This design comes from an exercise in tuning for small area on the open sky130 flow, not from production work.
At most, simulation tests tie the RTL to the original design; equivalence was not proved.
The series may have gaps, and a smaller design here may also do less where the tests do not look.
The RTL of run 3 was laid out without a check of its function.
No activity file was given, so power comes from the tool's default toggle rates.

### Signal wires on met3, run 1

Drawn at 2 px/um.
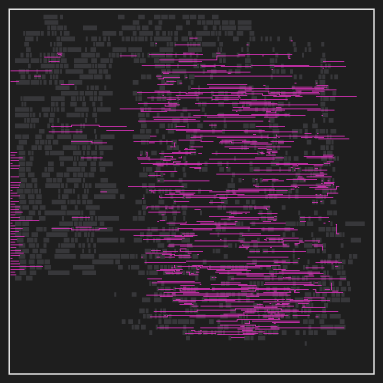
### The routed nets, run 1

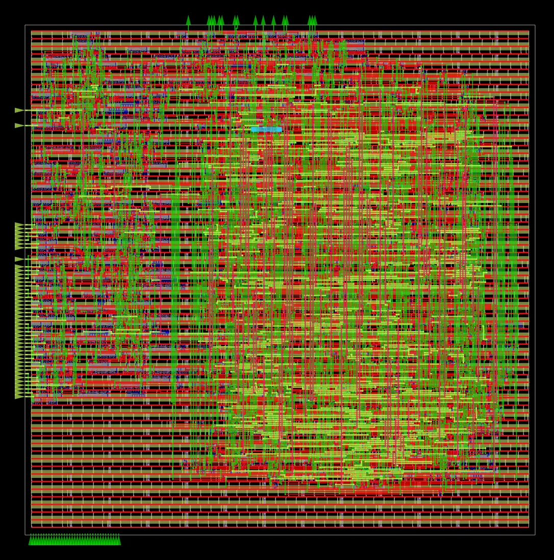
### Met4 routing, run 1

Drawn at 4 px/um. Supply wires on this layer in grey.
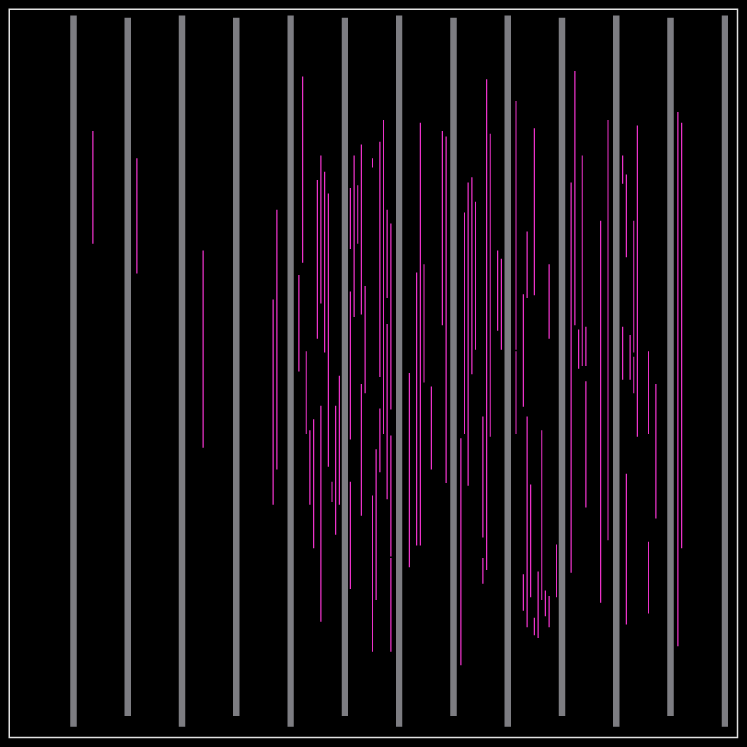
<file path="flow/run.sh">
#!/bin/bash
# synth_recipe.tcl (not shown) runs the flow's synth.tcl, then flattens the netlist and writes it again
# the make line also repeats each setting of config.mk as NAME=value (left out here)
make -C /OpenROAD-flow-scripts/flow DESIGN_CONFIG=/design/flow/config.mk WORK_HOME=/design/flow/orfs CLKGATE_MAP_FILE= SYNTH_SCRIPT=/design/flow/synth_recipe.tcl finish
</file>
<file path="flow/config.mk">
export PLATFORM = sky130hd
export DESIGN_NAME = top_leds
export DESIGN_NICKNAME = top_leds
export VERILOG_FILES = /design/flow/design.v
export SDC_FILE = /design/flow/constraint.sdc
export NUM_CORES = 4
export LEC_CHECK = 0
export CAP_MARGIN = 20
export CORE_MARGIN = 2
export CORE_UTILIZATION = 30
export SLEW_MARGIN = 20
export SYNTH_MEMORY_MAX_BITS = 65536
</file>
<file path="flow/constraint.sdc">
create_clock -name core_clock -period 10.0 [get_ports {clk}]
set_input_delay 2.0000 -clock core_clock [delete_from_list [all_inputs] [get_ports {clk}]]
set_output_delay 2.0000 -clock core_clock [all_outputs]
set_load 0.01 [all_outputs]
</file>
<file path="flow/design.v">
`timescale 1ns / 1ps
module top_leds(
  input         clk,
  input         reset,
  input  [76:0] str,
  input         new_string,
  output [15:0] ledsOut
);
  wire [6:0] efect = str[76:70];
  wire load_e = (efect == 7'd51);
  wire efect0 = !((efect == 7'd49) | (efect == 7'd50) | (efect == 7'd51) |
                  (efect == 7'd52) | (efect == 7'd53));
  reg [9:0] rc;
  wire r_idle  = (rc == 10'd0);
  wire r_check = &rc;
  always @(posedge clk) begin
    if (reset) rc <= 10'd0;
    else if (r_idle) begin
      if (new_string) rc <= 10'd495;
    end else if (r_check) begin
      if (new_string) rc <= 10'd0;
    end else rc <= rc + 1'b1;
  end
  wire run_efect = r_check;
  wire stable = r_check & ~new_string;    
  reg rendered, first_buf;
  always @(posedge clk) begin
    if (reset) rendered <= 1'b0;
    else if (rc == 10'd1022) rendered <= 1'b1;
  end
  always @(posedge clk) begin
    if (rc == 10'd1022) first_buf <= ~rendered;
  end
  localparam S_START = 3'd0, S_1 = 3'd1, S_2 = 3'd2, S_3 = 3'd3, S_4 = 3'd4,
             S_5 = 3'd5, S_3F = 3'd7;
  reg [2:0] cs, nst;
  reg add_1, add_2, reset_1, reset_2, load_crt, reset_new, load_led, rst;
  reg [2:0] vuelta;
  reg [3:0] T;
  reg new_col, done_crt;
  wire top_1 = (vuelta == 3'd5);
  always @(*) begin
    add_1 = 1'b0; add_2 = 1'b0; reset_1 = 1'b0; reset_2 = 1'b0;
    load_crt = 1'b0; reset_new = 1'b0; load_led = 1'b0; rst = 1'b0;
    nst = S_START;
    case (cs)
      S_START: begin
        reset_1 = 1'b1; reset_2 = 1'b1; reset_new = 1'b1; rst = 1'b1;
        nst = ((load_e | efect0) & run_efect) ? S_1 : S_START;
      end
      S_1: begin
        load_crt = 1'b1; reset_new = 1'b1;
        nst = S_2;
      end
      S_2: begin
        if (new_col) nst = efect0 ? S_3F : S_3;
        else if (done_crt) nst = efect0 ? S_1 : S_4;
        else nst = S_2;
      end
      S_3: begin
        reset_new = 1'b1; load_led = 1'b1;
        nst = done_crt ? S_4 : S_2;
      end
      S_3F: begin
        reset_1 = 1'b1; reset_2 = 1'b1; reset_new = 1'b1; load_led = 1'b1;
        nst = done_crt ? S_4 : S_2;
      end
      S_4: begin
        add_1 = 1'b1;
        nst = top_1 ? S_5 : S_1;
      end
      S_5: begin
        add_2 = 1'b1; reset_1 = 1'b1;
        nst = S_1;
      end
      default: nst = S_START;
    endcase
  end
  always @(posedge clk) begin
    if (reset) cs <= S_START;
    else cs <= nst;
  end
  always @(posedge clk) begin
    if (reset || reset_1) vuelta <= 3'd0;
    else if (add_1) vuelta <= vuelta + 1'b1;
  end
  always @(posedge clk) begin
    if (reset || reset_2) T <= 4'd0;
    else if (add_2) T <= T + 1'b1;
  end
  reg [4:0] dv;
  wire tick = &dv;
  always @(posedge clk) begin
    if (reset || rst) dv <= 5'd0;
    else dv <= dv + 1'b1;
  end
  reg [2:0] sl;
  reg [4:0] of;
  wire at79 = sl[2] & sl[0] & of[3] & of[1];
  wire of16 = of[4];
  wire [2:0] sl_inc = of16 ? sl + 1'b1 : sl;
  wire [4:0] of_inc = of16 ? 5'd0 : of + 1'b1;
  always @(posedge clk) begin
    if (reset || load_crt) begin
      sl <= 3'd0; of <= 5'd16; done_crt <= 1'b0;
    end else if (tick) begin
      if (!at79) begin sl <= sl_inc; of <= of_inc; end
      else done_crt <= 1'b1;
    end
  end
  always @(posedge clk) begin
    if (reset || reset_new) new_col <= 1'b0;
    else if (tick) new_col <= 1'b1;
  end
  wire tick1 = ~rst & (dv == 5'd30);
  reg [2:0] sl2;
  reg [4:0] of2;
  always @(*) begin
    if (nst == S_1) begin sl2 = 3'd0; of2 = 5'd16; end
    else if (load_crt) begin
      if (tick1) begin sl2 = 3'd1; of2 = 5'd0; end
      else begin sl2 = 3'd0; of2 = 5'd16; end
    end else if ((tick | tick1) & ~at79) begin sl2 = sl_inc; of2 = of_inc; end
    else begin sl2 = sl; of2 = of; end
  end
  reg [6:0] code2;
  always @(*) begin
    case (sl2)
      3'd0: code2 = 7'd0;
      3'd1: code2 = first_buf ? str[6:0] : 7'd0;
      3'd2: code2 = str[13:7];
      3'd3: code2 = str[20:14];
      3'd4: code2 = str[27:21];
      default: code2 = str[34:28];
    endcase
  end
  reg [10:0] rreg;
  always @(posedge clk) begin
    if (stable) rreg <= {code2, of2[3:0]};
  end
  wire [15:0] word;
  fontrom fr(.code(rreg[10:4]), .kk(rreg[3:0]), .q(word));
  reg [15:0] temp;
  reg [3:0] con_tem;
  always @(posedge clk) begin
    if (reset) begin
      temp <= 16'b0;
      con_tem <= 4'b0;
    end else if (load_led) begin
      temp <= word;
      con_tem <= 4'b0;
    end else if (con_tem < T) begin
      temp <= {temp[0], temp[15:1]};
      con_tem <= con_tem + 1'b1;
    end
  end
  assign ledsOut = (con_tem == T) ? temp : 16'b0;
endmodule
module fontrom(input [6:0] code, input [3:0] kk, output reg [15:0] q);
  always @(*) begin
    case ({code, kk})
      11'd481: q = 16'h3ffc;
      11'd482: q = 16'h3ffc;
      11'd483: q = 16'h3ffd;
      11'd484: q = 16'h3ffd;
      11'd485: q = 16'h03f1;
      11'd486: q = 16'h03f1;
      11'd487: q = 16'h0fc1;
      11'd488: q = 16'h0fc1;
      11'd489: q = 16'h3ffd;
      11'd490: q = 16'h3ffd;
      11'd491: q = 16'h3ffc;
      11'd492: q = 16'h3ffc;
      11'd497: q = 16'h3ff0;
      11'd498: q = 16'h3ff0;
      11'd499: q = 16'h3ff4;
      11'd500: q = 16'h3ff4;
      11'd501: q = 16'h0034;
      11'd502: q = 16'h0034;
      11'd503: q = 16'h0034;
      11'd504: q = 16'h0034;
      11'd505: q = 16'h3ff4;
      11'd506: q = 16'h3ff4;
      11'd507: q = 16'h3fc0;
      11'd508: q = 16'h3fc0;
      11'd533: q = 16'h33fc;
      11'd534: q = 16'h33fc;
      11'd535: q = 16'h33fc;
      11'd536: q = 16'h33fc;
      11'd547: q = 16'h00fc;
      11'd548: q = 16'h00fc;
      11'd553: q = 16'h00fc;
      11'd554: q = 16'h00fc;
      11'd561: q = 16'h0660;
      11'd562: q = 16'h0660;
      11'd563: q = 16'h1ff8;
      11'd564: q = 16'h1ff8;
      11'd565: q = 16'h0660;
      11'd566: q = 16'h0660;
      11'd567: q = 16'h0660;
      11'd568: q = 16'h0660;
      11'd569: q = 16'h1ff8;
      11'd570: q = 16'h1ff8;
      11'd571: q = 16'h0660;
      11'd572: q = 16'h0660;
      11'd577: q = 16'h1860;
      11'd578: q = 16'h1860;
      11'd579: q = 16'h1998;
      11'd580: q = 16'h1998;
      11'd581: q = 16'h799e;
      11'd582: q = 16'h799e;
      11'd583: q = 16'h799e;
      11'd584: q = 16'h799e;
      11'd585: q = 16'h1998;
      11'd586: q = 16'h1998;
      11'd587: q = 16'h0618;
      11'd588: q = 16'h0618;
      11'd592: q = 16'h6000;
      11'd593: q = 16'h6000;
      11'd594: q = 16'h781e;
      11'd595: q = 16'h781e;
      11'd596: q = 16'h1e1e;
      11'd597: q = 16'h1e1e;
      11'd598: q = 16'h0780;
      11'd599: q = 16'h0780;
      11'd600: q = 16'h01e0;
      11'd601: q = 16'h01e0;
      11'd602: q = 16'h7878;
      11'd603: q = 16'h7878;
      11'd604: q = 16'h781e;
      11'd605: q = 16'h781e;
      11'd608: q = 16'h0c00;
      11'd609: q = 16'h3f30;
      11'd610: q = 16'h3f30;
      11'd611: q = 16'h33fc;
      11'd612: q = 16'h33fc;
      11'd613: q = 16'h30cc;
      11'd614: q = 16'h30cc;
      11'd615: q = 16'h33fc;
      11'd616: q = 16'h33fc;
      11'd617: q = 16'h0f30;
      11'd618: q = 16'h0f30;
      11'd619: q = 16'h3fc0;
      11'd620: q = 16'h3fc0;
      11'd621: q = 16'h30c0;
      11'd627: q = 16'h00c0;
      11'd628: q = 16'h00c0;
      11'd629: q = 16'h00fc;
      11'd630: q = 16'h00fc;
      11'd631: q = 16'h003c;
      11'd632: q = 16'h003c;
      11'd644: q = 16'h0ff0;
      11'd645: q = 16'h0ff0;
      11'd646: q = 16'h3ffc;
      11'd647: q = 16'h3ffc;
      11'd648: q = 16'h300c;
      11'd649: q = 16'h300c;
      11'd660: q = 16'h300c;
      11'd661: q = 16'h300c;
      11'd662: q = 16'h3ffc;
      11'd663: q = 16'h3ffc;
      11'd664: q = 16'h0ff0;
      11'd665: q = 16'h0ff0;
      11'd674: q = 16'h1c38;
      11'd675: q = 16'h1e78;
      11'd676: q = 16'h1e78;
      11'd677: q = 16'h0ff0;
      11'd678: q = 16'h03c0;
      11'd679: q = 16'h03c0;
      11'd680: q = 16'h0ff0;
      11'd681: q = 16'h1e78;
      11'd682: q = 16'h1e78;
      11'd683: q = 16'h1c38;
      11'd689: q = 16'h0180;
      11'd690: q = 16'h0180;
      11'd691: q = 16'h0180;
      11'd692: q = 16'h0180;
      11'd693: q = 16'h1ff8;
      11'd694: q = 16'h1ff8;
      11'd695: q = 16'h1ff8;
      11'd696: q = 16'h1ff8;
      11'd697: q = 16'h0180;
      11'd698: q = 16'h0180;
      11'd699: q = 16'h0180;
      11'd700: q = 16'h0180;
      11'd707: q = 16'h3000;
      11'd708: q = 16'h3000;
      11'd709: q = 16'h3f00;
      11'd710: q = 16'h3f00;
      11'd711: q = 16'h0f00;
      11'd712: q = 16'h0f00;
      11'd721: q = 16'h0180;
      11'd722: q = 16'h0180;
      11'd723: q = 16'h0180;
      11'd724: q = 16'h0180;
      11'd725: q = 16'h0180;
      11'd726: q = 16'h0180;
      11'd727: q = 16'h0180;
      11'd728: q = 16'h0180;
      11'd729: q = 16'h0180;
      11'd730: q = 16'h0180;
      11'd731: q = 16'h0180;
      11'd732: q = 16'h0180;
      11'd741: q = 16'h3c00;
      11'd742: q = 16'h3c00;
      11'd743: q = 16'h3c00;
      11'd744: q = 16'h3c00;
      11'd754: q = 16'h1e00;
      11'd755: q = 16'h1e00;
      11'd756: q = 16'h0780;
      11'd757: q = 16'h0780;
      11'd758: q = 16'h01e0;
      11'd759: q = 16'h01e0;
      11'd760: q = 16'h0078;
      11'd761: q = 16'h0078;
      11'd762: q = 16'h0018;
      11'd763: q = 16'h0018;
      11'd769: q = 16'h0ff0;
      11'd770: q = 16'h0ff0;
      11'd771: q = 16'h3ffc;
      11'd772: q = 16'h3ffc;
      11'd773: q = 16'h330c;
      11'd774: q = 16'h330c;
      11'd775: q = 16'h30cc;
      11'd776: q = 16'h30cc;
      11'd777: q = 16'h3ffc;
      11'd778: q = 16'h3ffc;
      11'd779: q = 16'h0ff0;
      11'd780: q = 16'h0ff0;
      11'd787: q = 16'h3030;
      11'd788: q = 16'h3030;
      11'd789: q = 16'h3ffc;
      11'd790: q = 16'h3ffc;
      11'd791: q = 16'h3ffc;
      11'd792: q = 16'h3ffc;
      11'd793: q = 16'h3000;
      11'd794: q = 16'h3000;
      11'd801: q = 16'h3c30;
      11'd802: q = 16'h3c30;
      11'd803: q = 16'h3f3c;
      11'd804: q = 16'h3f3c;
      11'd805: q = 16'h330c;
      11'd806: q = 16'h330c;
      11'd807: q = 16'h330c;
      11'd808: q = 16'h330c;
      11'd809: q = 16'h33fc;
      11'd810: q = 16'h33fc;
      11'd811: q = 16'h30f0;
      11'd812: q = 16'h30f0;
      11'd817: q = 16'h0c30;
      11'd818: q = 16'h0c30;
      11'd819: q = 16'h3c3c;
      11'd820: q = 16'h3c3c;
      11'd821: q = 16'h300c;
      11'd822: q = 16'h300c;
      11'd823: q = 16'h30cc;
      11'd824: q = 16'h30cc;
      11'd825: q = 16'h3ffc;
      11'd826: q = 16'h3ffc;
      11'd827: q = 16'h0f30;
      11'd828: q = 16'h0f30;
      11'd833: q = 16'h03fc;
      11'd834: q = 16'h03fc;
      11'd835: q = 16'h03fc;
      11'd836: q = 16'h03fc;
      11'd837: q = 16'h0300;
      11'd838: q = 16'h0300;
      11'd839: q = 16'h3ff0;
      11'd840: q = 16'h3ff0;
      11'd841: q = 16'h3ff0;
      11'd842: q = 16'h3ff0;
      11'd843: q = 16'h0300;
      11'd844: q = 16'h0300;
      11'd849: q = 16'h0cfc;
      11'd850: q = 16'h0cfc;
      11'd851: q = 16'h3ccc;
      11'd852: q = 16'h3ccc;
      11'd853: q = 16'h30cc;
      11'd854: q = 16'h30cc;
      11'd855: q = 16'h30cc;
      11'd856: q = 16'h30cc;
      11'd857: q = 16'h3fcc;
      11'd858: q = 16'h3fcc;
      11'd859: q = 16'h0f0c;
      11'd860: q = 16'h0f0c;
      11'd865: q = 16'h0ff0;
      11'd866: q = 16'h0ff0;
      11'd867: q = 16'h3ffc;
      11'd868: q = 16'h3ffc;
      11'd869: q = 16'h30cc;
      11'd870: q = 16'h30cc;
      11'd871: q = 16'h30cc;
      11'd872: q = 16'h30cc;
      11'd873: q = 16'h3fcc;
      11'd874: q = 16'h3fcc;
      11'd875: q = 16'h0f00;
      11'd876: q = 16'h0f00;
      11'd881: q = 16'h000c;
      11'd882: q = 16'h000c;
      11'd883: q = 16'h000c;
      11'd884: q = 16'h000c;
      11'd885: q = 16'h3f0c;
      11'd886: q = 16'h3f0c;
      11'd887: q = 16'h3ffc;
      11'd888: q = 16'h3ffc;
      11'd889: q = 16'h00fc;
      11'd890: q = 16'h00fc;
      11'd891: q = 16'h000c;
      11'd892: q = 16'h000c;
      11'd897: q = 16'h0f30;
      11'd898: q = 16'h0f30;
      11'd899: q = 16'h3ffc;
      11'd900: q = 16'h3ffc;
      11'd901: q = 16'h30cc;
      11'd902: q = 16'h30cc;
      11'd903: q = 16'h30cc;
      11'd904: q = 16'h30cc;
      11'd905: q = 16'h3ffc;
      11'd906: q = 16'h3ffc;
      11'd907: q = 16'h0f30;
      11'd908: q = 16'h0f30;
      11'd913: q = 16'h00f0;
      11'd914: q = 16'h00f0;
      11'd915: q = 16'h33fc;
      11'd916: q = 16'h33fc;
      11'd917: q = 16'h330c;
      11'd918: q = 16'h330c;
      11'd919: q = 16'h330c;
      11'd920: q = 16'h330c;
      11'd921: q = 16'h3ffc;
      11'd922: q = 16'h3ffc;
      11'd923: q = 16'h0ff0;
      11'd924: q = 16'h0ff0;
      11'd933: q = 16'h1e78;
      11'd934: q = 16'h1e78;
      11'd935: q = 16'h1e78;
      11'd936: q = 16'h1e78;
      11'd949: q = 16'h3f3c;
      11'd950: q = 16'h3f3c;
      11'd951: q = 16'h0f3c;
      11'd952: q = 16'h0f3c;
      11'd963: q = 16'h0180;
      11'd964: q = 16'h0180;
      11'd965: q = 16'h07e0;
      11'd966: q = 16'h07e0;
      11'd967: q = 16'h1e78;
      11'd968: q = 16'h1e78;
      11'd969: q = 16'h1818;
      11'd970: q = 16'h1818;
      11'd978: q = 16'h0e70;
      11'd979: q = 16'h0e70;
      11'd980: q = 16'h0e70;
      11'd981: q = 16'h0e70;
      11'd982: q = 16'h0e70;
      11'd983: q = 16'h0e70;
      11'd984: q = 16'h0e70;
      11'd985: q = 16'h0e70;
      11'd986: q = 16'h0e70;
      11'd987: q = 16'h0e70;
      11'd995: q = 16'h1818;
      11'd996: q = 16'h1818;
      11'd997: q = 16'h1e78;
      11'd998: q = 16'h1e78;
      11'd999: q = 16'h07e0;
      11'd1000: q = 16'h07e0;
      11'd1001: q = 16'h0180;
      11'd1002: q = 16'h0180;
      11'd1009: q = 16'h0030;
      11'd1010: q = 16'h0030;
      11'd1011: q = 16'h003c;
      11'd1012: q = 16'h003c;
      11'd1013: q = 16'h330c;
      11'd1014: q = 16'h330c;
      11'd1015: q = 16'h330c;
      11'd1016: q = 16'h330c;
      11'd1017: q = 16'h03fc;
      11'd1018: q = 16'h03fc;
      11'd1019: q = 16'h00f0;
      11'd1020: q = 16'h00f0;
      11'd1025: q = 16'h0ff0;
      11'd1026: q = 16'h0ff0;
      11'd1027: q = 16'h3ffc;
      11'd1028: q = 16'h3ffc;
      11'd1029: q = 16'h300c;
      11'd1030: q = 16'h300c;
      11'd1031: q = 16'h33cc;
      11'd1032: q = 16'h33cc;
      11'd1033: q = 16'h33fc;
      11'd1034: q = 16'h33fc;
      11'd1035: q = 16'h30f0;
      11'd1036: q = 16'h30f0;
      11'd1041: q = 16'h3ff0;
      11'd1042: q = 16'h3ff0;
      11'd1043: q = 16'h3ffc;
      11'd1044: q = 16'h3ffc;
      11'd1045: q = 16'h030c;
      11'd1046: q = 16'h030c;
      11'd1047: q = 16'h030c;
      11'd1048: q = 16'h030c;
      11'd1049: q = 16'h3ffc;
      11'd1050: q = 16'h3ffc;
      11'd1051: q = 16'h3ff0;
      11'd1052: q = 16'h3ff0;
      11'd1057: q = 16'h3ffc;
      11'd1058: q = 16'h3ffc;
      11'd1059: q = 16'h3ffc;
      11'd1060: q = 16'h3ffc;
      11'd1061: q = 16'h30cc;
      11'd1062: q = 16'h30cc;
      11'd1063: q = 16'h30cc;
      11'd1064: q = 16'h30cc;
      11'd1065: q = 16'h3ffc;
      11'd1066: q = 16'h3ffc;
      11'd1067: q = 16'h0f30;
      11'd1068: q = 16'h0f30;
      11'd1073: q = 16'h0ff0;
      11'd1074: q = 16'h0ff0;
      11'd1075: q = 16'h3ffc;
      11'd1076: q = 16'h3ffc;
      11'd1077: q = 16'h300c;
      11'd1078: q = 16'h300c;
      11'd1079: q = 16'h300c;
      11'd1080: q = 16'h300c;
      11'd1081: q = 16'h3c3c;
      11'd1082: q = 16'h3c3c;
      11'd1083: q = 16'h0c30;
      11'd1084: q = 16'h0c30;
      11'd1089: q = 16'h3ffc;
      11'd1090: q = 16'h3ffc;
      11'd1091: q = 16'h3ffc;
      11'd1092: q = 16'h3ffc;
      11'd1093: q = 16'h300c;
      11'd1094: q = 16'h300c;
      11'd1095: q = 16'h300c;
      11'd1096: q = 16'h300c;
      11'd1097: q = 16'h3ffc;
      11'd1098: q = 16'h3ffc;
      11'd1099: q = 16'h0ff0;
      11'd1100: q = 16'h0ff0;
      11'd1105: q = 16'h3ffc;
      11'd1106: q = 16'h3ffc;
      11'd1107: q = 16'h3ffc;
      11'd1108: q = 16'h3ffc;
      11'd1109: q = 16'h30cc;
      11'd1110: q = 16'h30cc;
      11'd1111: q = 16'h30cc;
      11'd1112: q = 16'h30cc;
      11'd1113: q = 16'h300c;
      11'd1114: q = 16'h300c;
      11'd1115: q = 16'h300c;
      11'd1116: q = 16'h300c;
      11'd1121: q = 16'h3ffc;
      11'd1122: q = 16'h3ffc;
      11'd1123: q = 16'h3ffc;
      11'd1124: q = 16'h3ffc;
      11'd1125: q = 16'h00cc;
      11'd1126: q = 16'h00cc;
      11'd1127: q = 16'h00cc;
      11'd1128: q = 16'h00cc;
      11'd1129: q = 16'h000c;
      11'd1130: q = 16'h000c;
      11'd1131: q = 16'h000c;
      11'd1132: q = 16'h000c;
      11'd1137: q = 16'h0ff0;
      11'd1138: q = 16'h0ff0;
      11'd1139: q = 16'h3ffc;
      11'd1140: q = 16'h3ffc;
      11'd1141: q = 16'h300c;
      11'd1142: q = 16'h300c;
      11'd1143: q = 16'h330c;
      11'd1144: q = 16'h330c;
      11'd1145: q = 16'h3f3c;
      11'd1146: q = 16'h3f3c;
      11'd1147: q = 16'h0f30;
      11'd1148: q = 16'h0f30;
      11'd1153: q = 16'h3ffc;
      11'd1154: q = 16'h3ffc;
      11'd1155: q = 16'h3ffc;
      11'd1156: q = 16'h3ffc;
      11'd1157: q = 16'h00c0;
      11'd1158: q = 16'h00c0;
      11'd1159: q = 16'h00c0;
      11'd1160: q = 16'h00c0;
      11'd1161: q = 16'h3ffc;
      11'd1162: q = 16'h3ffc;
      11'd1163: q = 16'h3ffc;
      11'd1164: q = 16'h3ffc;
      11'd1171: q = 16'h300c;
      11'd1172: q = 16'h300c;
      11'd1173: q = 16'h3ffc;
      11'd1174: q = 16'h3ffc;
      11'd1175: q = 16'h3ffc;
      11'd1176: q = 16'h3ffc;
      11'd1177: q = 16'h300c;
      11'd1178: q = 16'h300c;
      11'd1185: q = 16'h0c00;
      11'd1186: q = 16'h0c00;
      11'd1187: q = 16'h3c0c;
      11'd1188: q = 16'h3c0c;
      11'd1189: q = 16'h300c;
      11'd1190: q = 16'h300c;
      11'd1191: q = 16'h3ffc;
      11'd1192: q = 16'h3ffc;
      11'd1193: q = 16'h0ffc;
      11'd1194: q = 16'h0ffc;
      11'd1195: q = 16'h000c;
      11'd1196: q = 16'h000c;
      11'd1201: q = 16'h3ffc;
      11'd1202: q = 16'h3ffc;
      11'd1203: q = 16'h3ffc;
      11'd1204: q = 16'h3ffc;
      11'd1205: q = 16'h03c0;
      11'd1206: q = 16'h03c0;
      11'd1207: q = 16'h0ff0;
      11'd1208: q = 16'h0ff0;
      11'd1209: q = 16'h3c3c;
      11'd1210: q = 16'h3c3c;
      11'd1211: q = 16'h300c;
      11'd1212: q = 16'h300c;
      11'd1218: q = 16'h3ffc;
      11'd1219: q = 16'h3ffc;
      11'd1220: q = 16'h3ffc;
      11'd1221: q = 16'h3ffc;
      11'd1222: q = 16'h3000;
      11'd1223: q = 16'h3000;
      11'd1224: q = 16'h3000;
      11'd1225: q = 16'h3000;
      11'd1226: q = 16'h3000;
      11'd1227: q = 16'h3000;
      11'd1232: q = 16'h3ffc;
      11'd1233: q = 16'h3ffc;
      11'd1234: q = 16'h3ffc;
      11'd1235: q = 16'h3ffc;
      11'd1236: q = 16'h00f0;
      11'd1237: q = 16'h00f0;
      11'd1238: q = 16'h03c0;
      11'd1239: q = 16'h03c0;
      11'd1240: q = 16'h00f0;
      11'd1241: q = 16'h00f0;
      11'd1242: q = 16'h3ffc;
      11'd1243: q = 16'h3ffc;
      11'd1244: q = 16'h3ffc;
      11'd1245: q = 16'h3ffc;
      11'd1249: q = 16'h3ffc;
      11'd1250: q = 16'h3ffc;
      11'd1251: q = 16'h3ffc;
      11'd1252: q = 16'h3ffc;
      11'd1253: q = 16'h03f0;
      11'd1254: q = 16'h03f0;
      11'd1255: q = 16'h0fc0;
      11'd1256: q = 16'h0fc0;
      11'd1257: q = 16'h3ffc;
      11'd1258: q = 16'h3ffc;
      11'd1259: q = 16'h3ffc;
      11'd1260: q = 16'h3ffc;
      11'd1265: q = 16'h0ff0;
      11'd1266: q = 16'h0ff0;
      11'd1267: q = 16'h3ffc;
      11'd1268: q = 16'h3ffc;
      11'd1269: q = 16'h300c;
      11'd1270: q = 16'h300c;
      11'd1271: q = 16'h300c;
      11'd1272: q = 16'h300c;
      11'd1273: q = 16'h3ffc;
      11'd1274: q = 16'h3ffc;
      11'd1275: q = 16'h0ff0;
      11'd1276: q = 16'h0ff0;
      11'd1281: q = 16'h3ffc;
      11'd1282: q = 16'h3ffc;
      11'd1283: q = 16'h3ffc;
      11'd1284: q = 16'h3ffc;
      11'd1285: q = 16'h030c;
      11'd1286: q = 16'h030c;
      11'd1287: q = 16'h030c;
      11'd1288: q = 16'h030c;
      11'd1289: q = 16'h03fc;
      11'd1290: q = 16'h03fc;
      11'd1291: q = 16'h00f0;
      11'd1292: q = 16'h00f0;
      11'd1297: q = 16'h0ff0;
      11'd1298: q = 16'h0ff0;
      11'd1299: q = 16'h3ffc;
      11'd1300: q = 16'h3ffc;
      11'd1301: q = 16'h300c;
      11'd1302: q = 16'h300c;
      11'd1303: q = 16'h3c0c;
      11'd1304: q = 16'h3c0c;
      11'd1305: q = 16'h0ffc;
      11'd1306: q = 16'h0ffc;
      11'd1307: q = 16'h33f0;
      11'd1308: q = 16'h33f0;
      11'd1313: q = 16'h3ffc;
      11'd1314: q = 16'h3ffc;
      11'd1315: q = 16'h3ffc;
      11'd1316: q = 16'h3ffc;
      11'd1317: q = 16'h030c;
      11'd1318: q = 16'h030c;
      11'd1319: q = 16'h030c;
      11'd1320: q = 16'h030c;
      11'd1321: q = 16'h3ffc;
      11'd1322: q = 16'h3ffc;
      11'd1323: q = 16'h3cf0;
      11'd1324: q = 16'h3cf0;
      11'd1329: q = 16'h0c78;
      11'd1330: q = 16'h0c78;
      11'd1331: q = 16'h3dfc;
      11'd1332: q = 16'h3dfc;
      11'd1333: q = 16'h318c;
      11'd1334: q = 16'h318c;
      11'd1335: q = 16'h318c;
      11'd1336: q = 16'h318c;
      11'd1337: q = 16'h3fbc;
      11'd1338: q = 16'h3fbc;
      11'd1339: q = 16'h0f30;
      11'd1340: q = 16'h0f30;
      11'd1345: q = 16'h000c;
      11'd1346: q = 16'h000c;
      11'd1347: q = 16'h000c;
      11'd1348: q = 16'h000c;
      11'd1349: q = 16'h3ffc;
      11'd1350: q = 16'h3ffc;
      11'd1351: q = 16'h3ffc;
      11'd1352: q = 16'h3ffc;
      11'd1353: q = 16'h000c;
      11'd1354: q = 16'h000c;
      11'd1355: q = 16'h000c;
      11'd1356: q = 16'h000c;
      11'd1361: q = 16'h0ffc;
      11'd1362: q = 16'h0ffc;
      11'd1363: q = 16'h3ffc;
      11'd1364: q = 16'h3ffc;
      11'd1365: q = 16'h3000;
      11'd1366: q = 16'h3000;
      11'd1367: q = 16'h3000;
      11'd1368: q = 16'h3000;
      11'd1369: q = 16'h3ffc;
      11'd1370: q = 16'h3ffc;
      11'd1371: q = 16'h0ffc;
      11'd1372: q = 16'h0ffc;
      11'd1377: q = 16'h03fc;
      11'd1378: q = 16'h03fc;
      11'd1379: q = 16'h0ffc;
      11'd1380: q = 16'h0ffc;
      11'd1381: q = 16'h3c00;
      11'd1382: q = 16'h3c00;
      11'd1383: q = 16'h3c00;
      11'd1384: q = 16'h3c00;
      11'd1385: q = 16'h0ffc;
      11'd1386: q = 16'h0ffc;
      11'd1387: q = 16'h03fc;
      11'd1388: q = 16'h03fc;
      11'd1392: q = 16'h3ffc;
      11'd1393: q = 16'h3ffc;
      11'd1394: q = 16'h3ffc;
      11'd1395: q = 16'h3ffc;
      11'd1396: q = 16'h0f00;
      11'd1397: q = 16'h0f00;
      11'd1398: q = 16'h03c0;
      11'd1399: q = 16'h03c0;
      11'd1400: q = 16'h0f00;
      11'd1401: q = 16'h0f00;
      11'd1402: q = 16'h3ffc;
      11'd1403: q = 16'h3ffc;
      11'd1404: q = 16'h3ffc;
      11'd1405: q = 16'h3ffc;
      11'd1409: q = 16'h3c0c;
      11'd1410: q = 16'h3c0c;
      11'd1411: q = 16'h0f3c;
      11'd1412: q = 16'h0f3c;
      11'd1413: q = 16'h03f0;
      11'd1414: q = 16'h03f0;
      11'd1415: q = 16'h03f0;
      11'd1416: q = 16'h03f0;
      11'd1417: q = 16'h0f3c;
      11'd1418: q = 16'h0f3c;
      11'd1419: q = 16'h3c0c;
      11'd1420: q = 16'h3c0c;
      11'd1425: q = 16'h003c;
      11'd1426: q = 16'h003c;
      11'd1427: q = 16'h00fc;
      11'd1428: q = 16'h00fc;
      11'd1429: q = 16'h3fc0;
      11'd1430: q = 16'h3fc0;
      11'd1431: q = 16'h3fc0;
      11'd1432: q = 16'h3fc0;
      11'd1433: q = 16'h00fc;
      11'd1434: q = 16'h00fc;
      11'd1435: q = 16'h003c;
      11'd1436: q = 16'h003c;
      11'd1441: q = 16'h3c0c;
      11'd1442: q = 16'h3c0c;
      11'd1443: q = 16'h3f0c;
      11'd1444: q = 16'h3f0c;
      11'd1445: q = 16'h33cc;
      11'd1446: q = 16'h33cc;
      11'd1447: q = 16'h30fc;
      11'd1448: q = 16'h30fc;
      11'd1449: q = 16'h303c;
      11'd1450: q = 16'h303c;
      11'd1451: q = 16'h300c;
      11'd1452: q = 16'h300c;
      11'd1460: q = 16'h3ffc;
      11'd1461: q = 16'h3ffc;
      11'd1462: q = 16'h3ffc;
      11'd1463: q = 16'h3ffc;
      11'd1464: q = 16'h300c;
      11'd1465: q = 16'h300c;
      11'd1474: q = 16'h0018;
      11'd1475: q = 16'h0018;
      11'd1476: q = 16'h0078;
      11'd1477: q = 16'h0078;
      11'd1478: q = 16'h01e0;
      11'd1479: q = 16'h01e0;
      11'd1480: q = 16'h0780;
      11'd1481: q = 16'h0780;
      11'd1482: q = 16'h1e00;
      11'd1483: q = 16'h1e00;
      11'd1493: q = 16'h300c;
      11'd1494: q = 16'h300c;
      11'd1495: q = 16'h3ffc;
      11'd1496: q = 16'h3ffc;
      11'd1497: q = 16'h3ffc;
      11'd1498: q = 16'h3ffc;
      11'd1506: q = 16'h0030;
      11'd1507: q = 16'h0030;
      11'd1508: q = 16'h003c;
      11'd1509: q = 16'h003c;
      11'd1510: q = 16'h000e;
      11'd1511: q = 16'h000e;
      11'd1512: q = 16'h000e;
      11'd1513: q = 16'h003c;
      11'd1514: q = 16'h003c;
      11'd1515: q = 16'h0030;
      11'd1516: q = 16'h0030;
      11'd1521: q = 16'h3000;
      11'd1522: q = 16'h3000;
      11'd1523: q = 16'h3000;
      11'd1524: q = 16'h3000;
      11'd1525: q = 16'h3000;
      11'd1526: q = 16'h3000;
      11'd1527: q = 16'h3000;
      11'd1528: q = 16'h3000;
      11'd1529: q = 16'h3000;
      11'd1530: q = 16'h3000;
      11'd1531: q = 16'h3000;
      11'd1532: q = 16'h3000;
      11'd1539: q = 16'h003c;
      11'd1540: q = 16'h003c;
      11'd1541: q = 16'h00fc;
      11'd1542: q = 16'h00fc;
      11'd1543: q = 16'h00c0;
      11'd1544: q = 16'h00c0;
      11'd1552: q = 16'h0fc0;
      11'd1553: q = 16'h0fc0;
      11'd1554: q = 16'h3ff0;
      11'd1555: q = 16'h3ff0;
      11'd1556: q = 16'h3030;
      11'd1557: q = 16'h3030;
      11'd1558: q = 16'h3030;
      11'd1559: q = 16'h3030;
      11'd1560: q = 16'h0ff0;
      11'd1561: q = 16'h0ff0;
      11'd1562: q = 16'h3ff0;
      11'd1563: q = 16'h3ff0;
      11'd1564: q = 16'h3000;
      11'd1565: q = 16'h3000;
      11'd1569: q = 16'h3fff;
      11'd1570: q = 16'h3fff;
      11'd1571: q = 16'h3fff;
      11'd1572: q = 16'h3fff;
      11'd1573: q = 16'h3030;
      11'd1574: q = 16'h3030;
      11'd1575: q = 16'h3030;
      11'd1576: q = 16'h3030;
      11'd1577: q = 16'h3ff0;
      11'd1578: q = 16'h3ff0;
      11'd1579: q = 16'h0fc0;
      11'd1580: q = 16'h0fc0;
      11'd1585: q = 16'h0fc0;
      11'd1586: q = 16'h0fc0;
      11'd1587: q = 16'h3ff0;
      11'd1588: q = 16'h3ff0;
      11'd1589: q = 16'h3030;
      11'd1590: q = 16'h3030;
      11'd1591: q = 16'h3030;
      11'd1592: q = 16'h3030;
      11'd1593: q = 16'h3cf0;
      11'd1594: q = 16'h3cf0;
      11'd1595: q = 16'h0cc0;
      11'd1596: q = 16'h0cc0;
      11'd1601: q = 16'h0fc0;
      11'd1602: q = 16'h0fc0;
      11'd1603: q = 16'h3ff0;
      11'd1604: q = 16'h3ff0;
      11'd1605: q = 16'h3030;
      11'd1606: q = 16'h3030;
      11'd1607: q = 16'h3030;
      11'd1608: q = 16'h3030;
      11'd1609: q = 16'h3fff;
      11'd1610: q = 16'h3fff;
      11'd1611: q = 16'h3fff;
      11'd1612: q = 16'h3fff;
      11'd1617: q = 16'h0fc0;
      11'd1618: q = 16'h0fc0;
      11'd1619: q = 16'h3ff0;
      11'd1620: q = 16'h3ff0;
      11'd1621: q = 16'h3330;
      11'd1622: q = 16'h3330;
      11'd1623: q = 16'h3330;
      11'd1624: q = 16'h3330;
      11'd1625: q = 16'h33f0;
      11'd1626: q = 16'h33f0;
      11'd1627: q = 16'h30c0;
      11'd1628: q = 16'h30c0;
      11'd1634: q = 16'h00c0;
      11'd1635: q = 16'h00c0;
      11'd1636: q = 16'h3ff0;
      11'd1637: q = 16'h3ff0;
      11'd1638: q = 16'h3ffc;
      11'd1639: q = 16'h3ffc;
      11'd1640: q = 16'h00cc;
      11'd1641: q = 16'h00cc;
      11'd1642: q = 16'h000c;
      11'd1643: q = 16'h000c;
      11'd1649: q = 16'h03c0;
      11'd1650: q = 16'h03c0;
      11'd1651: q = 16'hcff0;
      11'd1652: q = 16'hcff0;
      11'd1653: q = 16'hcc30;
      11'd1654: q = 16'hcc30;
      11'd1655: q = 16'hcc30;
      11'd1656: q = 16'hcc30;
      11'd1657: q = 16'hfff0;
      11'd1658: q = 16'hfff0;
      11'd1659: q = 16'h3ff0;
      11'd1660: q = 16'h3ff0;
      11'd1665: q = 16'h3fff;
      11'd1666: q = 16'h3fff;
      11'd1667: q = 16'h3fff;
      11'd1668: q = 16'h3fff;
      11'd1669: q = 16'h0030;
      11'd1670: q = 16'h0030;
      11'd1671: q = 16'h0030;
      11'd1672: q = 16'h0030;
      11'd1673: q = 16'h3ff0;
      11'd1674: q = 16'h3ff0;
      11'd1675: q = 16'h3fc0;
      11'd1676: q = 16'h3fc0;
      11'd1685: q = 16'h3ff3;
      11'd1686: q = 16'h3ff3;
      11'd1687: q = 16'h3ff3;
      11'd1688: q = 16'h3ff3;
      11'd1698: q = 16'h3000;
      11'd1699: q = 16'h3000;
      11'd1700: q = 16'hf000;
      11'd1701: q = 16'hf000;
      11'd1702: q = 16'hc000;
      11'd1703: q = 16'hc000;
      11'd1704: q = 16'hfff3;
      11'd1705: q = 16'hfff3;
      11'd1706: q = 16'h3ff3;
      11'd1707: q = 16'h3ff3;
      11'd1713: q = 16'h3fff;
      11'd1714: q = 16'h3fff;
      11'd1715: q = 16'h3fff;
      11'd1716: q = 16'h3fff;
      11'd1717: q = 16'h03c0;
      11'd1718: q = 16'h03c0;
      11'd1719: q = 16'h0fc0;
      11'd1720: q = 16'h0fc0;
      11'd1721: q = 16'h3cf0;
      11'd1722: q = 16'h3cf0;
      11'd1723: q = 16'h3030;
      11'd1724: q = 16'h3030;
      11'd1731: q = 16'h0fff;
      11'd1732: q = 16'h0fff;
      11'd1733: q = 16'h3fff;
      11'd1734: q = 16'h3fff;
      11'd1735: q = 16'h3000;
      11'd1736: q = 16'h3000;
      11'd1737: q = 16'h3000;
      11'd1738: q = 16'h3000;
      11'd1744: q = 16'h3ff0;
      11'd1745: q = 16'h3ff0;
      11'd1746: q = 16'h3ff0;
      11'd1747: q = 16'h3ff0;
      11'd1748: q = 16'h0030;
      11'd1749: q = 16'h0030;
      11'd1750: q = 16'h3fc0;
      11'd1751: q = 16'h3fc0;
      11'd1752: q = 16'h0030;
      11'd1753: q = 16'h0030;
      11'd1754: q = 16'h3ff0;
      11'd1755: q = 16'h3ff0;
      11'd1756: q = 16'h3fc0;
      11'd1757: q = 16'h3fc0;
      11'd1761: q = 16'h3ff0;
      11'd1762: q = 16'h3ff0;
      11'd1763: q = 16'h3ff0;
      11'd1764: q = 16'h3ff0;
      11'd1765: q = 16'h0030;
      11'd1766: q = 16'h0030;
      11'd1767: q = 16'h0030;
      11'd1768: q = 16'h0030;
      11'd1769: q = 16'h3ff0;
      11'd1770: q = 16'h3ff0;
      11'd1771: q = 16'h3fc0;
      11'd1772: q = 16'h3fc0;
      11'd1777: q = 16'h0fc0;
      11'd1778: q = 16'h0fc0;
      11'd1779: q = 16'h3ff0;
      11'd1780: q = 16'h3ff0;
      11'd1781: q = 16'h3030;
      11'd1782: q = 16'h3030;
      11'd1783: q = 16'h3030;
      11'd1784: q = 16'h3030;
      11'd1785: q = 16'h3ff0;
      11'd1786: q = 16'h3ff0;
      11'd1787: q = 16'h0fc0;
      11'd1788: q = 16'h0fc0;
      11'd1793: q = 16'hfff0;
      11'd1794: q = 16'hfff0;
      11'd1795: q = 16'hfff0;
      11'd1796: q = 16'hfff0;
      11'd1797: q = 16'h0c30;
      11'd1798: q = 16'h0c30;
      11'd1799: q = 16'h0c30;
      11'd1800: q = 16'h0c30;
      11'd1801: q = 16'h0ff0;
      11'd1802: q = 16'h0ff0;
      11'd1803: q = 16'h03c0;
      11'd1804: q = 16'h03c0;
      11'd1808: q = 16'h03c0;
      11'd1809: q = 16'h03c0;
      11'd1810: q = 16'h0ff0;
      11'd1811: q = 16'h0ff0;
      11'd1812: q = 16'h0c30;
      11'd1813: q = 16'h0c30;
      11'd1814: q = 16'h0c30;
      11'd1815: q = 16'h0c30;
      11'd1816: q = 16'hfff0;
      11'd1817: q = 16'hfff0;
      11'd1818: q = 16'hfff0;
      11'd1819: q = 16'hfff0;
      11'd1820: q = 16'h3000;
      11'd1821: q = 16'h3000;
      11'd1825: q = 16'h3ff0;
      11'd1826: q = 16'h3ff0;
      11'd1827: q = 16'h3ff0;
      11'd1828: q = 16'h3ff0;
      11'd1829: q = 16'h00c0;
      11'd1830: q = 16'h00c0;
      11'd1831: q = 16'h0030;
      11'd1832: q = 16'h0030;
      11'd1833: q = 16'h00f0;
      11'd1834: q = 16'h00f0;
      11'd1835: q = 16'h00c0;
      11'd1836: q = 16'h00c0;
      11'd1841: q = 16'h30c0;
      11'd1842: q = 16'h30c0;
      11'd1843: q = 16'h33f0;
      11'd1844: q = 16'h33f0;
      11'd1845: q = 16'h3330;
      11'd1846: q = 16'h3330;
      11'd1847: q = 16'h3330;
      11'd1848: q = 16'h3330;
      11'd1849: q = 16'h3f30;
      11'd1850: q = 16'h3f30;
      11'd1851: q = 16'h0c00;
      11'd1852: q = 16'h0c00;
      11'd1857: q = 16'h0030;
      11'd1858: q = 16'h0030;
      11'd1859: q = 16'h0ffc;
      11'd1860: q = 16'h0ffc;
      11'd1861: q = 16'h3ffc;
      11'd1862: q = 16'h3ffc;
      11'd1863: q = 16'h3030;
      11'd1864: q = 16'h3030;
      11'd1865: q = 16'h3c30;
      11'd1866: q = 16'h3c30;
      11'd1867: q = 16'h0c00;
      11'd1868: q = 16'h0c00;
      11'd1872: q = 16'h0ff0;
      11'd1873: q = 16'h0ff0;
      11'd1874: q = 16'h3ff0;
      11'd1875: q = 16'h3ff0;
      11'd1876: q = 16'h3000;
      11'd1877: q = 16'h3000;
      11'd1878: q = 16'h3000;
      11'd1879: q = 16'h3000;
      11'd1880: q = 16'h0ff0;
      11'd1881: q = 16'h0ff0;
      11'd1882: q = 16'h3ff0;
      11'd1883: q = 16'h3ff0;
      11'd1884: q = 16'h3000;
      11'd1885: q = 16'h3000;
      11'd1889: q = 16'h03f0;
      11'd1890: q = 16'h03f0;
      11'd1891: q = 16'h0ff0;
      11'd1892: q = 16'h0ff0;
      11'd1893: q = 16'h3c00;
      11'd1894: q = 16'h3c00;
      11'd1895: q = 16'h3c00;
      11'd1896: q = 16'h3c00;
      11'd1897: q = 16'h0ff0;
      11'd1898: q = 16'h0ff0;
      11'd1899: q = 16'h03f0;
      11'd1900: q = 16'h03f0;
      11'd1904: q = 16'h0ff0;
      11'd1905: q = 16'h0ff0;
      11'd1906: q = 16'h3ff0;
      11'd1907: q = 16'h3ff0;
      11'd1908: q = 16'h3000;
      11'd1909: q = 16'h3000;
      11'd1910: q = 16'h0ff0;
      11'd1911: q = 16'h0ff0;
      11'd1912: q = 16'h3000;
      11'd1913: q = 16'h3000;
      11'd1914: q = 16'h3ff0;
      11'd1915: q = 16'h3ff0;
      11'd1916: q = 16'h3ff0;
      11'd1917: q = 16'h3ff0;
      11'd1921: q = 16'h3030;
      11'd1922: q = 16'h3030;
      11'd1923: q = 16'h38f0;
      11'd1924: q = 16'h1cf0;
      11'd1925: q = 16'h0fc0;
      11'd1926: q = 16'h0780;
      11'd1927: q = 16'h0780;
      11'd1928: q = 16'h0fc0;
      11'd1929: q = 16'h1cf0;
      11'd1930: q = 16'h38f0;
      11'd1931: q = 16'h3030;
      11'd1932: q = 16'h3030;
      11'd1937: q = 16'h03f0;
      11'd1938: q = 16'h03f0;
      11'd1939: q = 16'hcff0;
      11'd1940: q = 16'hcff0;
      11'd1941: q = 16'hcc00;
      11'd1942: q = 16'hcc00;
      11'd1943: q = 16'hcc00;
      11'd1944: q = 16'hcc00;
      11'd1945: q = 16'hfff0;
      11'd1946: q = 16'hfff0;
      11'd1947: q = 16'h3ff0;
      11'd1948: q = 16'h3ff0;
      11'd1953: q = 16'h3030;
      11'd1954: q = 16'h3030;
      11'd1955: q = 16'h3c30;
      11'd1956: q = 16'h3c30;
      11'd1957: q = 16'h3f30;
      11'd1958: q = 16'h3f30;
      11'd1959: q = 16'h33f0;
      11'd1960: q = 16'h33f0;
      11'd1961: q = 16'h30f0;
      11'd1962: q = 16'h30f0;
      11'd1963: q = 16'h3030;
      11'd1964: q = 16'h3030;
      11'd1970: q = 16'h0180;
      11'd1971: q = 16'h0180;
      11'd1972: q = 16'h0180;
      11'd1973: q = 16'h0180;
      11'd1974: q = 16'h0ff0;
      11'd1975: q = 16'h0ff0;
      11'd1976: q = 16'h3e7c;
      11'd1977: q = 16'h3e7c;
      11'd1978: q = 16'h300c;
      11'd1979: q = 16'h300c;
      11'd1989: q = 16'h3ffc;
      11'd1990: q = 16'h3ffc;
      11'd1991: q = 16'h3ffc;
      11'd1992: q = 16'h3ffc;
      11'd2002: q = 16'h300c;
      11'd2003: q = 16'h300c;
      11'd2004: q = 16'h3e7c;
      11'd2005: q = 16'h3e7c;
      11'd2006: q = 16'h0ff0;
      11'd2007: q = 16'h0ff0;
      11'd2008: q = 16'h0180;
      11'd2009: q = 16'h0180;
      11'd2010: q = 16'h0180;
      11'd2011: q = 16'h0180;
      11'd2017: q = 16'h0180;
      11'd2018: q = 16'h0180;
      11'd2019: q = 16'h0060;
      11'd2020: q = 16'h0060;
      11'd2021: q = 16'h01e0;
      11'd2022: q = 16'h01e0;
      11'd2023: q = 16'h0780;
      11'd2024: q = 16'h0780;
      11'd2025: q = 16'h0600;
      11'd2026: q = 16'h0600;
      11'd2027: q = 16'h0180;
      11'd2028: q = 16'h0180;
      default: q = 16'h0000;
    endcase
  end
endmodule
</file>
==> run_results.csv, run 1 <==
group,metric,value,unit
critical_path,cp_max_fo,52,
critical_path,worstPathArrival,5.64,ns
run,cap_violations,0,
yosys,ys_seq_elements,68,
yosys,yosys.area_share.simple,0.2555,
global_routing,antenna_found_initial,2,
sta,drv_slew,0,
finish,regArea,0.001481,mm2
sta,finalSetupViolCount,0,
critical_path,cp_cell_sequence,"buf_4, inv_1, buf_4, ha_1, nand2b_1, nand3_1, nand2_1, o211ai_1, o2111ai_1, a2111oi_0, o22ai_1",
yosys,synth_edf_count,12,
floorplanning,core,0.03131,mm2
yosys,yosysMostFrequentCell,"a21oi_1",
clock_network,tritoncts,"done",
yosys,netlist_area,0.009472,mm2
finish,drive_above_1_share,0.08060,
placement,io_buffer_count,60,
sta,fin_hold_ws,0.4543,ns
yosys,synthMuxAreaShare,0.03289,
finish,syn_to_final_growth,11.02,%
routing,drt_iter0_markers,1676,
clock_network,cts.sinks,68,
critical_path,worstSetupPathType,"register to register",
clock_network,cts-root-buf,"clkbuf_16",
finish,fillers,3389,
finish,diodes,0,
placement,gp_congestion,1.043,
yosys,ys_seq_area_frac,0.1564,
yosys,syn_nets,1468,
placement,hpwl,38250,um
yosys,synth_top_family_by_area,"compound AO/OA/AOI/OAI gates",
yosys,synthArstFlopShare,0,
global_routing,grt_max_degree,110,
floorplanning,rows,65,
power_and_ir_drop,power.density,68.85,mW/mm2
clock_network,cts_hold_buf,0,
placement,dp_cells,1726,
critical_path,critPathCaptureType,"register",
yosys,syn_inst,1358,
yosys,synth-xor-area-share,0.01466,
sta,rsz0062_at_grt,"no",
clock_network,clkLatencyLatePin,0.35,ns
sta,tightest_slew,1.204,ns
routing,ant_nets,0,
hold_path,hp-class,"register to register",
sta,layout_min_cycle_time,5.460,ns
clock_network,cts_buffers,9,
critical_path,cp_common_cell,"buf_4",
global_routing,first_global_vias,11460,
routing,vias_per_cell,6.893,
sta,tns,0,ns
yosys,ys.flop_type,"dfxtp_1",
floorplanning,die_h,181.7,um
yosys,synthTopCellsByArea,"dfxtp_1 12%, a21oi_1 7.2%, o21ai_0 6.1%",
clock_network,postCtsSetupBuffers,0,
clock_network,cts_buffer_depth,2,
clock_network,ctsResizeCount,0,
finish,instances_no_fill,1742,
yosys,synth-compound-area-share,0.4161,
routing,drc_errors,0,
sta,skew,0.01033,ns
yosys,synthAdderAreaFrac,0.03963,
yosys,synthTopCellsByCount,"137 x a21oi_1, 120 x nand2_1, 118 x nor2_1",
routing,firstDrtPassIters,6,
sta,fmax,183.2,MHz
clock_network,clkTransAtPathRegs,0.06,ns
critical_path,crit_path_start_kind,"register",
run_status,run_status,"timing/DRC/antenna clean",
finish,multi_input_area,0.007207,mm2
sta,fin_crit_sh,0.5460,
floorplanning,pin_count,96,
global_routing,grt.overflow.total,0,
global_routing,grt_pass1_wl,79850,um
sta,hold_viol,0,
yosys,synthDominantCellAreaShare,0.1184,
sta,maxSlewHeadroom,0.1769,
routing,avgRoutedWirePerCell,31.41,um
yosys,avgSynthCellArea,6.975,um2
critical_path,max_stage_delay,1.20,ns
placement,place_ws,5.061,ns
clock_network,cts.htree.levels,3,
yosys,synth_top_area_cell,"dfxtp_1",
critical_path,crit_path_top_delay_cell,"a2111oi_0",
power_and_ir_drop,p_leak,3.394,nW
power_and_ir_drop,peakVddDrop,0.09176,mV
critical_path,cp_data_required_time,10.18,ns
floorplanning,die_x,181.7,um
floorplanning,initial_utilization,0.3025,
yosys,ys_types,106,
floorplanning,die_area,0.03301,mm2
sta,setup_ws,4.540,ns
yosys,yosys_warnings,2,
finish,nNetsFinal,1445,
Notes on 'Signal wires on met3' above:
share of all routed wire: 11%
wire length on this layer: 5,870 um
longest straight run: 73.6 um
nets with wire on the layer: 264
GRT met3 Usage: 0.07521
overall via count from detail_route: 12.01k

Notes on 'The routed nets' above:
Routed WL: 54,710 um
GRT Resource Usage Total: 0.3266
WL met1: 21,480 um

Notes on 'Met4 routing' above:
wire length on this layer: 3,600 um
longest straight run: 133 um

-- run 1: area by class of cell --
| cell class | count | share of cell area |
|---|---|---|
| Clock buffer | 10 | 0.02380 |
| Clock inverter | 6 | 0.004879 |
| Inverter | 31 | 0.01107 |
| Multi-Input combinational cell | 1126 | 0.6854 |
| Sequential cell | 68 | 0.1409 |
| Tap cell | 402 | 0.04783 |
| Timing Repair Buffer | 99 | 0.08615 |
-- run 1: report_power, final --
part | total, W | internal, W | switching, W
logic | 0.0000896 | 0.0000439 | 0.0000457
clock network | 0.000325 | 0.000188 | 0.000138
registers | 0.000309 | 0.000290 | 0.0000189
-- run 1: registers in the layout, summed over array words and instances, names as in the netlist, 3 cells and up --
signal	count
rreg	11
sl	3
cs	3
con_tem	4
dv	5
rc	10
of	5
vuelta	3
temp	16
T	4
-- run 1: per-layer routing --
layer	vias to the layer above	global-route usage	part of all wire
met3	199	0.07521	0.11
met5	-	0	0.00016
met1	5736	0.4127	0.39
met2	902	0.5093	0.43
met4	2	0.1896	0.066
li1	5169	-	-
-- run 1: critical path: cells and delay by family (launching register included) --
| family | cells | cell delay, ns |
|---|---|---|
| buffers and inverters | 3 | 0.90 |
| flip-flops | 1 | 0.32 |
| AO/OA/AOI/OAI | 4 | 2.61 |
| AND/OR/NAND/NOR | 3 | 0.92 |
| adder cells (fa/ha/maj) | 1 | 0.53 |
-- run 1: metrics by stage --
step | util | total power (W) | cell area, um2
after floorplan | - | 0.0003692 | 9472
after global placement | 0.3260 | 0.0004006 | 10210
after detailed placement | 0.3260 | 0.0004032 | 10210
after CTS | 0.3357 | 0.0007294 | 10510
after global routing | 0.3358 | 0.0007574 | 10520
final | 0.3358 | 0.0007240 | 10520
-- run 1: cells in the final DEF (no fill, tap or decap), drive strengths merged, types with 11 or more instances in the layout --
master,netlist,routed
a22oi,12,12
edfxtp,12,12
ha,30,30
o31ai,17,17
buf,69,39
a221oi,17,17
o22ai,11,11
clkdlybuf4s50,0,60
o221ai,13,13
mux2i,24,24
o21ai,124,124
nor2b,30,30
a21oi,138,138
nand4,15,15
inv,31,36
dfxtp,56,56
nand2b,23,23
o311ai,13,13
nor3,42,42
nand3,38,38
nor2,121,121
a211oi,31,31
nand2,121,121
a31oi,38,38
a311oi,13,13
o211ai,27,27
and2,27,27
-- run 1: kinds of logic after synthesis --
logic type / after synthesis
flip-flops: 68
adder cells (fa/ha/maj): 30
XOR/XNOR: 15
AND/OR/NAND/NOR: 474
buffers and inverters: 164
multiplexers: 30
AO/OA/AOI/OAI: 577
-- run 1: path summary, 6_finish.rpt --
check	startpoint	end	slack [ns]	depth (start not counted)
max	rreg[2]$_SDFFCE_PP0P_	temp[7]$_SDFFE_PP0P_	4.54	11
min	rendered$_SDFFE_PP0N_	first_buf$_DFFE_PN_	0.45	1
max reg2reg	rreg[2]$_SDFFCE_PP0P_	temp[7]$_SDFFE_PP0P_	4.54	11
min reg2reg	rendered$_SDFFE_PP0N_	first_buf$_DFFE_PN_	0.45	1
### Where the registers sit, run 1

Drawn at 2 px/um.
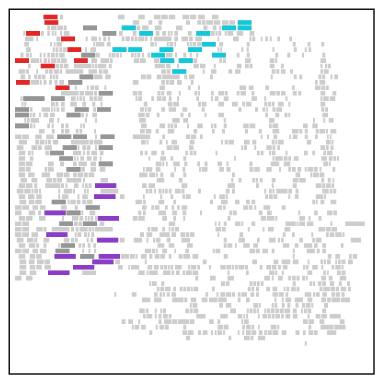

## Run 2: what changed since run 1
--- a/flow/config.mk
+++ b/flow/config.mk
@@ -5,6 +5,7 @@
 export SDC_FILE = /design/flow/constraint.sdc
 export NUM_CORES = 4
 export LEC_CHECK = 0
+export ABC_AREA = 1
 export CAP_MARGIN = 20
 export CORE_MARGIN = 2
 export CORE_UTILIZATION = 30
### Where the registers sit, run 2

Drawn at 3 px/um.
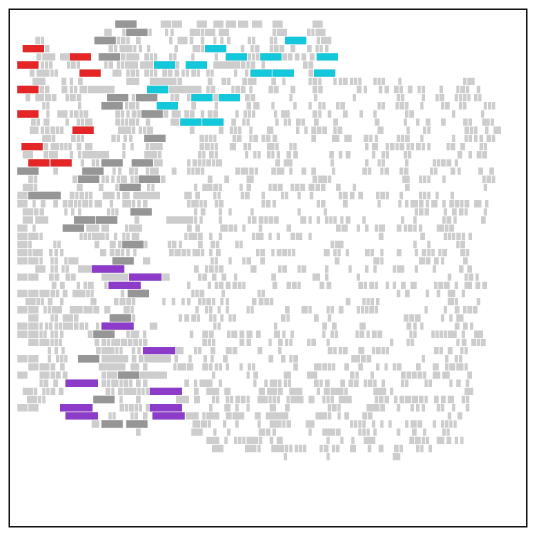
| colour | netlist name | sequential cells |
|---|---|---|
| cyan | temp | 16 |
| purple | rreg | 11 |
| red | rc | 10 |
sequential cell area: 0.001481 mm2
Seq/total area: 0.1542
Seq power: 0.000306 W
Final Util: 0.3459

==> run_results.csv, run 2 <==
group,metric,value,unit
yosys,ys.flop_type,"dfxtp_1",
finish,instances_no_fill,1936,
yosys,avgSynthCellArea,5.517,um2
sta,fin_hold_ws,0.4566,ns
yosys,syn_inst,1535,
yosys,synthDominantCellAreaShare,0.2168,
sta,drv_slew,0,
power_and_ir_drop,power.density,77.93,mW/mm2
yosys,ys_types,56,
yosys,synthArstFlopShare,0,
finish,reg_top3,"temp: 16 flops, rreg: 11 flops, rc: 10 flops",
floorplanning,pin_count,96,
floorplanning,core,0.02778,mm2
floorplanning,rows,61,
sta,maxSlewHeadroom,0.3421,
finish,largest_reg_flops,16,
power_and_ir_drop,power_frac_comb,0.129,
power_and_ir_drop,power.total,0.0007488,W
yosys,synthTopCellsByArea,"nand2_1 22%, dfxtp_1 13%, nand3_1 8.7%",
clock_network,cts_buffer_depth,2,
sta,hold_viol,0,
sta,tns,0,ns
sta,rsz0062_at_grt,"no",
placement,dp_cells,1919,
yosys,ys_seq_area_frac,0.1749,
yosys,synthTopCellsByCount,"489 x nand2_1, 157 x nor2_1, 150 x inv_1",
clock_network,cts_hold_buf,0,
routing,num_vias,10990,
routing,drt-total-wl,42470,um
critical_path,cp_max_fo,16,
finish,regMostFlops,"temp",
finish,syn_to_final_growth,13.48,%
critical_path,cp_common_cell,"inv_1",
power_and_ir_drop,p_sw,0.0001881,W
sta,tightest_slew,0.9857,ns
clock_network,cts.sinks,68,
floorplanning,die_h,172.0,um
critical_path,worstSetupPathType,"register to primary output",
floorplanning,die_x,172.0,um
critical_path,startpoint,"T[2]$_SDFFE_PP0P_",
routing,drc_errors,0,
global_routing,grt.overflow.total,0,
critical_path,r2r-start,"rreg[2]$_SDFFCE_PP0P_",
hold_path,hold_start,"rendered$_SDFFE_PP0N_",
power_and_ir_drop,p_leak,4.566,nW
run_status,run_status,"timing/DRC/antenna clean",
global_routing,grt_use_total,0.2897,
global_routing,antenna_found_initial,3,
clock_network,cts.htree.levels,3,
critical_path,worstPathArrival,2.29,ns
global_routing,first_global_vias,10450,
critical_path,cp_cell_sequence,"inv_1, ha_1, nand2_1, inv_1, nand3_1, nor2_1, clkdlybuf4s50_1",
critical_path,critPathCaptureType,"primary output",
global_routing,grt_max_degree,56,
finish,fillers,3134,
power_and_ir_drop,swShare,0.2512,
critical_path,crit_path_top_delay_cell,"clkdlybuf4s50_1",
yosys,syn_nets,1645,
sta,finalSetupViolCount,0,
yosys,yosys_warnings,2,
finish,final_common_cell,"nand2_1",
routing,firstDrtPassIters,5,
clock_network,cts-root-buf,"clkbuf_16",
routing,vias_per_cell,5.674,
clock_network,postCtsSetupBuffers,0,
hold_path,hp-class,"register to register",
global_routing,grt_pass1_wl,63660,um
sta,fmax,233.3,MHz
power_and_ir_drop,peakVddDrop,0.1099,mV
yosys,netlist_area,0.008468,mm2
critical_path,max_stage_delay,0.56,ns
clock_network,tritoncts,"done",
yosys,yosysMostFrequentCell,"nand2_1",
clock_network,ctsResizeCount,0,
routing,avgRoutedWirePerCell,21.94,um
clock_network,cts_buffers,9,
sta,skew,0.009898,ns
placement,io_buffer_count,60,
critical_path,crit_path_start_kind,"register",
floorplanning,initial_utilization,0.3048,
floorplanning,die_area,0.02959,mm2
clock_network,clkLatencyLatePin,0.34,ns
run,cap_violations,0,
yosys,ys_seq_elements,68,
finish,nNetsFinal,1662,
### Sizing map, run 2

Drawn at 3 px/um.
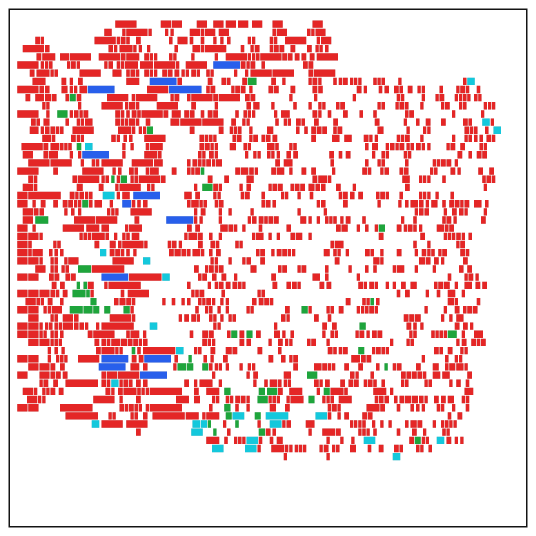
| colour | size | cells | share | most used |
|---|---|---|---|---|
| green | _2 cells | 51 | 3.3% | nand2_2 |
| red | _0 and _1 cells | 1,468 | 94% | nand2_1 |
| blue | _6 and larger | 13 | 0.83% | clkbuf_16 |
| cyan | _3 and _4 cells | 25 | 1.6% | buf_4 |
Worst Slack Setup Final: 5.713 ns
nonclk buf count: 73

[run 2: path summary, 6_finish.rpt]
kind	to	slack, ns	depth (start not counted)
worst max register to register	temp[9]$_SDFFE_PP0P_	5.79	18
worst min register to register	first_buf$_DFFE_PN_	0.46	1
worst max-delay path	ledsOut[2]	5.71	7
worst min-delay path	first_buf$_DFFE_PN_	0.46	1
[run 2: metal layers]
layer	track usage	vias to the layer above	share of wire
met5	0	-	0.00061
met4	0.2097	4	0.081
met3	0.05837	180	0.097
met2	0.4526	657	0.43
met1	0.3543	5047	0.39
li1	-	5097	-
[run 2: area by class of cell]
class | count | area (um2) | share of cell area
Multi-Input combinational cell | 1235 | 6003 | 0.6247
Sequential cell | 68 | 1481 | 0.1542
Timing Repair Buffer | 73 | 698.2 | 0.07266
Inverter | 165 | 621.8 | 0.06471
Tap cell | 378 | 473.0 | 0.04922
Clock buffer | 12 | 279.0 | 0.02904
Clock inverter | 4 | 50.05 | 0.005208
Antenna cell | 1 | 2.502 | 0.0002604
[run 2: worst max-delay path: cells and delay by family (launching register included)]
kind / cells / cell delay, ns
adders and majority gates: 1 / 0.28
buffers and inverters: 3 / 0.70
DFF: 1 / 0.34
and+or+nand+nor: 3 / 0.62
[run 2: logic make-up (layout without fill, tap and decap cells)]
family                   count (synthesis)  after routing  share of synthesized area
XOR/XNOR                                12             12                    0.01241
AND/OR/NAND/NOR                        888            888                     0.4543
multiplexers                             1              1                   0.001182
adder cells (fa/ha/maj)                 30             30                    0.04433
buffers and inverters                  232            254                     0.1164
other                                    0              1                          0
AO/OA/AOI/OAI                          304            304                     0.1964
flip-flops                              68             68                     0.1749
[run 2: power groups by stage]
stage                logic, W  clock network (W)  registers [W]
floorplan           0.0000643                  0       0.000309
global placement    0.0000942                  0       0.000312
detailed placement  0.0000968                  0       0.000312
CTS                 0.0000969           0.000353       0.000306
global route         0.000111           0.000366       0.000308
finish              0.0000968           0.000346       0.000306
[run 2: per-stage QoR]
step                      setup slack [ns]    util  area [um2]
after floorplan                      6.502       -        8468
after global placement               5.725  0.3339        9278
after detailed placement             5.675  0.3339        9278
after CTS                            5.646  0.3458        9607
after global routing                 5.432  0.3458        9607
final                                5.713  0.3459        9609
### Met4 routing, run 2

Drawn at 4 px/um. Supply wires on this layer in grey.
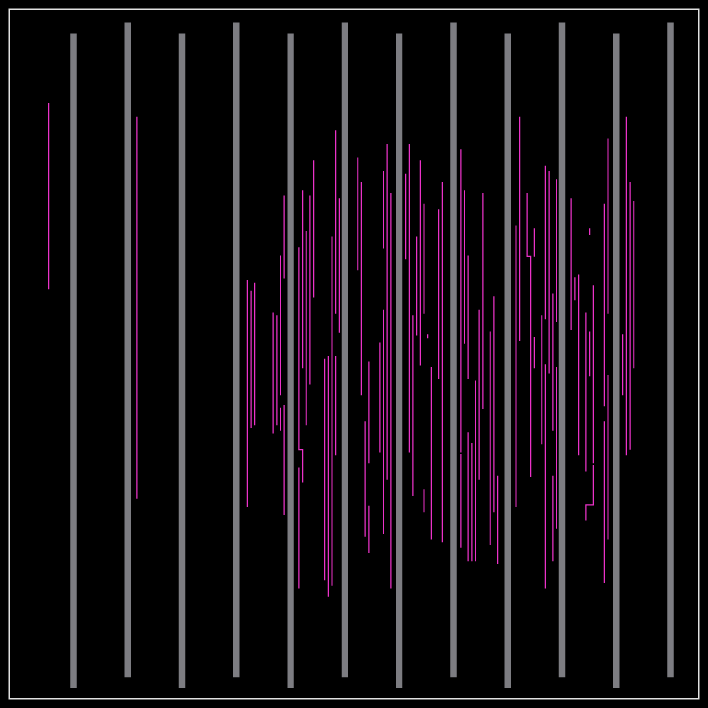

## Run 3: files that changed since run 2, shown whole
removed: flow/run.sh
==> flow/design.v <==
`timescale 1ns / 1ps
module top_leds(
  input         clk,
  input         reset,
  input  [76:0] str,
  input         new_string,
  output [15:0] ledsOut
);
  wire [6:0] efect = str[76:70];
  wire load_e = (efect == 7'd51);
  wire efect0 = !((efect == 7'd49) | (efect == 7'd50) | (efect == 7'd51) |
                  (efect == 7'd52) | (efect == 7'd53));
  reg [9:0] rc;
  wire r_idle  = ~|rc;
  wire r_check = &rc;
  always @(posedge clk) begin
    if (reset) rc <= 10'd0;
    else if (r_check) begin
      if (new_string) rc <= 10'd0;
    end else if (r_idle & new_string) rc <= 10'h135;
    else rc <= {rc[8:0], rc[9] ^ rc[6]};
  end
  wire run_efect = r_check;
  wire stable = r_check & ~new_string;    
  reg started, first_buf;
  always @(posedge clk) begin
    if (reset) started <= 1'b0;
    else if (r_idle & new_string) started <= 1'b1;
  end
  always @(posedge clk) begin
    if (r_idle & new_string) first_buf <= ~started;
  end
  localparam S_START = 3'd0, S_1 = 3'd1, S_2 = 3'd2, S_3 = 3'd3, S_4 = 3'd4,
             S_5 = 3'd5, S_3F = 3'd7;
  reg [2:0] cs, nst;
  reg add_1, add_2, reset_1, reset_2, load_crt, reset_new, load_led, rst;
  reg [2:0] vuelta;
  reg [3:0] T;
  reg new_col, done_crt;
  wire top_1 = (vuelta == 3'd5);
  always @(*) begin
    add_1 = 1'b0; add_2 = 1'b0; reset_1 = 1'b0; reset_2 = 1'b0;
    load_crt = 1'b0; reset_new = 1'b0; load_led = 1'b0; rst = 1'b0;
    nst = S_START;
    case (cs)
      S_START: begin
        reset_1 = 1'b1; reset_2 = 1'b1; reset_new = 1'b1; rst = 1'b1;
        nst = ((load_e | efect0) & run_efect) ? S_1 : S_START;
      end
      S_1: begin
        load_crt = 1'b1; reset_new = 1'b1;
        nst = S_2;
      end
      S_2: begin
        if (new_col) nst = efect0 ? S_3F : S_3;
        else if (done_crt) nst = efect0 ? S_1 : S_4;
        else nst = S_2;
      end
      S_3: begin
        reset_new = 1'b1; load_led = 1'b1;
        nst = done_crt ? S_4 : S_2;
      end
      S_3F: begin
        reset_1 = 1'b1; reset_2 = 1'b1; reset_new = 1'b1; load_led = 1'b1;
        nst = done_crt ? S_4 : S_2;
      end
      S_4: begin
        add_1 = 1'b1;
        nst = top_1 ? S_5 : S_1;
      end
      S_5: begin
        add_2 = 1'b1; reset_1 = 1'b1;
        nst = S_1;
      end
      default: nst = S_START;
    endcase
  end
  always @(posedge clk) begin
    if (reset) cs <= S_START;
    else cs <= nst;
  end
  always @(posedge clk) begin
    if (reset || reset_1) vuelta <= 3'd0;
    else if (add_1) vuelta <= vuelta + 1'b1;
  end
  always @(posedge clk) begin
    if (reset || reset_2) T <= 4'd0;
    else if (add_2) T <= T + 1'b1;
  end
  reg [4:0] dv;
  wire tick = &dv;
  always @(posedge clk) begin
    if (reset || rst) dv <= 5'd0;
    else dv <= dv + 1'b1;
  end
  reg [2:0] sl;
  reg [4:0] u;
  wire at79 = sl[2] & sl[0] & u[3] & u[1] & u[0];
  wire u17 = u[4] & u[0];
  wire [2:0] sl_inc = u17 ? sl + 1'b1 : sl;
  wire [4:0] u_inc = u17 ? 5'd1 : u + 1'b1;
  always @(posedge clk) begin
    if (reset || load_crt) begin
      sl <= 3'd0; u <= 5'd17; done_crt <= 1'b0;
    end else if (tick) begin
      if (!at79) begin sl <= sl_inc; u <= u_inc; end
      else done_crt <= 1'b1;
    end
  end
  always @(posedge clk) begin
    if (reset || reset_new) new_col <= 1'b0;
    else if (tick) new_col <= 1'b1;
  end
  wire tick1 = (dv == 5'd30);
  reg [2:0] sl2;
  reg [4:0] u2;
  always @(*) begin
    if ((nst == S_1) | load_crt) begin sl2 = 3'd0; u2 = 5'd17; end
    else if ((tick | tick1) & ~at79) begin sl2 = sl_inc; u2 = u_inc; end
    else begin sl2 = sl; u2 = u; end
  end
  reg [6:0] code2;
  always @(*) begin
    case (sl2)
      3'd0: code2 = 7'd0;
      3'd1: code2 = first_buf ? str[6:0] : 7'd0;
      3'd2: code2 = str[13:7];
      3'd3: code2 = str[20:14];
      3'd4: code2 = str[27:21];
      default: code2 = str[34:28];
    endcase
  end
  reg [10:0] rreg;
  always @(posedge clk) begin
    if (stable) rreg <= {code2, u2[3:0]};
  end
  wire [15:0] word;
  fontrom fr(.code(rreg[10:4]), .col(rreg[3:0]), .q(word));
  reg [15:0] temp;
  reg [3:0] con_tem;
  always @(posedge clk) begin
    if (reset) con_tem <= 4'hf;
    else if (load_led) con_tem <= 4'b0;
    else if (con_tem < T) con_tem <= con_tem + 1'b1;
  end
  always @(posedge clk) begin
    if (load_led) temp <= word;
    else if (con_tem < T) temp <= {temp[0], temp[15:1]};
  end
  assign ledsOut = (con_tem == T) ? temp : 16'b0;
endmodule
module fontrom(input [6:0] code, input [3:0] col, output [15:0] q);
  reg ox, oy; reg [7:0] base; reg [15:0] res;
  always @(*) begin case (code)
    7'd35: {ox,oy} = 2'b01;
    7'd36: {ox,oy} = 2'b01;
    7'd37: {ox,oy} = 2'b11;
    7'd40: {ox,oy} = 2'b10;
    7'd41: {ox,oy} = 2'b10;
    7'd42: {ox,oy} = 2'b01;
    7'd43: {ox,oy} = 2'b01;
    7'd45: {ox,oy} = 2'b01;
    7'd47: {ox,oy} = 2'b11;
    7'd58: {ox,oy} = 2'b01;
    7'd60: {ox,oy} = 2'b01;
    7'd61: {ox,oy} = 2'b10;
    7'd62: {ox,oy} = 2'b01;
    7'd76: {ox,oy} = 2'b10;
    7'd77: {ox,oy} = 2'b10;
    7'd87: {ox,oy} = 2'b10;
    7'd91: {ox,oy} = 2'b10;
    7'd92: {ox,oy} = 2'b11;
    7'd97: {ox,oy} = 2'b10;
    7'd102: {ox,oy} = 2'b10;
    7'd106: {ox,oy} = 2'b10;
    7'd109: {ox,oy} = 2'b10;
    7'd113: {ox,oy} = 2'b10;
    7'd117: {ox,oy} = 2'b10;
    7'd119: {ox,oy} = 2'b10;
    7'd123: {ox,oy} = 2'b10;
    7'd125: {ox,oy} = 2'b10;
    7'd126: {ox,oy} = 2'b01;
    default: {ox,oy} = 2'b00; endcase end
  wire [2:0] m = (ox & ~col[0]) ? col[3:1] - 1'b1 : col[3:1];
  always @(*) begin case ({code,m})
    10'd241: base = 8'h7e;
    10'd242: base = 8'h7e;
    10'd243: base = 8'h1c;
    10'd244: base = 8'h38;
    10'd245: base = 8'h7e;
    10'd246: base = 8'h7e;
    10'd249: base = 8'h7c;
    10'd250: base = 8'h7c;
    10'd251: base = 8'h04;
    10'd252: base = 8'h04;
    10'd253: base = 8'h7c;
    10'd254: base = 8'h78;
    10'd267: base = 8'h5e;
    10'd268: base = 8'h5e;
    10'd274: base = 8'h0e;
    10'd277: base = 8'h0e;
    10'd281: base = 8'h14;
    10'd282: base = 8'h3e;
    10'd283: base = 8'h14;
    10'd284: base = 8'h14;
    10'd285: base = 8'h3e;
    10'd286: base = 8'h14;
    10'd289: base = 8'h24;
    10'd290: base = 8'h2a;
    10'd291: base = 8'h6b;
    10'd292: base = 8'h6b;
    10'd293: base = 8'h2a;
    10'd294: base = 8'h12;
    10'd296: base = 8'h40;
    10'd297: base = 8'h63;
    10'd298: base = 8'h33;
    10'd299: base = 8'h18;
    10'd300: base = 8'h0c;
    10'd301: base = 8'h66;
    10'd302: base = 8'h63;
    10'd305: base = 8'h74;
    10'd306: base = 8'h5e;
    10'd307: base = 8'h4a;
    10'd308: base = 8'h5e;
    10'd309: base = 8'h34;
    10'd310: base = 8'h78;
    10'd314: base = 8'h08;
    10'd315: base = 8'h0e;
    10'd316: base = 8'h06;
    10'd322: base = 8'h3c;
    10'd323: base = 8'h7e;
    10'd324: base = 8'h42;
    10'd330: base = 8'h42;
    10'd331: base = 8'h7e;
    10'd332: base = 8'h3c;
    10'd338: base = 8'h36;
    10'd339: base = 8'h08;
    10'd340: base = 8'h08;
    10'd341: base = 8'h36;
    10'd345: base = 8'h08;
    10'd346: base = 8'h08;
    10'd347: base = 8'h3e;
    10'd348: base = 8'h3e;
    10'd349: base = 8'h08;
    10'd350: base = 8'h08;
    10'd354: base = 8'h40;
    10'd355: base = 8'h70;
    10'd356: base = 8'h30;
    10'd361: base = 8'h08;
    10'd362: base = 8'h08;
    10'd363: base = 8'h08;
    10'd364: base = 8'h08;
    10'd365: base = 8'h08;
    10'd366: base = 8'h08;
    10'd371: base = 8'h60;
    10'd372: base = 8'h60;
    10'd377: base = 8'h30;
    10'd378: base = 8'h18;
    10'd379: base = 8'h0c;
    10'd380: base = 8'h06;
    10'd381: base = 8'h02;
    10'd385: base = 8'h3c;
    10'd386: base = 8'h7e;
    10'd387: base = 8'h52;
    10'd388: base = 8'h4a;
    10'd389: base = 8'h7e;
    10'd390: base = 8'h3c;
    10'd394: base = 8'h44;
    10'd395: base = 8'h7e;
    10'd396: base = 8'h7e;
    10'd397: base = 8'h40;
    10'd401: base = 8'h64;
    10'd402: base = 8'h76;
    10'd403: base = 8'h52;
    10'd404: base = 8'h52;
    10'd405: base = 8'h5e;
    10'd406: base = 8'h4c;
    10'd409: base = 8'h24;
    10'd410: base = 8'h66;
    10'd411: base = 8'h42;
    10'd412: base = 8'h4a;
    10'd413: base = 8'h7e;
    10'd414: base = 8'h34;
    10'd417: base = 8'h1e;
    10'd418: base = 8'h1e;
    10'd419: base = 8'h10;
    10'd420: base = 8'h7c;
    10'd421: base = 8'h7c;
    10'd422: base = 8'h10;
    10'd425: base = 8'h2e;
    10'd426: base = 8'h6a;
    10'd427: base = 8'h4a;
    10'd428: base = 8'h4a;
    10'd429: base = 8'h7a;
    10'd430: base = 8'h32;
    10'd433: base = 8'h3c;
    10'd434: base = 8'h7e;
    10'd435: base = 8'h4a;
    10'd436: base = 8'h4a;
    10'd437: base = 8'h7a;
    10'd438: base = 8'h30;
    10'd441: base = 8'h02;
    10'd442: base = 8'h02;
    10'd443: base = 8'h72;
    10'd444: base = 8'h7e;
    10'd445: base = 8'h0e;
    10'd446: base = 8'h02;
    10'd449: base = 8'h34;
    10'd450: base = 8'h7e;
    10'd451: base = 8'h4a;
    10'd452: base = 8'h4a;
    10'd453: base = 8'h7e;
    10'd454: base = 8'h34;
    10'd457: base = 8'h0c;
    10'd458: base = 8'h5e;
    10'd459: base = 8'h52;
    10'd460: base = 8'h52;
    10'd461: base = 8'h7e;
    10'd462: base = 8'h3c;
    10'd467: base = 8'h36;
    10'd468: base = 8'h36;
    10'd475: base = 8'h76;
    10'd476: base = 8'h36;
    10'd482: base = 8'h08;
    10'd483: base = 8'h1c;
    10'd484: base = 8'h36;
    10'd485: base = 8'h22;
    10'd489: base = 8'h24;
    10'd490: base = 8'h24;
    10'd491: base = 8'h24;
    10'd492: base = 8'h24;
    10'd493: base = 8'h24;
    10'd498: base = 8'h22;
    10'd499: base = 8'h36;
    10'd500: base = 8'h1c;
    10'd501: base = 8'h08;
    10'd505: base = 8'h04;
    10'd506: base = 8'h06;
    10'd507: base = 8'h52;
    10'd508: base = 8'h52;
    10'd509: base = 8'h1e;
    10'd510: base = 8'h0c;
    10'd513: base = 8'h3c;
    10'd514: base = 8'h7e;
    10'd515: base = 8'h42;
    10'd516: base = 8'h5a;
    10'd517: base = 8'h5e;
    10'd518: base = 8'h4c;
    10'd521: base = 8'h7c;
    10'd522: base = 8'h7e;
    10'd523: base = 8'h12;
    10'd524: base = 8'h12;
    10'd525: base = 8'h7e;
    10'd526: base = 8'h7c;
    10'd529: base = 8'h7e;
    10'd530: base = 8'h7e;
    10'd531: base = 8'h4a;
    10'd532: base = 8'h4a;
    10'd533: base = 8'h7e;
    10'd534: base = 8'h34;
    10'd537: base = 8'h3c;
    10'd538: base = 8'h7e;
    10'd539: base = 8'h42;
    10'd540: base = 8'h42;
    10'd541: base = 8'h66;
    10'd542: base = 8'h24;
    10'd545: base = 8'h7e;
    10'd546: base = 8'h7e;
    10'd547: base = 8'h42;
    10'd548: base = 8'h42;
    10'd549: base = 8'h7e;
    10'd550: base = 8'h3c;
    10'd553: base = 8'h7e;
    10'd554: base = 8'h7e;
    10'd555: base = 8'h4a;
    10'd556: base = 8'h4a;
    10'd557: base = 8'h42;
    10'd558: base = 8'h42;
    10'd561: base = 8'h7e;
    10'd562: base = 8'h7e;
    10'd563: base = 8'h0a;
    10'd564: base = 8'h0a;
    10'd565: base = 8'h02;
    10'd566: base = 8'h02;
    10'd569: base = 8'h3c;
    10'd570: base = 8'h7e;
    10'd571: base = 8'h42;
    10'd572: base = 8'h52;
    10'd573: base = 8'h76;
    10'd574: base = 8'h34;
    10'd577: base = 8'h7e;
    10'd578: base = 8'h7e;
    10'd579: base = 8'h08;
    10'd580: base = 8'h08;
    10'd581: base = 8'h7e;
    10'd582: base = 8'h7e;
    10'd586: base = 8'h42;
    10'd587: base = 8'h7e;
    10'd588: base = 8'h7e;
    10'd589: base = 8'h42;
    10'd593: base = 8'h20;
    10'd594: base = 8'h62;
    10'd595: base = 8'h42;
    10'd596: base = 8'h7e;
    10'd597: base = 8'h3e;
    10'd598: base = 8'h02;
    10'd601: base = 8'h7e;
    10'd602: base = 8'h7e;
    10'd603: base = 8'h18;
    10'd604: base = 8'h3c;
    10'd605: base = 8'h66;
    10'd606: base = 8'h42;
    10'd609: base = 8'h7e;
    10'd610: base = 8'h7e;
    10'd611: base = 8'h40;
    10'd612: base = 8'h40;
    10'd613: base = 8'h40;
    10'd616: base = 8'h7e;
    10'd617: base = 8'h7e;
    10'd618: base = 8'h0c;
    10'd619: base = 8'h18;
    10'd620: base = 8'h0c;
    10'd621: base = 8'h7e;
    10'd622: base = 8'h7e;
    10'd625: base = 8'h7e;
    10'd626: base = 8'h7e;
    10'd627: base = 8'h1c;
    10'd628: base = 8'h38;
    10'd629: base = 8'h7e;
    10'd630: base = 8'h7e;
    10'd633: base = 8'h3c;
    10'd634: base = 8'h7e;
    10'd635: base = 8'h42;
    10'd636: base = 8'h42;
    10'd637: base = 8'h7e;
    10'd638: base = 8'h3c;
    10'd641: base = 8'h7e;
    10'd642: base = 8'h7e;
    10'd643: base = 8'h12;
    10'd644: base = 8'h12;
    10'd645: base = 8'h1e;
    10'd646: base = 8'h0c;
    10'd649: base = 8'h3c;
    10'd650: base = 8'h7e;
    10'd651: base = 8'h42;
    10'd652: base = 8'h62;
    10'd653: base = 8'h3e;
    10'd654: base = 8'h5c;
    10'd657: base = 8'h7e;
    10'd658: base = 8'h7e;
    10'd659: base = 8'h12;
    10'd660: base = 8'h12;
    10'd661: base = 8'h7e;
    10'd662: base = 8'h6c;
    10'd665: base = 8'h24;
    10'd666: base = 8'h6e;
    10'd667: base = 8'h42;
    10'd668: base = 8'h42;
    10'd669: base = 8'h76;
    10'd670: base = 8'h34;
    10'd673: base = 8'h02;
    10'd674: base = 8'h02;
    10'd675: base = 8'h7e;
    10'd676: base = 8'h7e;
    10'd677: base = 8'h02;
    10'd678: base = 8'h02;
    10'd681: base = 8'h3e;
    10'd682: base = 8'h7e;
    10'd683: base = 8'h40;
    10'd684: base = 8'h40;
    10'd685: base = 8'h7e;
    10'd686: base = 8'h3e;
    10'd689: base = 8'h1e;
    10'd690: base = 8'h3e;
    10'd691: base = 8'h60;
    10'd692: base = 8'h60;
    10'd693: base = 8'h3e;
    10'd694: base = 8'h1e;
    10'd696: base = 8'h7e;
    10'd697: base = 8'h7e;
    10'd698: base = 8'h30;
    10'd699: base = 8'h18;
    10'd700: base = 8'h30;
    10'd701: base = 8'h7e;
    10'd702: base = 8'h7e;
    10'd705: base = 8'h62;
    10'd706: base = 8'h36;
    10'd707: base = 8'h1c;
    10'd708: base = 8'h1c;
    10'd709: base = 8'h36;
    10'd710: base = 8'h62;
    10'd713: base = 8'h06;
    10'd714: base = 8'h0e;
    10'd715: base = 8'h78;
    10'd716: base = 8'h78;
    10'd717: base = 8'h0e;
    10'd718: base = 8'h06;
    10'd721: base = 8'h62;
    10'd722: base = 8'h72;
    10'd723: base = 8'h5a;
    10'd724: base = 8'h4e;
    10'd725: base = 8'h46;
    10'd726: base = 8'h42;
    10'd730: base = 8'h7e;
    10'd731: base = 8'h7e;
    10'd732: base = 8'h42;
    10'd737: base = 8'h02;
    10'd738: base = 8'h06;
    10'd739: base = 8'h0c;
    10'd740: base = 8'h18;
    10'd741: base = 8'h30;
    10'd747: base = 8'h42;
    10'd748: base = 8'h7e;
    10'd749: base = 8'h7e;
    10'd754: base = 8'h04;
    10'd755: base = 8'h02;
    10'd756: base = 8'h02;
    10'd757: base = 8'h06;
    10'd758: base = 8'h04;
    10'd761: base = 8'h40;
    10'd762: base = 8'h40;
    10'd763: base = 8'h40;
    10'd764: base = 8'h40;
    10'd765: base = 8'h40;
    10'd766: base = 8'h40;
    10'd770: base = 8'h06;
    10'd771: base = 8'h0e;
    10'd772: base = 8'h08;
    10'd776: base = 8'h38;
    10'd777: base = 8'h7c;
    10'd778: base = 8'h44;
    10'd779: base = 8'h44;
    10'd780: base = 8'h3c;
    10'd781: base = 8'h7c;
    10'd782: base = 8'h40;
    10'd785: base = 8'h7f;
    10'd786: base = 8'h7f;
    10'd787: base = 8'h44;
    10'd788: base = 8'h44;
    10'd789: base = 8'h7c;
    10'd790: base = 8'h38;
    10'd793: base = 8'h38;
    10'd794: base = 8'h7c;
    10'd795: base = 8'h44;
    10'd796: base = 8'h44;
    10'd797: base = 8'h6c;
    10'd798: base = 8'h28;
    10'd801: base = 8'h38;
    10'd802: base = 8'h7c;
    10'd803: base = 8'h44;
    10'd804: base = 8'h44;
    10'd805: base = 8'h7f;
    10'd806: base = 8'h7f;
    10'd809: base = 8'h38;
    10'd810: base = 8'h7c;
    10'd811: base = 8'h54;
    10'd812: base = 8'h54;
    10'd813: base = 8'h5c;
    10'd814: base = 8'h48;
    10'd817: base = 8'h08;
    10'd818: base = 8'h7c;
    10'd819: base = 8'h7e;
    10'd820: base = 8'h0a;
    10'd821: base = 8'h02;
    10'd825: base = 8'h18;
    10'd826: base = 8'hbc;
    10'd827: base = 8'ha4;
    10'd828: base = 8'ha4;
    10'd829: base = 8'hfc;
    10'd830: base = 8'h7c;
    10'd833: base = 8'h7f;
    10'd834: base = 8'h7f;
    10'd835: base = 8'h04;
    10'd836: base = 8'h04;
    10'd837: base = 8'h7c;
    10'd838: base = 8'h78;
    10'd843: base = 8'h7d;
    10'd844: base = 8'h7d;
    10'd849: base = 8'h40;
    10'd850: base = 8'hc0;
    10'd851: base = 8'h80;
    10'd852: base = 8'hfd;
    10'd853: base = 8'h7d;
    10'd857: base = 8'h7f;
    10'd858: base = 8'h7f;
    10'd859: base = 8'h18;
    10'd860: base = 8'h38;
    10'd861: base = 8'h6c;
    10'd862: base = 8'h44;
    10'd866: base = 8'h3f;
    10'd867: base = 8'h7f;
    10'd868: base = 8'h40;
    10'd869: base = 8'h40;
    10'd872: base = 8'h7c;
    10'd873: base = 8'h7c;
    10'd874: base = 8'h04;
    10'd875: base = 8'h78;
    10'd876: base = 8'h04;
    10'd877: base = 8'h7c;
    10'd878: base = 8'h78;
    10'd881: base = 8'h7c;
    10'd882: base = 8'h7c;
    10'd883: base = 8'h04;
    10'd884: base = 8'h04;
    10'd885: base = 8'h7c;
    10'd886: base = 8'h78;
    10'd889: base = 8'h38;
    10'd890: base = 8'h7c;
    10'd891: base = 8'h44;
    10'd892: base = 8'h44;
    10'd893: base = 8'h7c;
    10'd894: base = 8'h38;
    10'd897: base = 8'hfc;
    10'd898: base = 8'hfc;
    10'd899: base = 8'h24;
    10'd900: base = 8'h24;
    10'd901: base = 8'h3c;
    10'd902: base = 8'h18;
    10'd904: base = 8'h18;
    10'd905: base = 8'h3c;
    10'd906: base = 8'h24;
    10'd907: base = 8'h24;
    10'd908: base = 8'hfc;
    10'd909: base = 8'hfc;
    10'd910: base = 8'h40;
    10'd913: base = 8'h7c;
    10'd914: base = 8'h7c;
    10'd915: base = 8'h08;
    10'd916: base = 8'h04;
    10'd917: base = 8'h0c;
    10'd918: base = 8'h08;
    10'd921: base = 8'h48;
    10'd922: base = 8'h5c;
    10'd923: base = 8'h54;
    10'd924: base = 8'h54;
    10'd925: base = 8'h74;
    10'd926: base = 8'h20;
    10'd929: base = 8'h04;
    10'd930: base = 8'h3e;
    10'd931: base = 8'h7e;
    10'd932: base = 8'h44;
    10'd933: base = 8'h64;
    10'd934: base = 8'h20;
    10'd936: base = 8'h3c;
    10'd937: base = 8'h7c;
    10'd938: base = 8'h40;
    10'd939: base = 8'h40;
    10'd940: base = 8'h3c;
    10'd941: base = 8'h7c;
    10'd942: base = 8'h40;
    10'd945: base = 8'h1c;
    10'd946: base = 8'h3c;
    10'd947: base = 8'h60;
    10'd948: base = 8'h60;
    10'd949: base = 8'h3c;
    10'd950: base = 8'h1c;
    10'd952: base = 8'h3c;
    10'd953: base = 8'h7c;
    10'd954: base = 8'h40;
    10'd955: base = 8'h3c;
    10'd956: base = 8'h40;
    10'd957: base = 8'h7c;
    10'd958: base = 8'h7c;
    10'd961: base = 8'h44;
    10'd962: base = 8'h0c;
    10'd963: base = 8'h10;
    10'd964: base = 8'h10;
    10'd965: base = 8'h0c;
    10'd966: base = 8'h44;
    10'd969: base = 8'h1c;
    10'd970: base = 8'hbc;
    10'd971: base = 8'ha0;
    10'd972: base = 8'ha0;
    10'd973: base = 8'hfc;
    10'd974: base = 8'h7c;
    10'd977: base = 8'h44;
    10'd978: base = 8'h64;
    10'd979: base = 8'h74;
    10'd980: base = 8'h5c;
    10'd981: base = 8'h4c;
    10'd982: base = 8'h44;
    10'd987: base = 8'h3c;
    10'd988: base = 8'h66;
    10'd989: base = 8'h42;
    10'd995: base = 8'h7e;
    10'd996: base = 8'h7e;
    10'd1001: base = 8'h42;
    10'd1002: base = 8'h66;
    10'd1003: base = 8'h3c;
    10'd1009: base = 8'h08;
    10'd1010: base = 8'h04;
    10'd1011: base = 8'h0c;
    10'd1012: base = 8'h18;
    10'd1013: base = 8'h10;
    10'd1014: base = 8'h08;
    default: base = 8'h00; endcase end
  always @(*) begin case ({code,col})
    11'd484: res = 16'h0001;
    11'd485: res = 16'h0001;
    11'd486: res = 16'h0001;
    11'd487: res = 16'h0001;
    11'd488: res = 16'h0001;
    11'd489: res = 16'h0001;
    11'd490: res = 16'h0001;
    11'd491: res = 16'h0001;
    11'd500: res = 16'h0004;
    11'd501: res = 16'h0004;
    11'd502: res = 16'h0004;
    11'd503: res = 16'h0004;
    11'd504: res = 16'h0004;
    11'd505: res = 16'h0004;
    11'd506: res = 16'h0004;
    11'd507: res = 16'h0004;
    11'd609: res = 16'h0c00;
    11'd622: res = 16'h30c0;
    11'd675: res = 16'h1c38;
    11'd678: res = 16'h0e70;
    11'd679: res = 16'h0240;
    11'd680: res = 16'h0240;
    11'd681: res = 16'h0e70;
    11'd684: res = 16'h1c38;
    11'd979: res = 16'h0240;
    11'd980: res = 16'h0240;
    11'd981: res = 16'h0240;
    11'd982: res = 16'h0240;
    11'd983: res = 16'h0240;
    11'd984: res = 16'h0240;
    11'd985: res = 16'h0240;
    11'd986: res = 16'h0240;
    11'd987: res = 16'h0240;
    11'd988: res = 16'h0240;
    11'd1330: res = 16'h0048;
    11'd1331: res = 16'h0048;
    11'd1332: res = 16'h0100;
    11'd1333: res = 16'h0100;
    11'd1334: res = 16'h0180;
    11'd1335: res = 16'h0180;
    11'd1336: res = 16'h0180;
    11'd1337: res = 16'h0180;
    11'd1338: res = 16'h0080;
    11'd1339: res = 16'h0080;
    11'd1507: res = 16'h0030;
    11'd1509: res = 16'h000c;
    11'd1510: res = 16'h0030;
    11'd1511: res = 16'h0002;
    11'd1512: res = 16'h0002;
    11'd1513: res = 16'h0002;
    11'd1924: res = 16'h3800;
    11'd1925: res = 16'h1c00;
    11'd1926: res = 16'h0cc0;
    11'd1927: res = 16'h0480;
    11'd1928: res = 16'h0480;
    11'd1929: res = 16'h0cc0;
    11'd1930: res = 16'h1c00;
    11'd1931: res = 16'h3800;
    11'd1971: res = 16'h0180;
    11'd1972: res = 16'h0180;
    11'd1973: res = 16'h0180;
    11'd1974: res = 16'h0180;
    11'd1977: res = 16'h0240;
    11'd1978: res = 16'h0240;
    11'd2005: res = 16'h0240;
    11'd2006: res = 16'h0240;
    11'd2009: res = 16'h0180;
    11'd2010: res = 16'h0180;
    11'd2011: res = 16'h0180;
    11'd2012: res = 16'h0180;
    default: res = 16'h0000; endcase end
  wire [15:0] dbl = {base[7],base[7],base[6],base[6],base[5],base[5],base[4],base[4],base[3],base[3],base[2],base[2],base[1],base[1],base[0],base[0]};
  assign q = (oy ? {dbl[14:0],1'b0} : dbl) ^ res;
endmodule
==> flow/flow/run.sh <==
#!/bin/bash
# Own layout flow: the standard flow (standard.sh) with two changes.
#  1. Synthesis is the standard synthesis script, except that its one
#     technology-mapping ABC call runs flow/abc_area_deep.script (deep AIG
#     optimisation, then area-only mapping) instead of ORFS's abc_area.script.
#     Registers come from the same Yosys steps, so they are the standard ones.
#  2. Port buffers use the smallest buffer cell, sky130_fd_sc_hd__buf_1.
# Each step's output goes to a log file of its own in the work folder (and
# ORFS's own per-step logs stay under orfs/logs/).
set -euo pipefail
W=$(pwd)
F=$W/flow
{
  echo "proc abc {args} {"
  echo "  set i [lsearch -exact \$args -script]"
  echo "  if {\$i >= 0} { lset args [expr {\$i + 1}] {$F/abc_area_deep.script} }"
  echo "  yosys abc {*}\$args"
  echo "}"
  cat "$W/synth_recipe.tcl"
} > "$W/own_synth.tcl"
bash "$W/standard.sh" SYNTH_SCRIPT="$W/own_synth.tcl" synth > "$W/log_1_synth.txt" 2>&1
export BUFFER_PORTS_ARGS="-buffer_cell sky130_fd_sc_hd__buf_1"
bash "$W/standard.sh" finish > "$W/log_2_layout.txt" 2>&1
==> flow/flow/abc_area_deep.script <==
strash
&get -n
&deepsyn -T 240
&put
dch
amap
topo
==> flow/standard.sh <==
#!/bin/bash
# synth_recipe.tcl (not shown) runs the flow's synth.tcl, then flattens the netlist and writes it again
# the make line also repeats each setting of config.mk as NAME=value (left out here)
make -C /OpenROAD-flow-scripts/flow DESIGN_CONFIG=/design/flow/config.mk WORK_HOME=/design/flow/orfs CLKGATE_MAP_FILE= SYNTH_SCRIPT=/design/flow/synth_recipe.tcl "${@:-finish}"
==> flow/config.mk <==
export PLATFORM = sky130hd
export DESIGN_NAME = top_leds
export DESIGN_NICKNAME = top_leds
export VERILOG_FILES = /design/flow/design.v
export SDC_FILE = /design/flow/constraint.sdc
export NUM_CORES = 4
export LEC_CHECK = 0
export ABC_AREA = 1
export CAP_MARGIN = 20
export CORE_MARGIN = 2
export CORE_UTILIZATION = 40
export SLEW_MARGIN = 20
export SYNTH_MEMORY_MAX_BITS = 65536
### Met4 routing, run 3

Drawn at 4 px/um. Supply wires on this layer in grey.
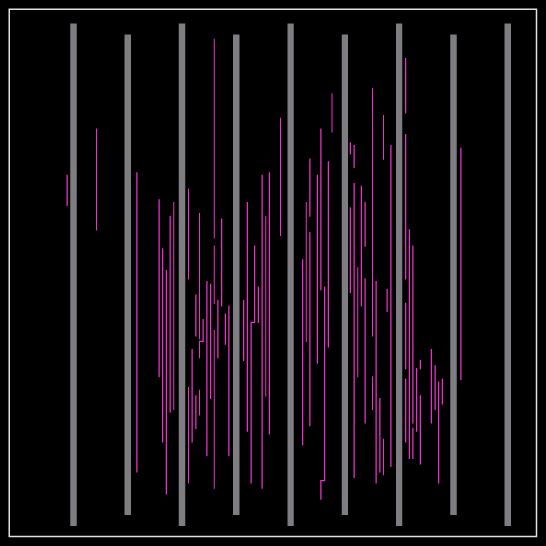
wire length on this layer: 2,240 um
longest straight run: 80.2 um
overall via count from detail_route: 8,817
Routed WL: 35,060 um

### Sizing map, run 3

Drawn at 4 px/um.
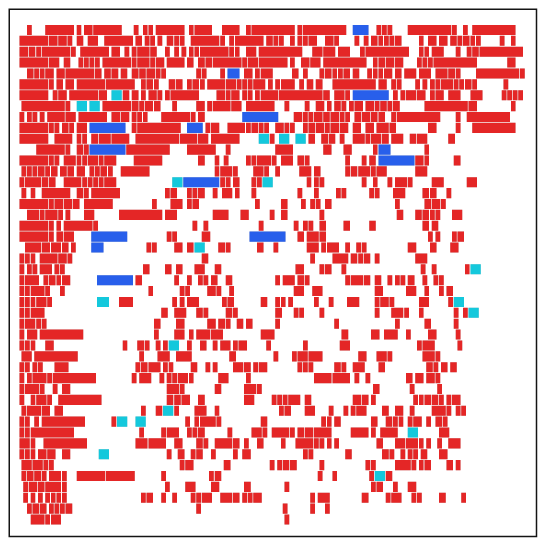
Area growth syn-to-layout: 14.17%
final non-filler cell area: 0.007420 mm2
nonclk buf count: 78
Worst Slack Setup Final: 3.010 ns

==> run_results.csv, run 3 <==
group,metric,value,unit
yosys,avgSynthCellArea,6.551,um2
clock_network,cts-root-buf,"clkbuf_16",
finish,final_common_cell,"nor2_1",
finish,utilization,0.4671,
routing,ant_nets,0,
power_and_ir_drop,p_leak,2.536,nW
sta,hold_viol,0,
floorplanning,die_h,131.5,um
sta,skew,0.008946,ns
finish,largest_reg_flops,16,
critical_path,cp_max_fo,13,
yosys,ys.flop_type,"dfxtp_1",
routing,drc_errors,0,
run,cap_violations,0,
clock_network,tritoncts,"done",
finish,nNetsFinal,1184,
floorplanning,initial_utilization,0.4091,
yosys,synthTopCellsByCount,"243 x nor2_1, 152 x clkinv_1, 78 x o21ai_0",
global_routing,grt_use_total,0.3976,
global_routing,grt_pass1_wl,51360,um
run_status,run_status,"timing/DRC/antenna clean",
floorplanning,core,0.01589,mm2
yosys,syn_nets,1095,
finish,diodes,0,
sta,fmax,143.1,MHz
global_routing,grt_max_degree,24,
critical_path,r2r_slack,3.01,ns
sta,rsz0062_at_grt,"no",
yosys,yosys_warnings,2,
routing,vias_per_cell,6.772,
sta,finalSetupViolCount,0,
global_routing,grt.overflow.total,0,
finish,regMostFlops,"temp",
global_routing,antenna_found_initial,0,
floorplanning,die_x,131.5,um
hold_path,hp-class,"register to register",
yosys,synthArstFlopShare,0,
clock_network,ctsResizeCount,0,
yosys,ys_seq_elements,70,
yosys,netlist_area,0.006499,mm2
global_routing,first_global_vias,8126,
sta,tightest_slew,1.034,ns
floorplanning,die_area,0.01728,mm2
routing,firstDrtPassIters,6,
critical_path,crit_path_start_kind,"register",
clock_network,postCtsSetupBuffers,0,
floorplanning,rows,46,
yosys,ys_seq_area_frac,0.2588,
sta,drv_slew,0,
routing,avgRoutedWirePerCell,26.93,um
critical_path,critPathCaptureType,"register",
yosys,yosysMostFrequentCell,"nor2_1",
yosys,ys_types,48,
yosys,synthTopCellsByArea,"nor2_1 14%, dfxtp_1 13%, edfxtp_1 13%",
clock_network,clkLatencyLatePin,0.34,ns
finish,fillers,1642,
clock_network,cts_buffer_depth,2,
power_and_ir_drop,power.total,0.0008500,W
clock_network,cts.sinks,70,
critical_path,worstSetupPathType,"register to register",
power_and_ir_drop,power.density,114.6,mW/mm2
placement,io_buffer_count,60,
sta,tns,0,ns
finish,reg_top3,"temp: 16 flops, rreg: 11 flops, rc: 10 flops",
==> run 3: cell types whose count changed after synthesis, moves of 22 or more <==
cell,delta
nand2_1,-414
clkinv_1,+150
inv_1,-150
nand3_1,-134
nor2_1,+86
a21oi_1,-68
o22ai_1,+29
buf_2,-27
nor3_1,+26
o21ai_1,-22
==> run 3: worst max-delay path: stages (launching register included) <==
cell and delay [ns]:
edfxtp_1 0.49, nor2b_1 0.30, clkinv_1 0.14, o22ai_1 0.13, buf_4 0.21, clkinv_1 0.13
ha_1 0.68, clkinv_1 0.61, nor2_1 0.83, clkinv_1 0.52, o21ai_0 0.23, nor2_1 0.09
nor2_1 0.12, a21oi_1 0.11, a31oi_1 0.25, o21ai_0 0.15, o311a_1 0.12, nor4_1 0.72
clkinv_1 0.28, o22ai_1 0.24, nor2_1 0.07, o21ai_0 0.16, o21ai_0 0.10
==> run 3: power by group <==
part	leakage [nW]	switching (W)	internal (W)	total, W
Clock	0.141	0.000143	0.000175	0.000318
Combinational	1.80	0.0000862	0.0000568	0.000143
Sequential	0.598	0.0000273	0.000362	0.000389
==> run 3: worst paths after layout <==
kind                                       startpoint                 end  depth (start not counted)
worst max-delay path            rreg[0]$_SDFFCE_PP1P_   temp[6]$_DFFE_PP_                         22
worst min-delay path               rc[0]$_SDFFE_PP0N_  rc[1]$_SDFFE_PP0N_                          2
worst max register to register  rreg[0]$_SDFFCE_PP1P_   temp[6]$_DFFE_PP_                         22
worst min register to register     rc[0]$_SDFFE_PP0N_  rc[1]$_SDFFE_PP0N_                          2
==> run 3: layout make-up <==
cell class	count	area (um2)	area share
inverter	152	570.5	0.07690
tap	216	270.3	0.03642
clock inverter	7	65.06	0.008769
timing repair buffer	78	360.3	0.04857
sequential	70	1682	0.2266
clock buffer	9	225.2	0.03035
multi-input combinational	770	4247	0.5723
==> run 3: stage by stage <==
step	cell area [um2]	instances	hold WS, ns	worst slack, ns
6_report	7420	1302	0.4461	3.010
5_1_grt	7420	1302	0.4752	2.932
3_5_place_dp	7129	1286	0.4327	3.440
2_1_floorplan	6499	992	0.4113	4.634
3_3_place_gp	7129	1286	0.4252	3.317
4_1_cts	7420	1302	0.4427	3.426
==> run 3: cell families after synthesis <==
logic type,after synthesis,synth area share
adders and majority gates,23,0.04428
and+or+nand+nor,433,0.2867
DFF,70,0.2588
xor gates and xnor gates,1,0.001348
AOI/OAI and AO/OA,313,0.3211
buffers and inverters,152,0.08779
==> run 3: metal layers <==
layer | part of all wire | up-vias | global-route usage
met5 | 0 | - | 0
met4 | 0.064 | 0 | 0.2132
met3 | 0.14 | 168 | 0.1254
met2 | 0.42 | 761 | 0.6044
met1 | 0.38 | 4070 | 0.5018
li1 | - | 3818 | -
### The routed nets, run 3

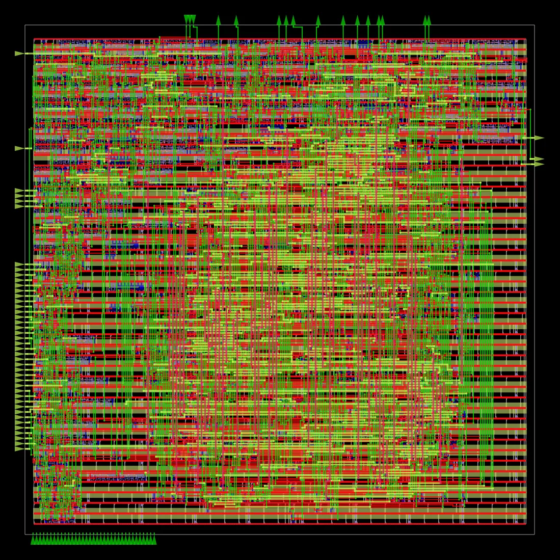

## Run 4: what changed since run 3
--- a/flow/design.v
+++ b/flow/design.v
@@ -30,13 +30,15 @@
   always @(posedge clk) begin
     if (r_idle & new_string) first_buf <= ~started;
   end
+  reg [4:0] dv;
+  wire tick = &dv;
+  wire done_crt, new_col;
   localparam S_START = 3'd0, S_1 = 3'd1, S_2 = 3'd2, S_3 = 3'd3, S_4 = 3'd4,
              S_5 = 3'd5, S_3F = 3'd7;
   reg [2:0] cs, nst;
   reg add_1, add_2, reset_1, reset_2, load_crt, reset_new, load_led, rst;
   reg [2:0] vuelta;
   reg [3:0] T;
-  reg new_col, done_crt;
   wire top_1 = (vuelta == 3'd5);
   always @(*) begin
     add_1 = 1'b0; add_2 = 1'b0; reset_1 = 1'b0; reset_2 = 1'b0;
@@ -87,8 +89,6 @@
     if (reset || reset_2) T <= 4'd0;
     else if (add_2) T <= T + 1'b1;
   end
-  reg [4:0] dv;
-  wire tick = &dv;
   always @(posedge clk) begin
     if (reset || rst) dv <= 5'd0;
     else dv <= dv + 1'b1;
@@ -96,21 +96,19 @@
   reg [2:0] sl;
   reg [4:0] u;
   wire at79 = sl[2] & sl[0] & u[3] & u[1] & u[0];
-  wire u17 = u[4] & u[0];
+  wire u17 = u[4] & u[0] & ~u[1];
   wire [2:0] sl_inc = u17 ? sl + 1'b1 : sl;
   wire [4:0] u_inc = u17 ? 5'd1 : u + 1'b1;
   always @(posedge clk) begin
     if (reset || load_crt) begin
-      sl <= 3'd0; u <= 5'd17; done_crt <= 1'b0;
+      sl <= 3'd0; u <= 5'd17;
     end else if (tick) begin
       if (!at79) begin sl <= sl_inc; u <= u_inc; end
-      else done_crt <= 1'b1;
+      else u[4] <= 1'b1;
     end
   end
-  always @(posedge clk) begin
-    if (reset || reset_new) new_col <= 1'b0;
-    else if (tick) new_col <= 1'b1;
-  end
+  assign done_crt = sl[2] & sl[0] & u[4];
+  assign new_col = ~|dv;
   wire tick1 = (dv == 5'd30);
   reg [2:0] sl2;
   reg [4:0] u2;
--- a/flow/flow/run.sh
+++ b/flow/flow/run.sh
@@ -4,6 +4,8 @@
 #     technology-mapping ABC call runs flow/abc_area_deep.script (deep AIG
 #     optimisation, then area-only mapping) instead of ORFS's abc_area.script.
 #     Registers come from the same Yosys steps, so they are the standard ones.
+#     Yosys's extract_fa is skipped too, so ABC maps the few counters as
+#     plain logic instead of fixed half-adder cells.
 #  2. Port buffers use the smallest buffer cell, sky130_fd_sc_hd__buf_1.
 # Each step's output goes to a log file of its own in the work folder (and
 # ORFS's own per-step logs stay under orfs/logs/).
@@ -16,6 +18,7 @@
   echo "  if {\$i >= 0} { lset args [expr {\$i + 1}] {$F/abc_area_deep.script} }"
   echo "  yosys abc {*}\$args"
   echo "}"
+  echo "proc extract_fa {args} {}"
   cat "$W/synth_recipe.tcl"
 } > "$W/own_synth.tcl"
 bash "$W/standard.sh" SYNTH_SCRIPT="$W/own_synth.tcl" synth > "$W/log_1_synth.txt" 2>&1
--- a/flow/config.mk
+++ b/flow/config.mk
@@ -8,6 +8,9 @@
 export ABC_AREA = 1
 export CAP_MARGIN = 20
 export CORE_MARGIN = 2
-export CORE_UTILIZATION = 40
+export CORE_UTILIZATION = 50
+export CTS_BUF_LIST = sky130_fd_sc_hd__clkbuf_8
+export CTS_CLUSTER_SIZE = 24
+export GPL_TIMING_DRIVEN = 0
 export SLEW_MARGIN = 20
 export SYNTH_MEMORY_MAX_BITS = 65536
### The routed nets, run 4

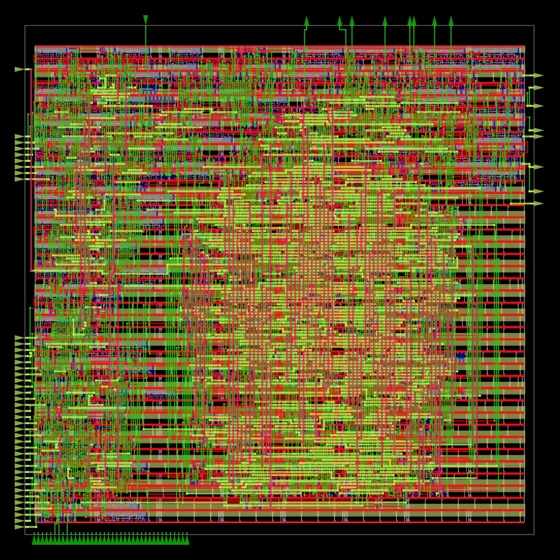
overall via count from detail_route: 8,484
WL per Instance: 25.03 um

### Met4 routing, run 4

Drawn at 6 px/um. Supply wires on this layer in grey.
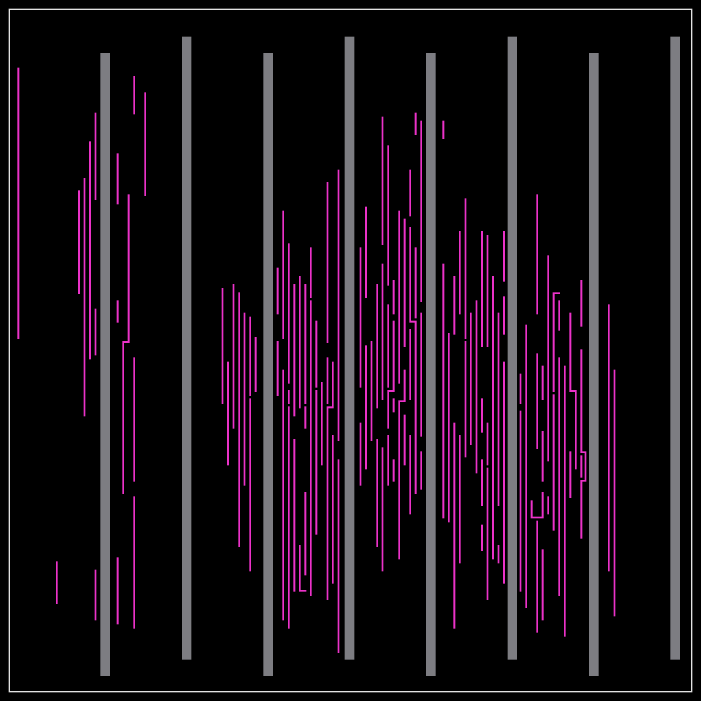
Routed WL: 28,730 um

==> run_results.csv, run 4 <==
group,metric,value,unit
run_status,run_status,"timing/DRC/antenna clean",
yosys,syn_nets,1006,
sta,skew,0.01518,ns
clock_network,cts.sinks,68,
power_and_ir_drop,power.density,105.3,mW/mm2
yosys,synthMuxAreaShare,0,
global_routing,grt_use_total,0.4424,
global_routing,antenna_found_initial,0,
global_routing,grt.overflow.total,0,
placement,gp_congestion,1.191,
floorplanning,die_x,113.5,um
yosys,syn_inst,926,
finish,reg_top3,"temp: 16 flops, rreg: 11 flops, rc: 10 flops",
global_routing,grt_max_degree,26,
finish,fin_area,0.006631,mm2
finish,instances_no_fill,1148,
yosys,ys_seq_elements,68,
clock_network,cts_hold_buf,0,
critical_path,crit_path_start_kind,"register",
sta,finalSetupViolCount,0,
sta,maxSlewHeadroom,0.1663,
sta,tightest_slew,1.246,ns
power_and_ir_drop,peakVddDrop,0.1828,mV
sta,layout_min_cycle_time,8.729,ns
clock_network,cts.htree.levels,3,
critical_path,cp_common_cell,"nor2_1",
finish,drive_above_1_share,0.02189,
yosys,yosys.area_share.simple,0.3113,
placement,place_ws,2.135,ns
sta,rsz0062_at_grt,"no",
clock_network,postCtsSetupBuffers,0,
placement,dp_cells,1132,
critical_path,cp_max_fo,13,
power_and_ir_drop,p_int,0.0004771,W
routing,firstDrtPassIters,16,
yosys,synthDominantCellAreaShare,0.1441,
floorplanning,die_h,113.5,um
power_and_ir_drop,clock_power_share,0.338,
yosys,synth_top_family_by_area,"compound AO/OA/AOI/OAI gates",
sta,fmax,114.6,MHz
floorplanning,initial_utilization,0.5182,
run,cap_violations,0,
floorplanning,rows,39,
finish,regArea,0.001642,mm2
clock_network,cts-root-buf,"clkbuf_8",
yosys,yosys_warnings,2,
yosys,ys_seq_area_frac,0.2739,
power_and_ir_drop,swShare,0.3170,
yosys,synth-xor-area-share,0,
critical_path,cp_top_family,"simple AND/OR/NAND/NOR gates",
finish,final_cell_mix,"227 x nor2_1, 147 x clkinv_1, 75 x nand2_1",
clock_network,tritoncts,"done",
global_routing,grt_pass1_wl,43620,um
power_and_ir_drop,power_frac_comb,0.167,
finish,regMostFlops,"temp",
placement,dpl-instance-area,0.006436,mm2
global_routing,first_global_vias,7890,
sta,hold_viol,0,
power_and_ir_drop,seq_power_share,0.495,
sta,setup_ws,1.271,ns
routing,drt_iter0_markers,1808,
critical_path,crit_path_top_delay_cell,"nor2_1",
routing,vias_per_cell,7.390,
placement,hpwl,20670,um
floorplanning,die_area,0.01288,mm2
routing,ant_nets,0,
critical_path,cp_data_required_time,10.10,ns
yosys,avgSynthCellArea,6.472,um2
finish,nNetsFinal,1080,
clock_network,clkLatencyLatePin,0.37,ns
floorplanning,pin_count,96,
critical_path,r2r_slack,1.27,ns
sta,fin_crit_sh,0.8729,
critical_path,timing.critical_path.buf_inv,6,
yosys,synthAdderAreaFrac,0,
clock_network,cts_buffer_depth,2,
yosys,synth-compound-area-share,0.3228,
finish,largest_reg_flops,16,
hold_path,hp-class,"register to register",
clock_network,clkTransAtPathRegs,0.09,ns
yosys,ys_types,48,
critical_path,max_stage_delay,0.76,ns
yosys,synth_top_area_cell,"nor2_1",
clock_network,ctsResizeCount,0,
power_and_ir_drop,p_leak,2.113,nW
critical_path,worstSetupPathType,"register to register",
yosys,synth_edf_count,28,
yosys,synthTopCellsByArea,"nor2_1 14%, edfxtp_1 14%, dfxtp_1 13%",
finish,syn_to_final_growth,10.65,%
yosys,ys.flop_type,"dfxtp_1",
yosys,yosysMostFrequentCell,"nor2_1",
finish,diodes,0,
clock_network,cts_buffers,9,
yosys,netlist_area,0.005993,mm2
critical_path,critPathCaptureType,"register",
finish,utilization,0.5734,
finish,multi_input_area,0.003809,mm2
sta,drv_slew,0,
sta,tns,0,ns
yosys,synthTopCellsByCount,"230 x nor2_1, 147 x clkinv_1, 75 x nand2_1",
yosys,synthArstFlopShare,0,
routing,drc_errors,0,
critical_path,worstPathArrival,8.83,ns
finish,final_common_cell,"nor2_1",
power_and_ir_drop,p_sw,0.0002215,W
floorplanning,core,0.01156,mm2
placement,io_buffer_count,60,
finish,fillers,1058,
## run 4: changes by cell type after synthesis, sizes merged, moves of 8 or more
cell,previous run,this run
a221oi,11,3
nor4,18,10
o32ai,6,16
o22ai,33,23
o21ai,78,52
ha,23,0
nor2,243,230
nor3,41,49
## run 4: worst paths after layout
kind	from	to	depth (start not counted)
max	rreg[1]$_SDFFCE_PP0P_	temp[4]$_DFFE_PP_	29
min	started$_SDFFE_PP0P_	started$_SDFFE_PP0P_	2
max reg2reg	rreg[1]$_SDFFCE_PP0P_	temp[4]$_DFFE_PP_	29
min reg2reg	started$_SDFFE_PP0P_	started$_SDFFE_PP0P_	2
## run 4: layout make-up
class,count,share of cell area
Tap cell,143,0.02698
Clock buffer,9,0.01868
Inverter,147,0.08321
Sequential cell,68,0.2475
Multi-Input combinational cell,711,0.5743
Clock inverter,7,0.01075
Timing Repair Buffer,63,0.03849
## run 4: cells by family (layout without fill, tap and decap cells)
| family | after synthesis | count (layout) |
|---|---|---|
| compound gates | 282 | 282 |
| buf+inv | 147 | 226 |
| flops | 68 | 68 |
| simple gates | 429 | 429 |
## run 4: metrics by stage
stage | hold WS [ns] | total power, W
6_report | 0.4683 | 0.0006986
5_1_grt | 0.4963 | 0.0007246
4_1_cts | 0.4671 | 0.0006921
3_5_place_dp | 0.4427 | 0.0004604
3_3_place_gp | 0.4265 | 0.0004475
2_1_floorplan | 0.4113 | 0.0004237
## run 4: per-layer routing
metal,part of all wire,global-route usage
met2,0.42,0.6822
met5,0,0.007843
met4,0.087,0.2528
met1,0.34,0.5174
met3,0.16,0.1860
## run 4: worst min-delay path, cell delays in order, from the launching register on
cell	delay (ns)
dfxtp_1	0.32
clkinv_1	0.05
a21oi_1	0.05
## run 4: power groups by stage
stage	logic (W)	registers (W)	clock network, W
floorplan	0.0000816	0.000342	0
global placement	0.000101	0.000347	0
detailed placement	0.000110	0.000350	0
CTS	0.000113	0.000344	0.000235
global route	0.000128	0.000348	0.000248
finish	0.000116	0.000346	0.000236
### Sizing map, run 4

Drawn at 4 px/um.
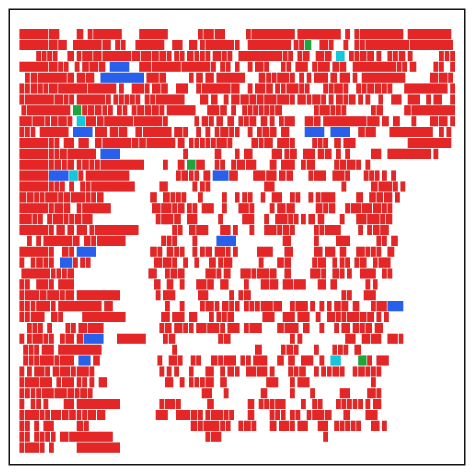

## Run 5: what changed since run 4
--- a/flow/config.mk
+++ b/flow/config.mk
@@ -8,9 +8,8 @@
 export ABC_AREA = 1
 export CAP_MARGIN = 20
 export CORE_MARGIN = 2
-export CORE_UTILIZATION = 50
+export CORE_UTILIZATION = 40
 export CTS_BUF_LIST = sky130_fd_sc_hd__clkbuf_8
 export CTS_CLUSTER_SIZE = 24
-export GPL_TIMING_DRIVEN = 0
 export SLEW_MARGIN = 20
 export SYNTH_MEMORY_MAX_BITS = 65536
### Sizing map, run 5

Drawn at 4 px/um.
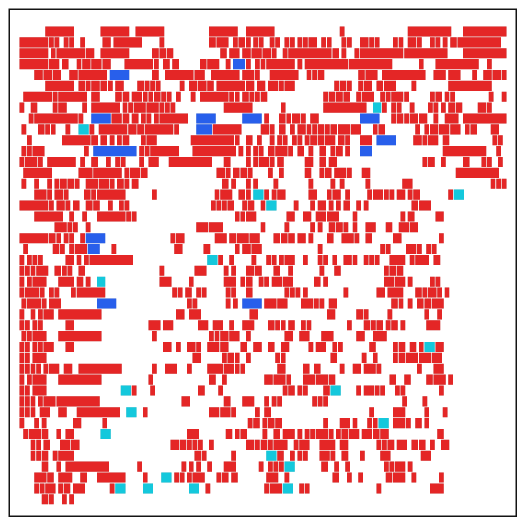
| colour | size | cells | share | most used |
|---|---|---|---|---|
| red | _0 and _1 cells | 986 | 97% | nor2_1 |
| blue | _6 and larger | 14 | 1.4% | clkbuf_8 |
| cyan | _3 and _4 cells | 20 | 2.0% | buf_4 |
final non-filler cell area: 0.006788 mm2
Area growth syn-to-layout: 13.26%
Worst Slack Setup Final: 2.484 ns

### Met4 routing, run 5

Drawn at 6 px/um. Supply wires on this layer in grey.
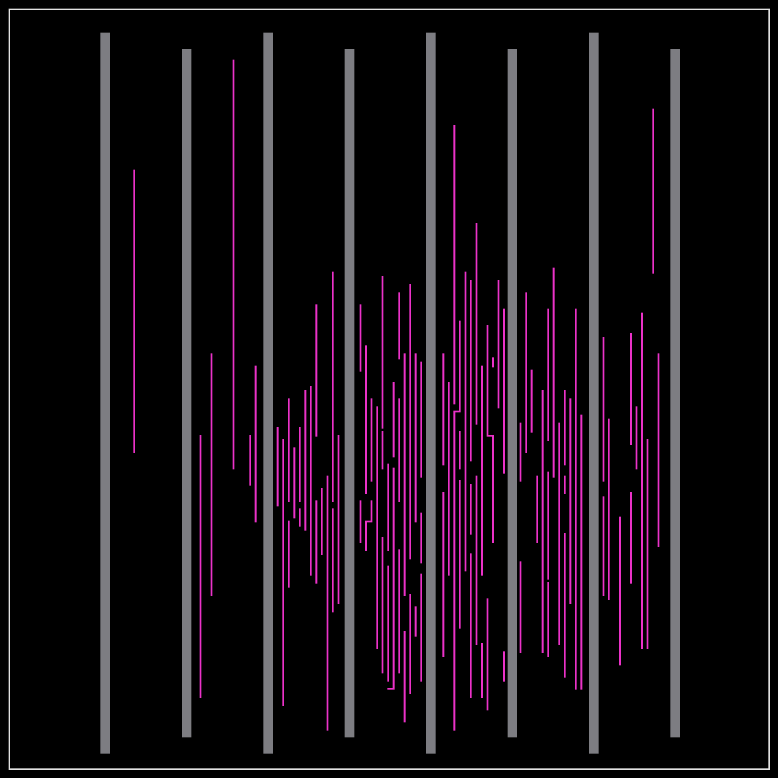
nets with wire on the layer: 75
wire length on this layer: 2,310 um
Routed WL: 28,750 um
overall via count from detail_route: 8,070

==> run_results.csv, run 5 <==
group,metric,value,unit
floorplanning,core,0.01459,mm2
routing,drt_iter0_markers,1127,
finish,drive_above_1_share,0.03333,
yosys,syn_nets,1006,
hold_path,hold_start,"started$_SDFFE_PP0P_",
yosys,yosysMostFrequentCell,"nor2_1",
yosys,netlist_area,0.005993,mm2
yosys,synthAdderAreaFrac,0,
critical_path,worstPathArrival,7.62,ns
sta,fin_crit_sh,0.7516,
critical_path,rr_worst_depth,30,
hold_path,hp-class,"register to register",
yosys,ys.flop_type,"dfxtp_1",
finish,regMostFlops,"temp",
yosys,ys_types,48,
run,cap_violations,0,
clock_network,cts_buffers,9,
routing,top_layer,"met4",
yosys,synth-compound-area-share,0.3228,
routing,routed-wl-met3,3921,um
clock_network,cts_buffer_depth,2,
finish,fillers,1523,
sta,hold_viol,0,
placement,io_buffer_count,60,
finish,nNetsFinal,1095,
yosys,synthTopCellsByArea,"nor2_1 14%, edfxtp_1 14%, dfxtp_1 13%",
power_and_ir_drop,power.density,102.6,mW/mm2
routing,ant_nets,0,
critical_path,crit_path_top_delay_cell,"clkinv_1",
yosys,synthArstFlopShare,0,
yosys,yosys_warnings,2,
power_and_ir_drop,p_leak,2.186,nW
critical_path,r2r-start,"rreg[1]$_SDFFCE_PP0P_",
floorplanning,rows,44,
yosys,synthDominantCellAreaShare,0.1441,
critical_path,cp_max_fo,13,
routing,firstDrtPassIters,10,
yosys,synthMuxAreaShare,0,
finish,reg_top3,"temp: 16 flops, rreg: 11 flops, rc: 10 flops",
yosys,synth-xor-area-share,0,
placement,hpwl,21560,um
yosys,avgSynthCellArea,6.472,um2
finish,final_cell_mix,"230 x nor2_1, 147 x clkinv_1, 75 x nand2_1",
global_routing,grt_pass1_wl,42890,um
sta,drv_slew,0,
finish,diodes,0,
global_routing,grt_max_degree,26,
clock_network,clkLatencyLatePin,0.37,ns
yosys,syn_inst,926,
sta,tightest_slew,0.9739,ns
clock_network,cts.htree.levels,3,
run_status,run_status,"timing/DRC/antenna clean",
hold_path,hold_depth,2,
sta,layout_min_cycle_time,7.516,ns
yosys,synthTopCellsByCount,"230 x nor2_1, 147 x clkinv_1, 75 x nand2_1",
routing,avgRoutedWirePerCell,23.88,um
global_routing,antenna_found_initial,0,
placement,place_ws,3.015,ns
yosys,yosys.area_share.simple,0.3113,
clock_network,cts-root-buf,"clkbuf_8",
yosys,ys_seq_area_frac,0.2739,
clock_network,cts.sinks,68,
power_and_ir_drop,peakVddDrop,0.1370,mV
critical_path,critPathCaptureType,"register",
floorplanning,die_x,126.4,um
yosys,synth_edf_count,28,
sta,maxSlewHeadroom,0.3487,
critical_path,crit_path_start_kind,"register",
yosys,ys_seq_elements,68,
critical_path,r2r_slack,2.48,ns
global_routing,grt.overflow.total,0,
yosys,synth_top_area_cell,"nor2_1",
routing,wl_met1,10900,um
floorplanning,initial_utilization,0.4108,
floorplanning,die_h,126.4,um
floorplanning,die_area,0.01598,mm2
global_routing,grt_use_total,0.3505,
critical_path,startpoint,"rreg[1]$_SDFFCE_PP0P_",
hold_path,worstHoldEndpoint,"started$_SDFFE_PP0P_",
clock_network,clkTransAtPathRegs,0.09,ns
sta,tns,0,ns
clock_network,cts_hold_buf,0,
finish,largest_reg_flops,16,
yosys,synth_top_family_by_area,"compound AO/OA/AOI/OAI gates",
finish,final_common_cell,"nor2_1",
clock_network,postCtsSetupBuffers,0,
finish,utilization,0.4653,
critical_path,worstSetupPathType,"register to register",
global_routing,first_global_vias,7318,
routing,vias_per_cell,6.703,
routing,drc_errors,0,
sta,skew,0.01832,ns
critical_path,max_stage_delay,0.64,ns
sta,finalSetupViolCount,0,
routing,met2_length,11610,um
critical_path,r2r_end,"temp[4]$_DFFE_PP_",
sta,fmax,133.1,MHz
critical_path,cp_data_required_time,10.11,ns
critical_path,cp_common_cell,"nor2_1",
clock_network,ctsResizeCount,0,
clock_network,tritoncts,"done",
floorplanning,pin_count,96,
placement,gp_congestion,1.173,
sta,rsz0062_at_grt,"no",
==> run 5: cell counts after synthesis <==
Identical to the previous run, type by type.
==> run 5: final cells by class <==
type | instances | area, um2 | area share
Clock buffer | 9 | 123.9 | 0.01825
Sequential cell | 68 | 1642 | 0.2418
Tap cell | 184 | 230.2 | 0.03392
Inverter | 147 | 551.8 | 0.08129
Clock inverter | 7 | 80.08 | 0.01180
Multi-Input combinational cell | 711 | 3800 | 0.5598
Timing Repair Buffer | 78 | 360.3 | 0.05309
==> run 5: worst max-delay path, delay by kind of cell, from the launching register on <==
family	cells	cell delay (ns)
compound gates	11	2.46
simple gates	12	2.50
buf+inv	7	1.89
flops	1	0.40
==> run 5: worst max-delay path by stage <==
stage	slack (ns)	cells after the start	endpoint
2_1_floorplan	4.39	20	fr.oy$_DFF_P_
3_3_place_gp	2.81	30	temp[4]$_DFFE_PP_
3_5_place_dp	3.02	30	temp[4]$_DFFE_PP_
4_1_cts	2.95	30	temp[4]$_DFFE_PP_
5_1_grt	2.30	30	temp[4]$_DFFE_PP_
6_report	2.48	30	temp[4]$_DFFE_PP_
==> run 5: metrics by stage <==
| stage | hold slack [ns] | cell area (um2) | total power, W | std cells |
|---|---|---|---|---|
| 5_1_grt | 0.4793 | 6788 | 0.0007327 | 1204 |
| 6_report | 0.4433 | 6788 | 0.0006963 | 1204 |
| 3_5_place_dp | 0.4371 | 6584 | 0.0004565 | 1188 |
| 2_1_floorplan | 0.4113 | 5993 | 0.0004237 | 926 |
| 3_3_place_gp | 0.4263 | 6584 | 0.0004544 | 1188 |
| 4_1_cts | 0.4504 | 6788 | 0.0007001 | 1204 |
==> run 5: kinds of logic (layout without fill, tap and decap cells) <==
family,count (synthesis),in the layout
buf+inv,147,241
compound gates,282,282
simple gates,429,429
flops,68,68
==> run 5: power breakdown <==
part / internal (W) / switching [W] / leakage [nW]
Combinational: 0.0000395 / 0.0000696 / 1.50
Clock: 0.000120 / 0.000124 / 0.107
Sequential: 0.000321 / 0.0000225 / 0.579
Total: 0.000480 / 0.000216 / 2.19
==> run 5: routing by layer <==
metal | track usage | up-vias
li1 | - | 3586
met2 | 0.5165 | 668
met3 | 0.1320 | 206
met4 | 0.2146 | 0
met1 | 0.4328 | 3610
met5 | 0 | -

## Gallery

Where the registers sit.
Drawn at 4 px/um.
panel A
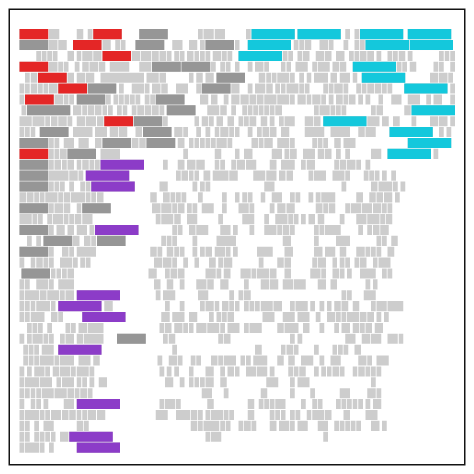
panel B
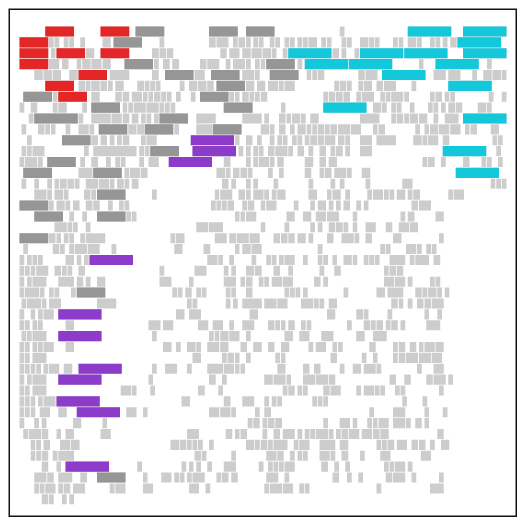
The one with the largest die is panel B.
Panel B comes from run 5.
Panel A comes from run 4.

Key to panel A:
| colour | netlist name | sequential cells |
|---|---|---|
| purple | rreg | 11 |
| cyan | temp | 16 |
| red | rc | 10 |


==> gallery <==
Signal wires on met3.
image #1
Drawn at 3 px/um.
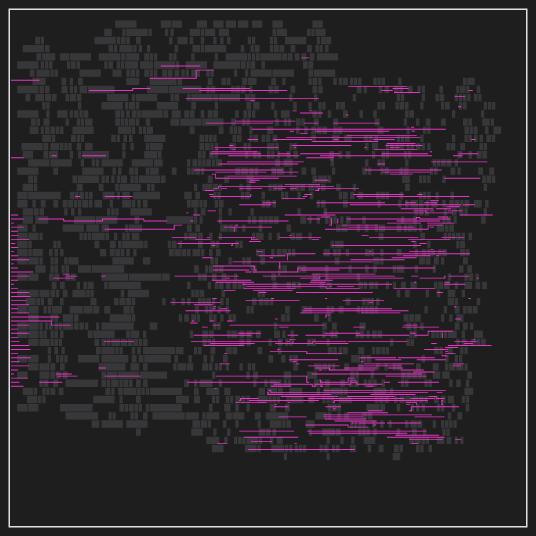
image #2
Drawn at 4 px/um.
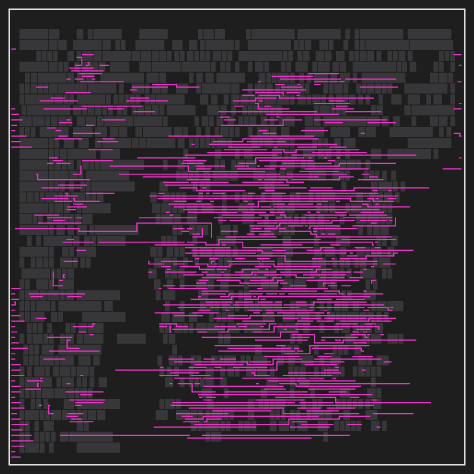
image #3
Drawn at 4 px/um.
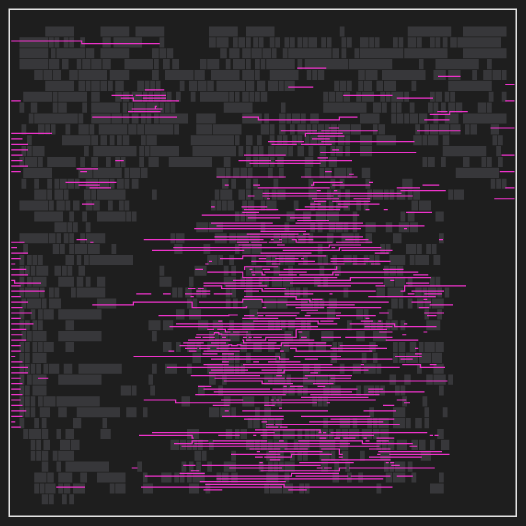
image #4
Drawn at 4 px/um.
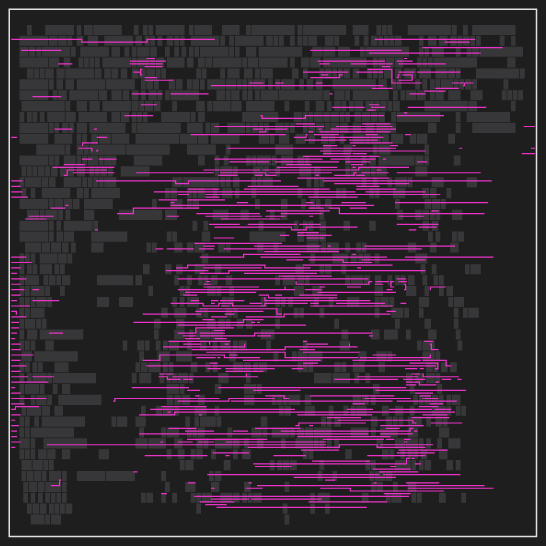
- run 5 = image #3
- run 2 = image #1
- run 3 = image #4
- run 4 = image #2
Of these, largest die: image #1
Of these, smallest die: image #2

## static timing again, ports no longer ideal
The results above use ideal ports. As a check the final layouts listed here were re-extracted and re-timed, cells and wires unchanged.
Step 1 sets driving cells, clkbuf_16 on the clock port and buf_2 on the other inputs (assumed; they add their load-dependent delay and slew).
Step 2 also shifts input and output timing later by t, the mid clock arrival at the registers, as if the neighbouring blocks saw the same clock.
Three values: ideal, step 1, step 2; two values: the first two.
run	shift t [ns]	setup slack, ns	worst setup path after step 2	worst slew at a driven data input, ns	cell pins on the clock port's net
run 1	0.380	4.540 / 4.540 / 4.540	register to register	0.04	1
run 2	0.373	5.713 / 5.675 / 5.626	input to register	0.04	1
run 3	0.381	3.010 / 3.010 / 3.010	register to register	0.05	1
run 4	0.404	1.271 / 1.271 / 1.271	register to register	0.03	1
run 5	0.397	2.484 / 2.484 / 2.484	register to register	0.03	1
After both steps setup and hold are still met in every run listed. The setup slack of run 2, which loses most, moves by -0.038 ns with the drivers and by -0.087 ns with both steps.
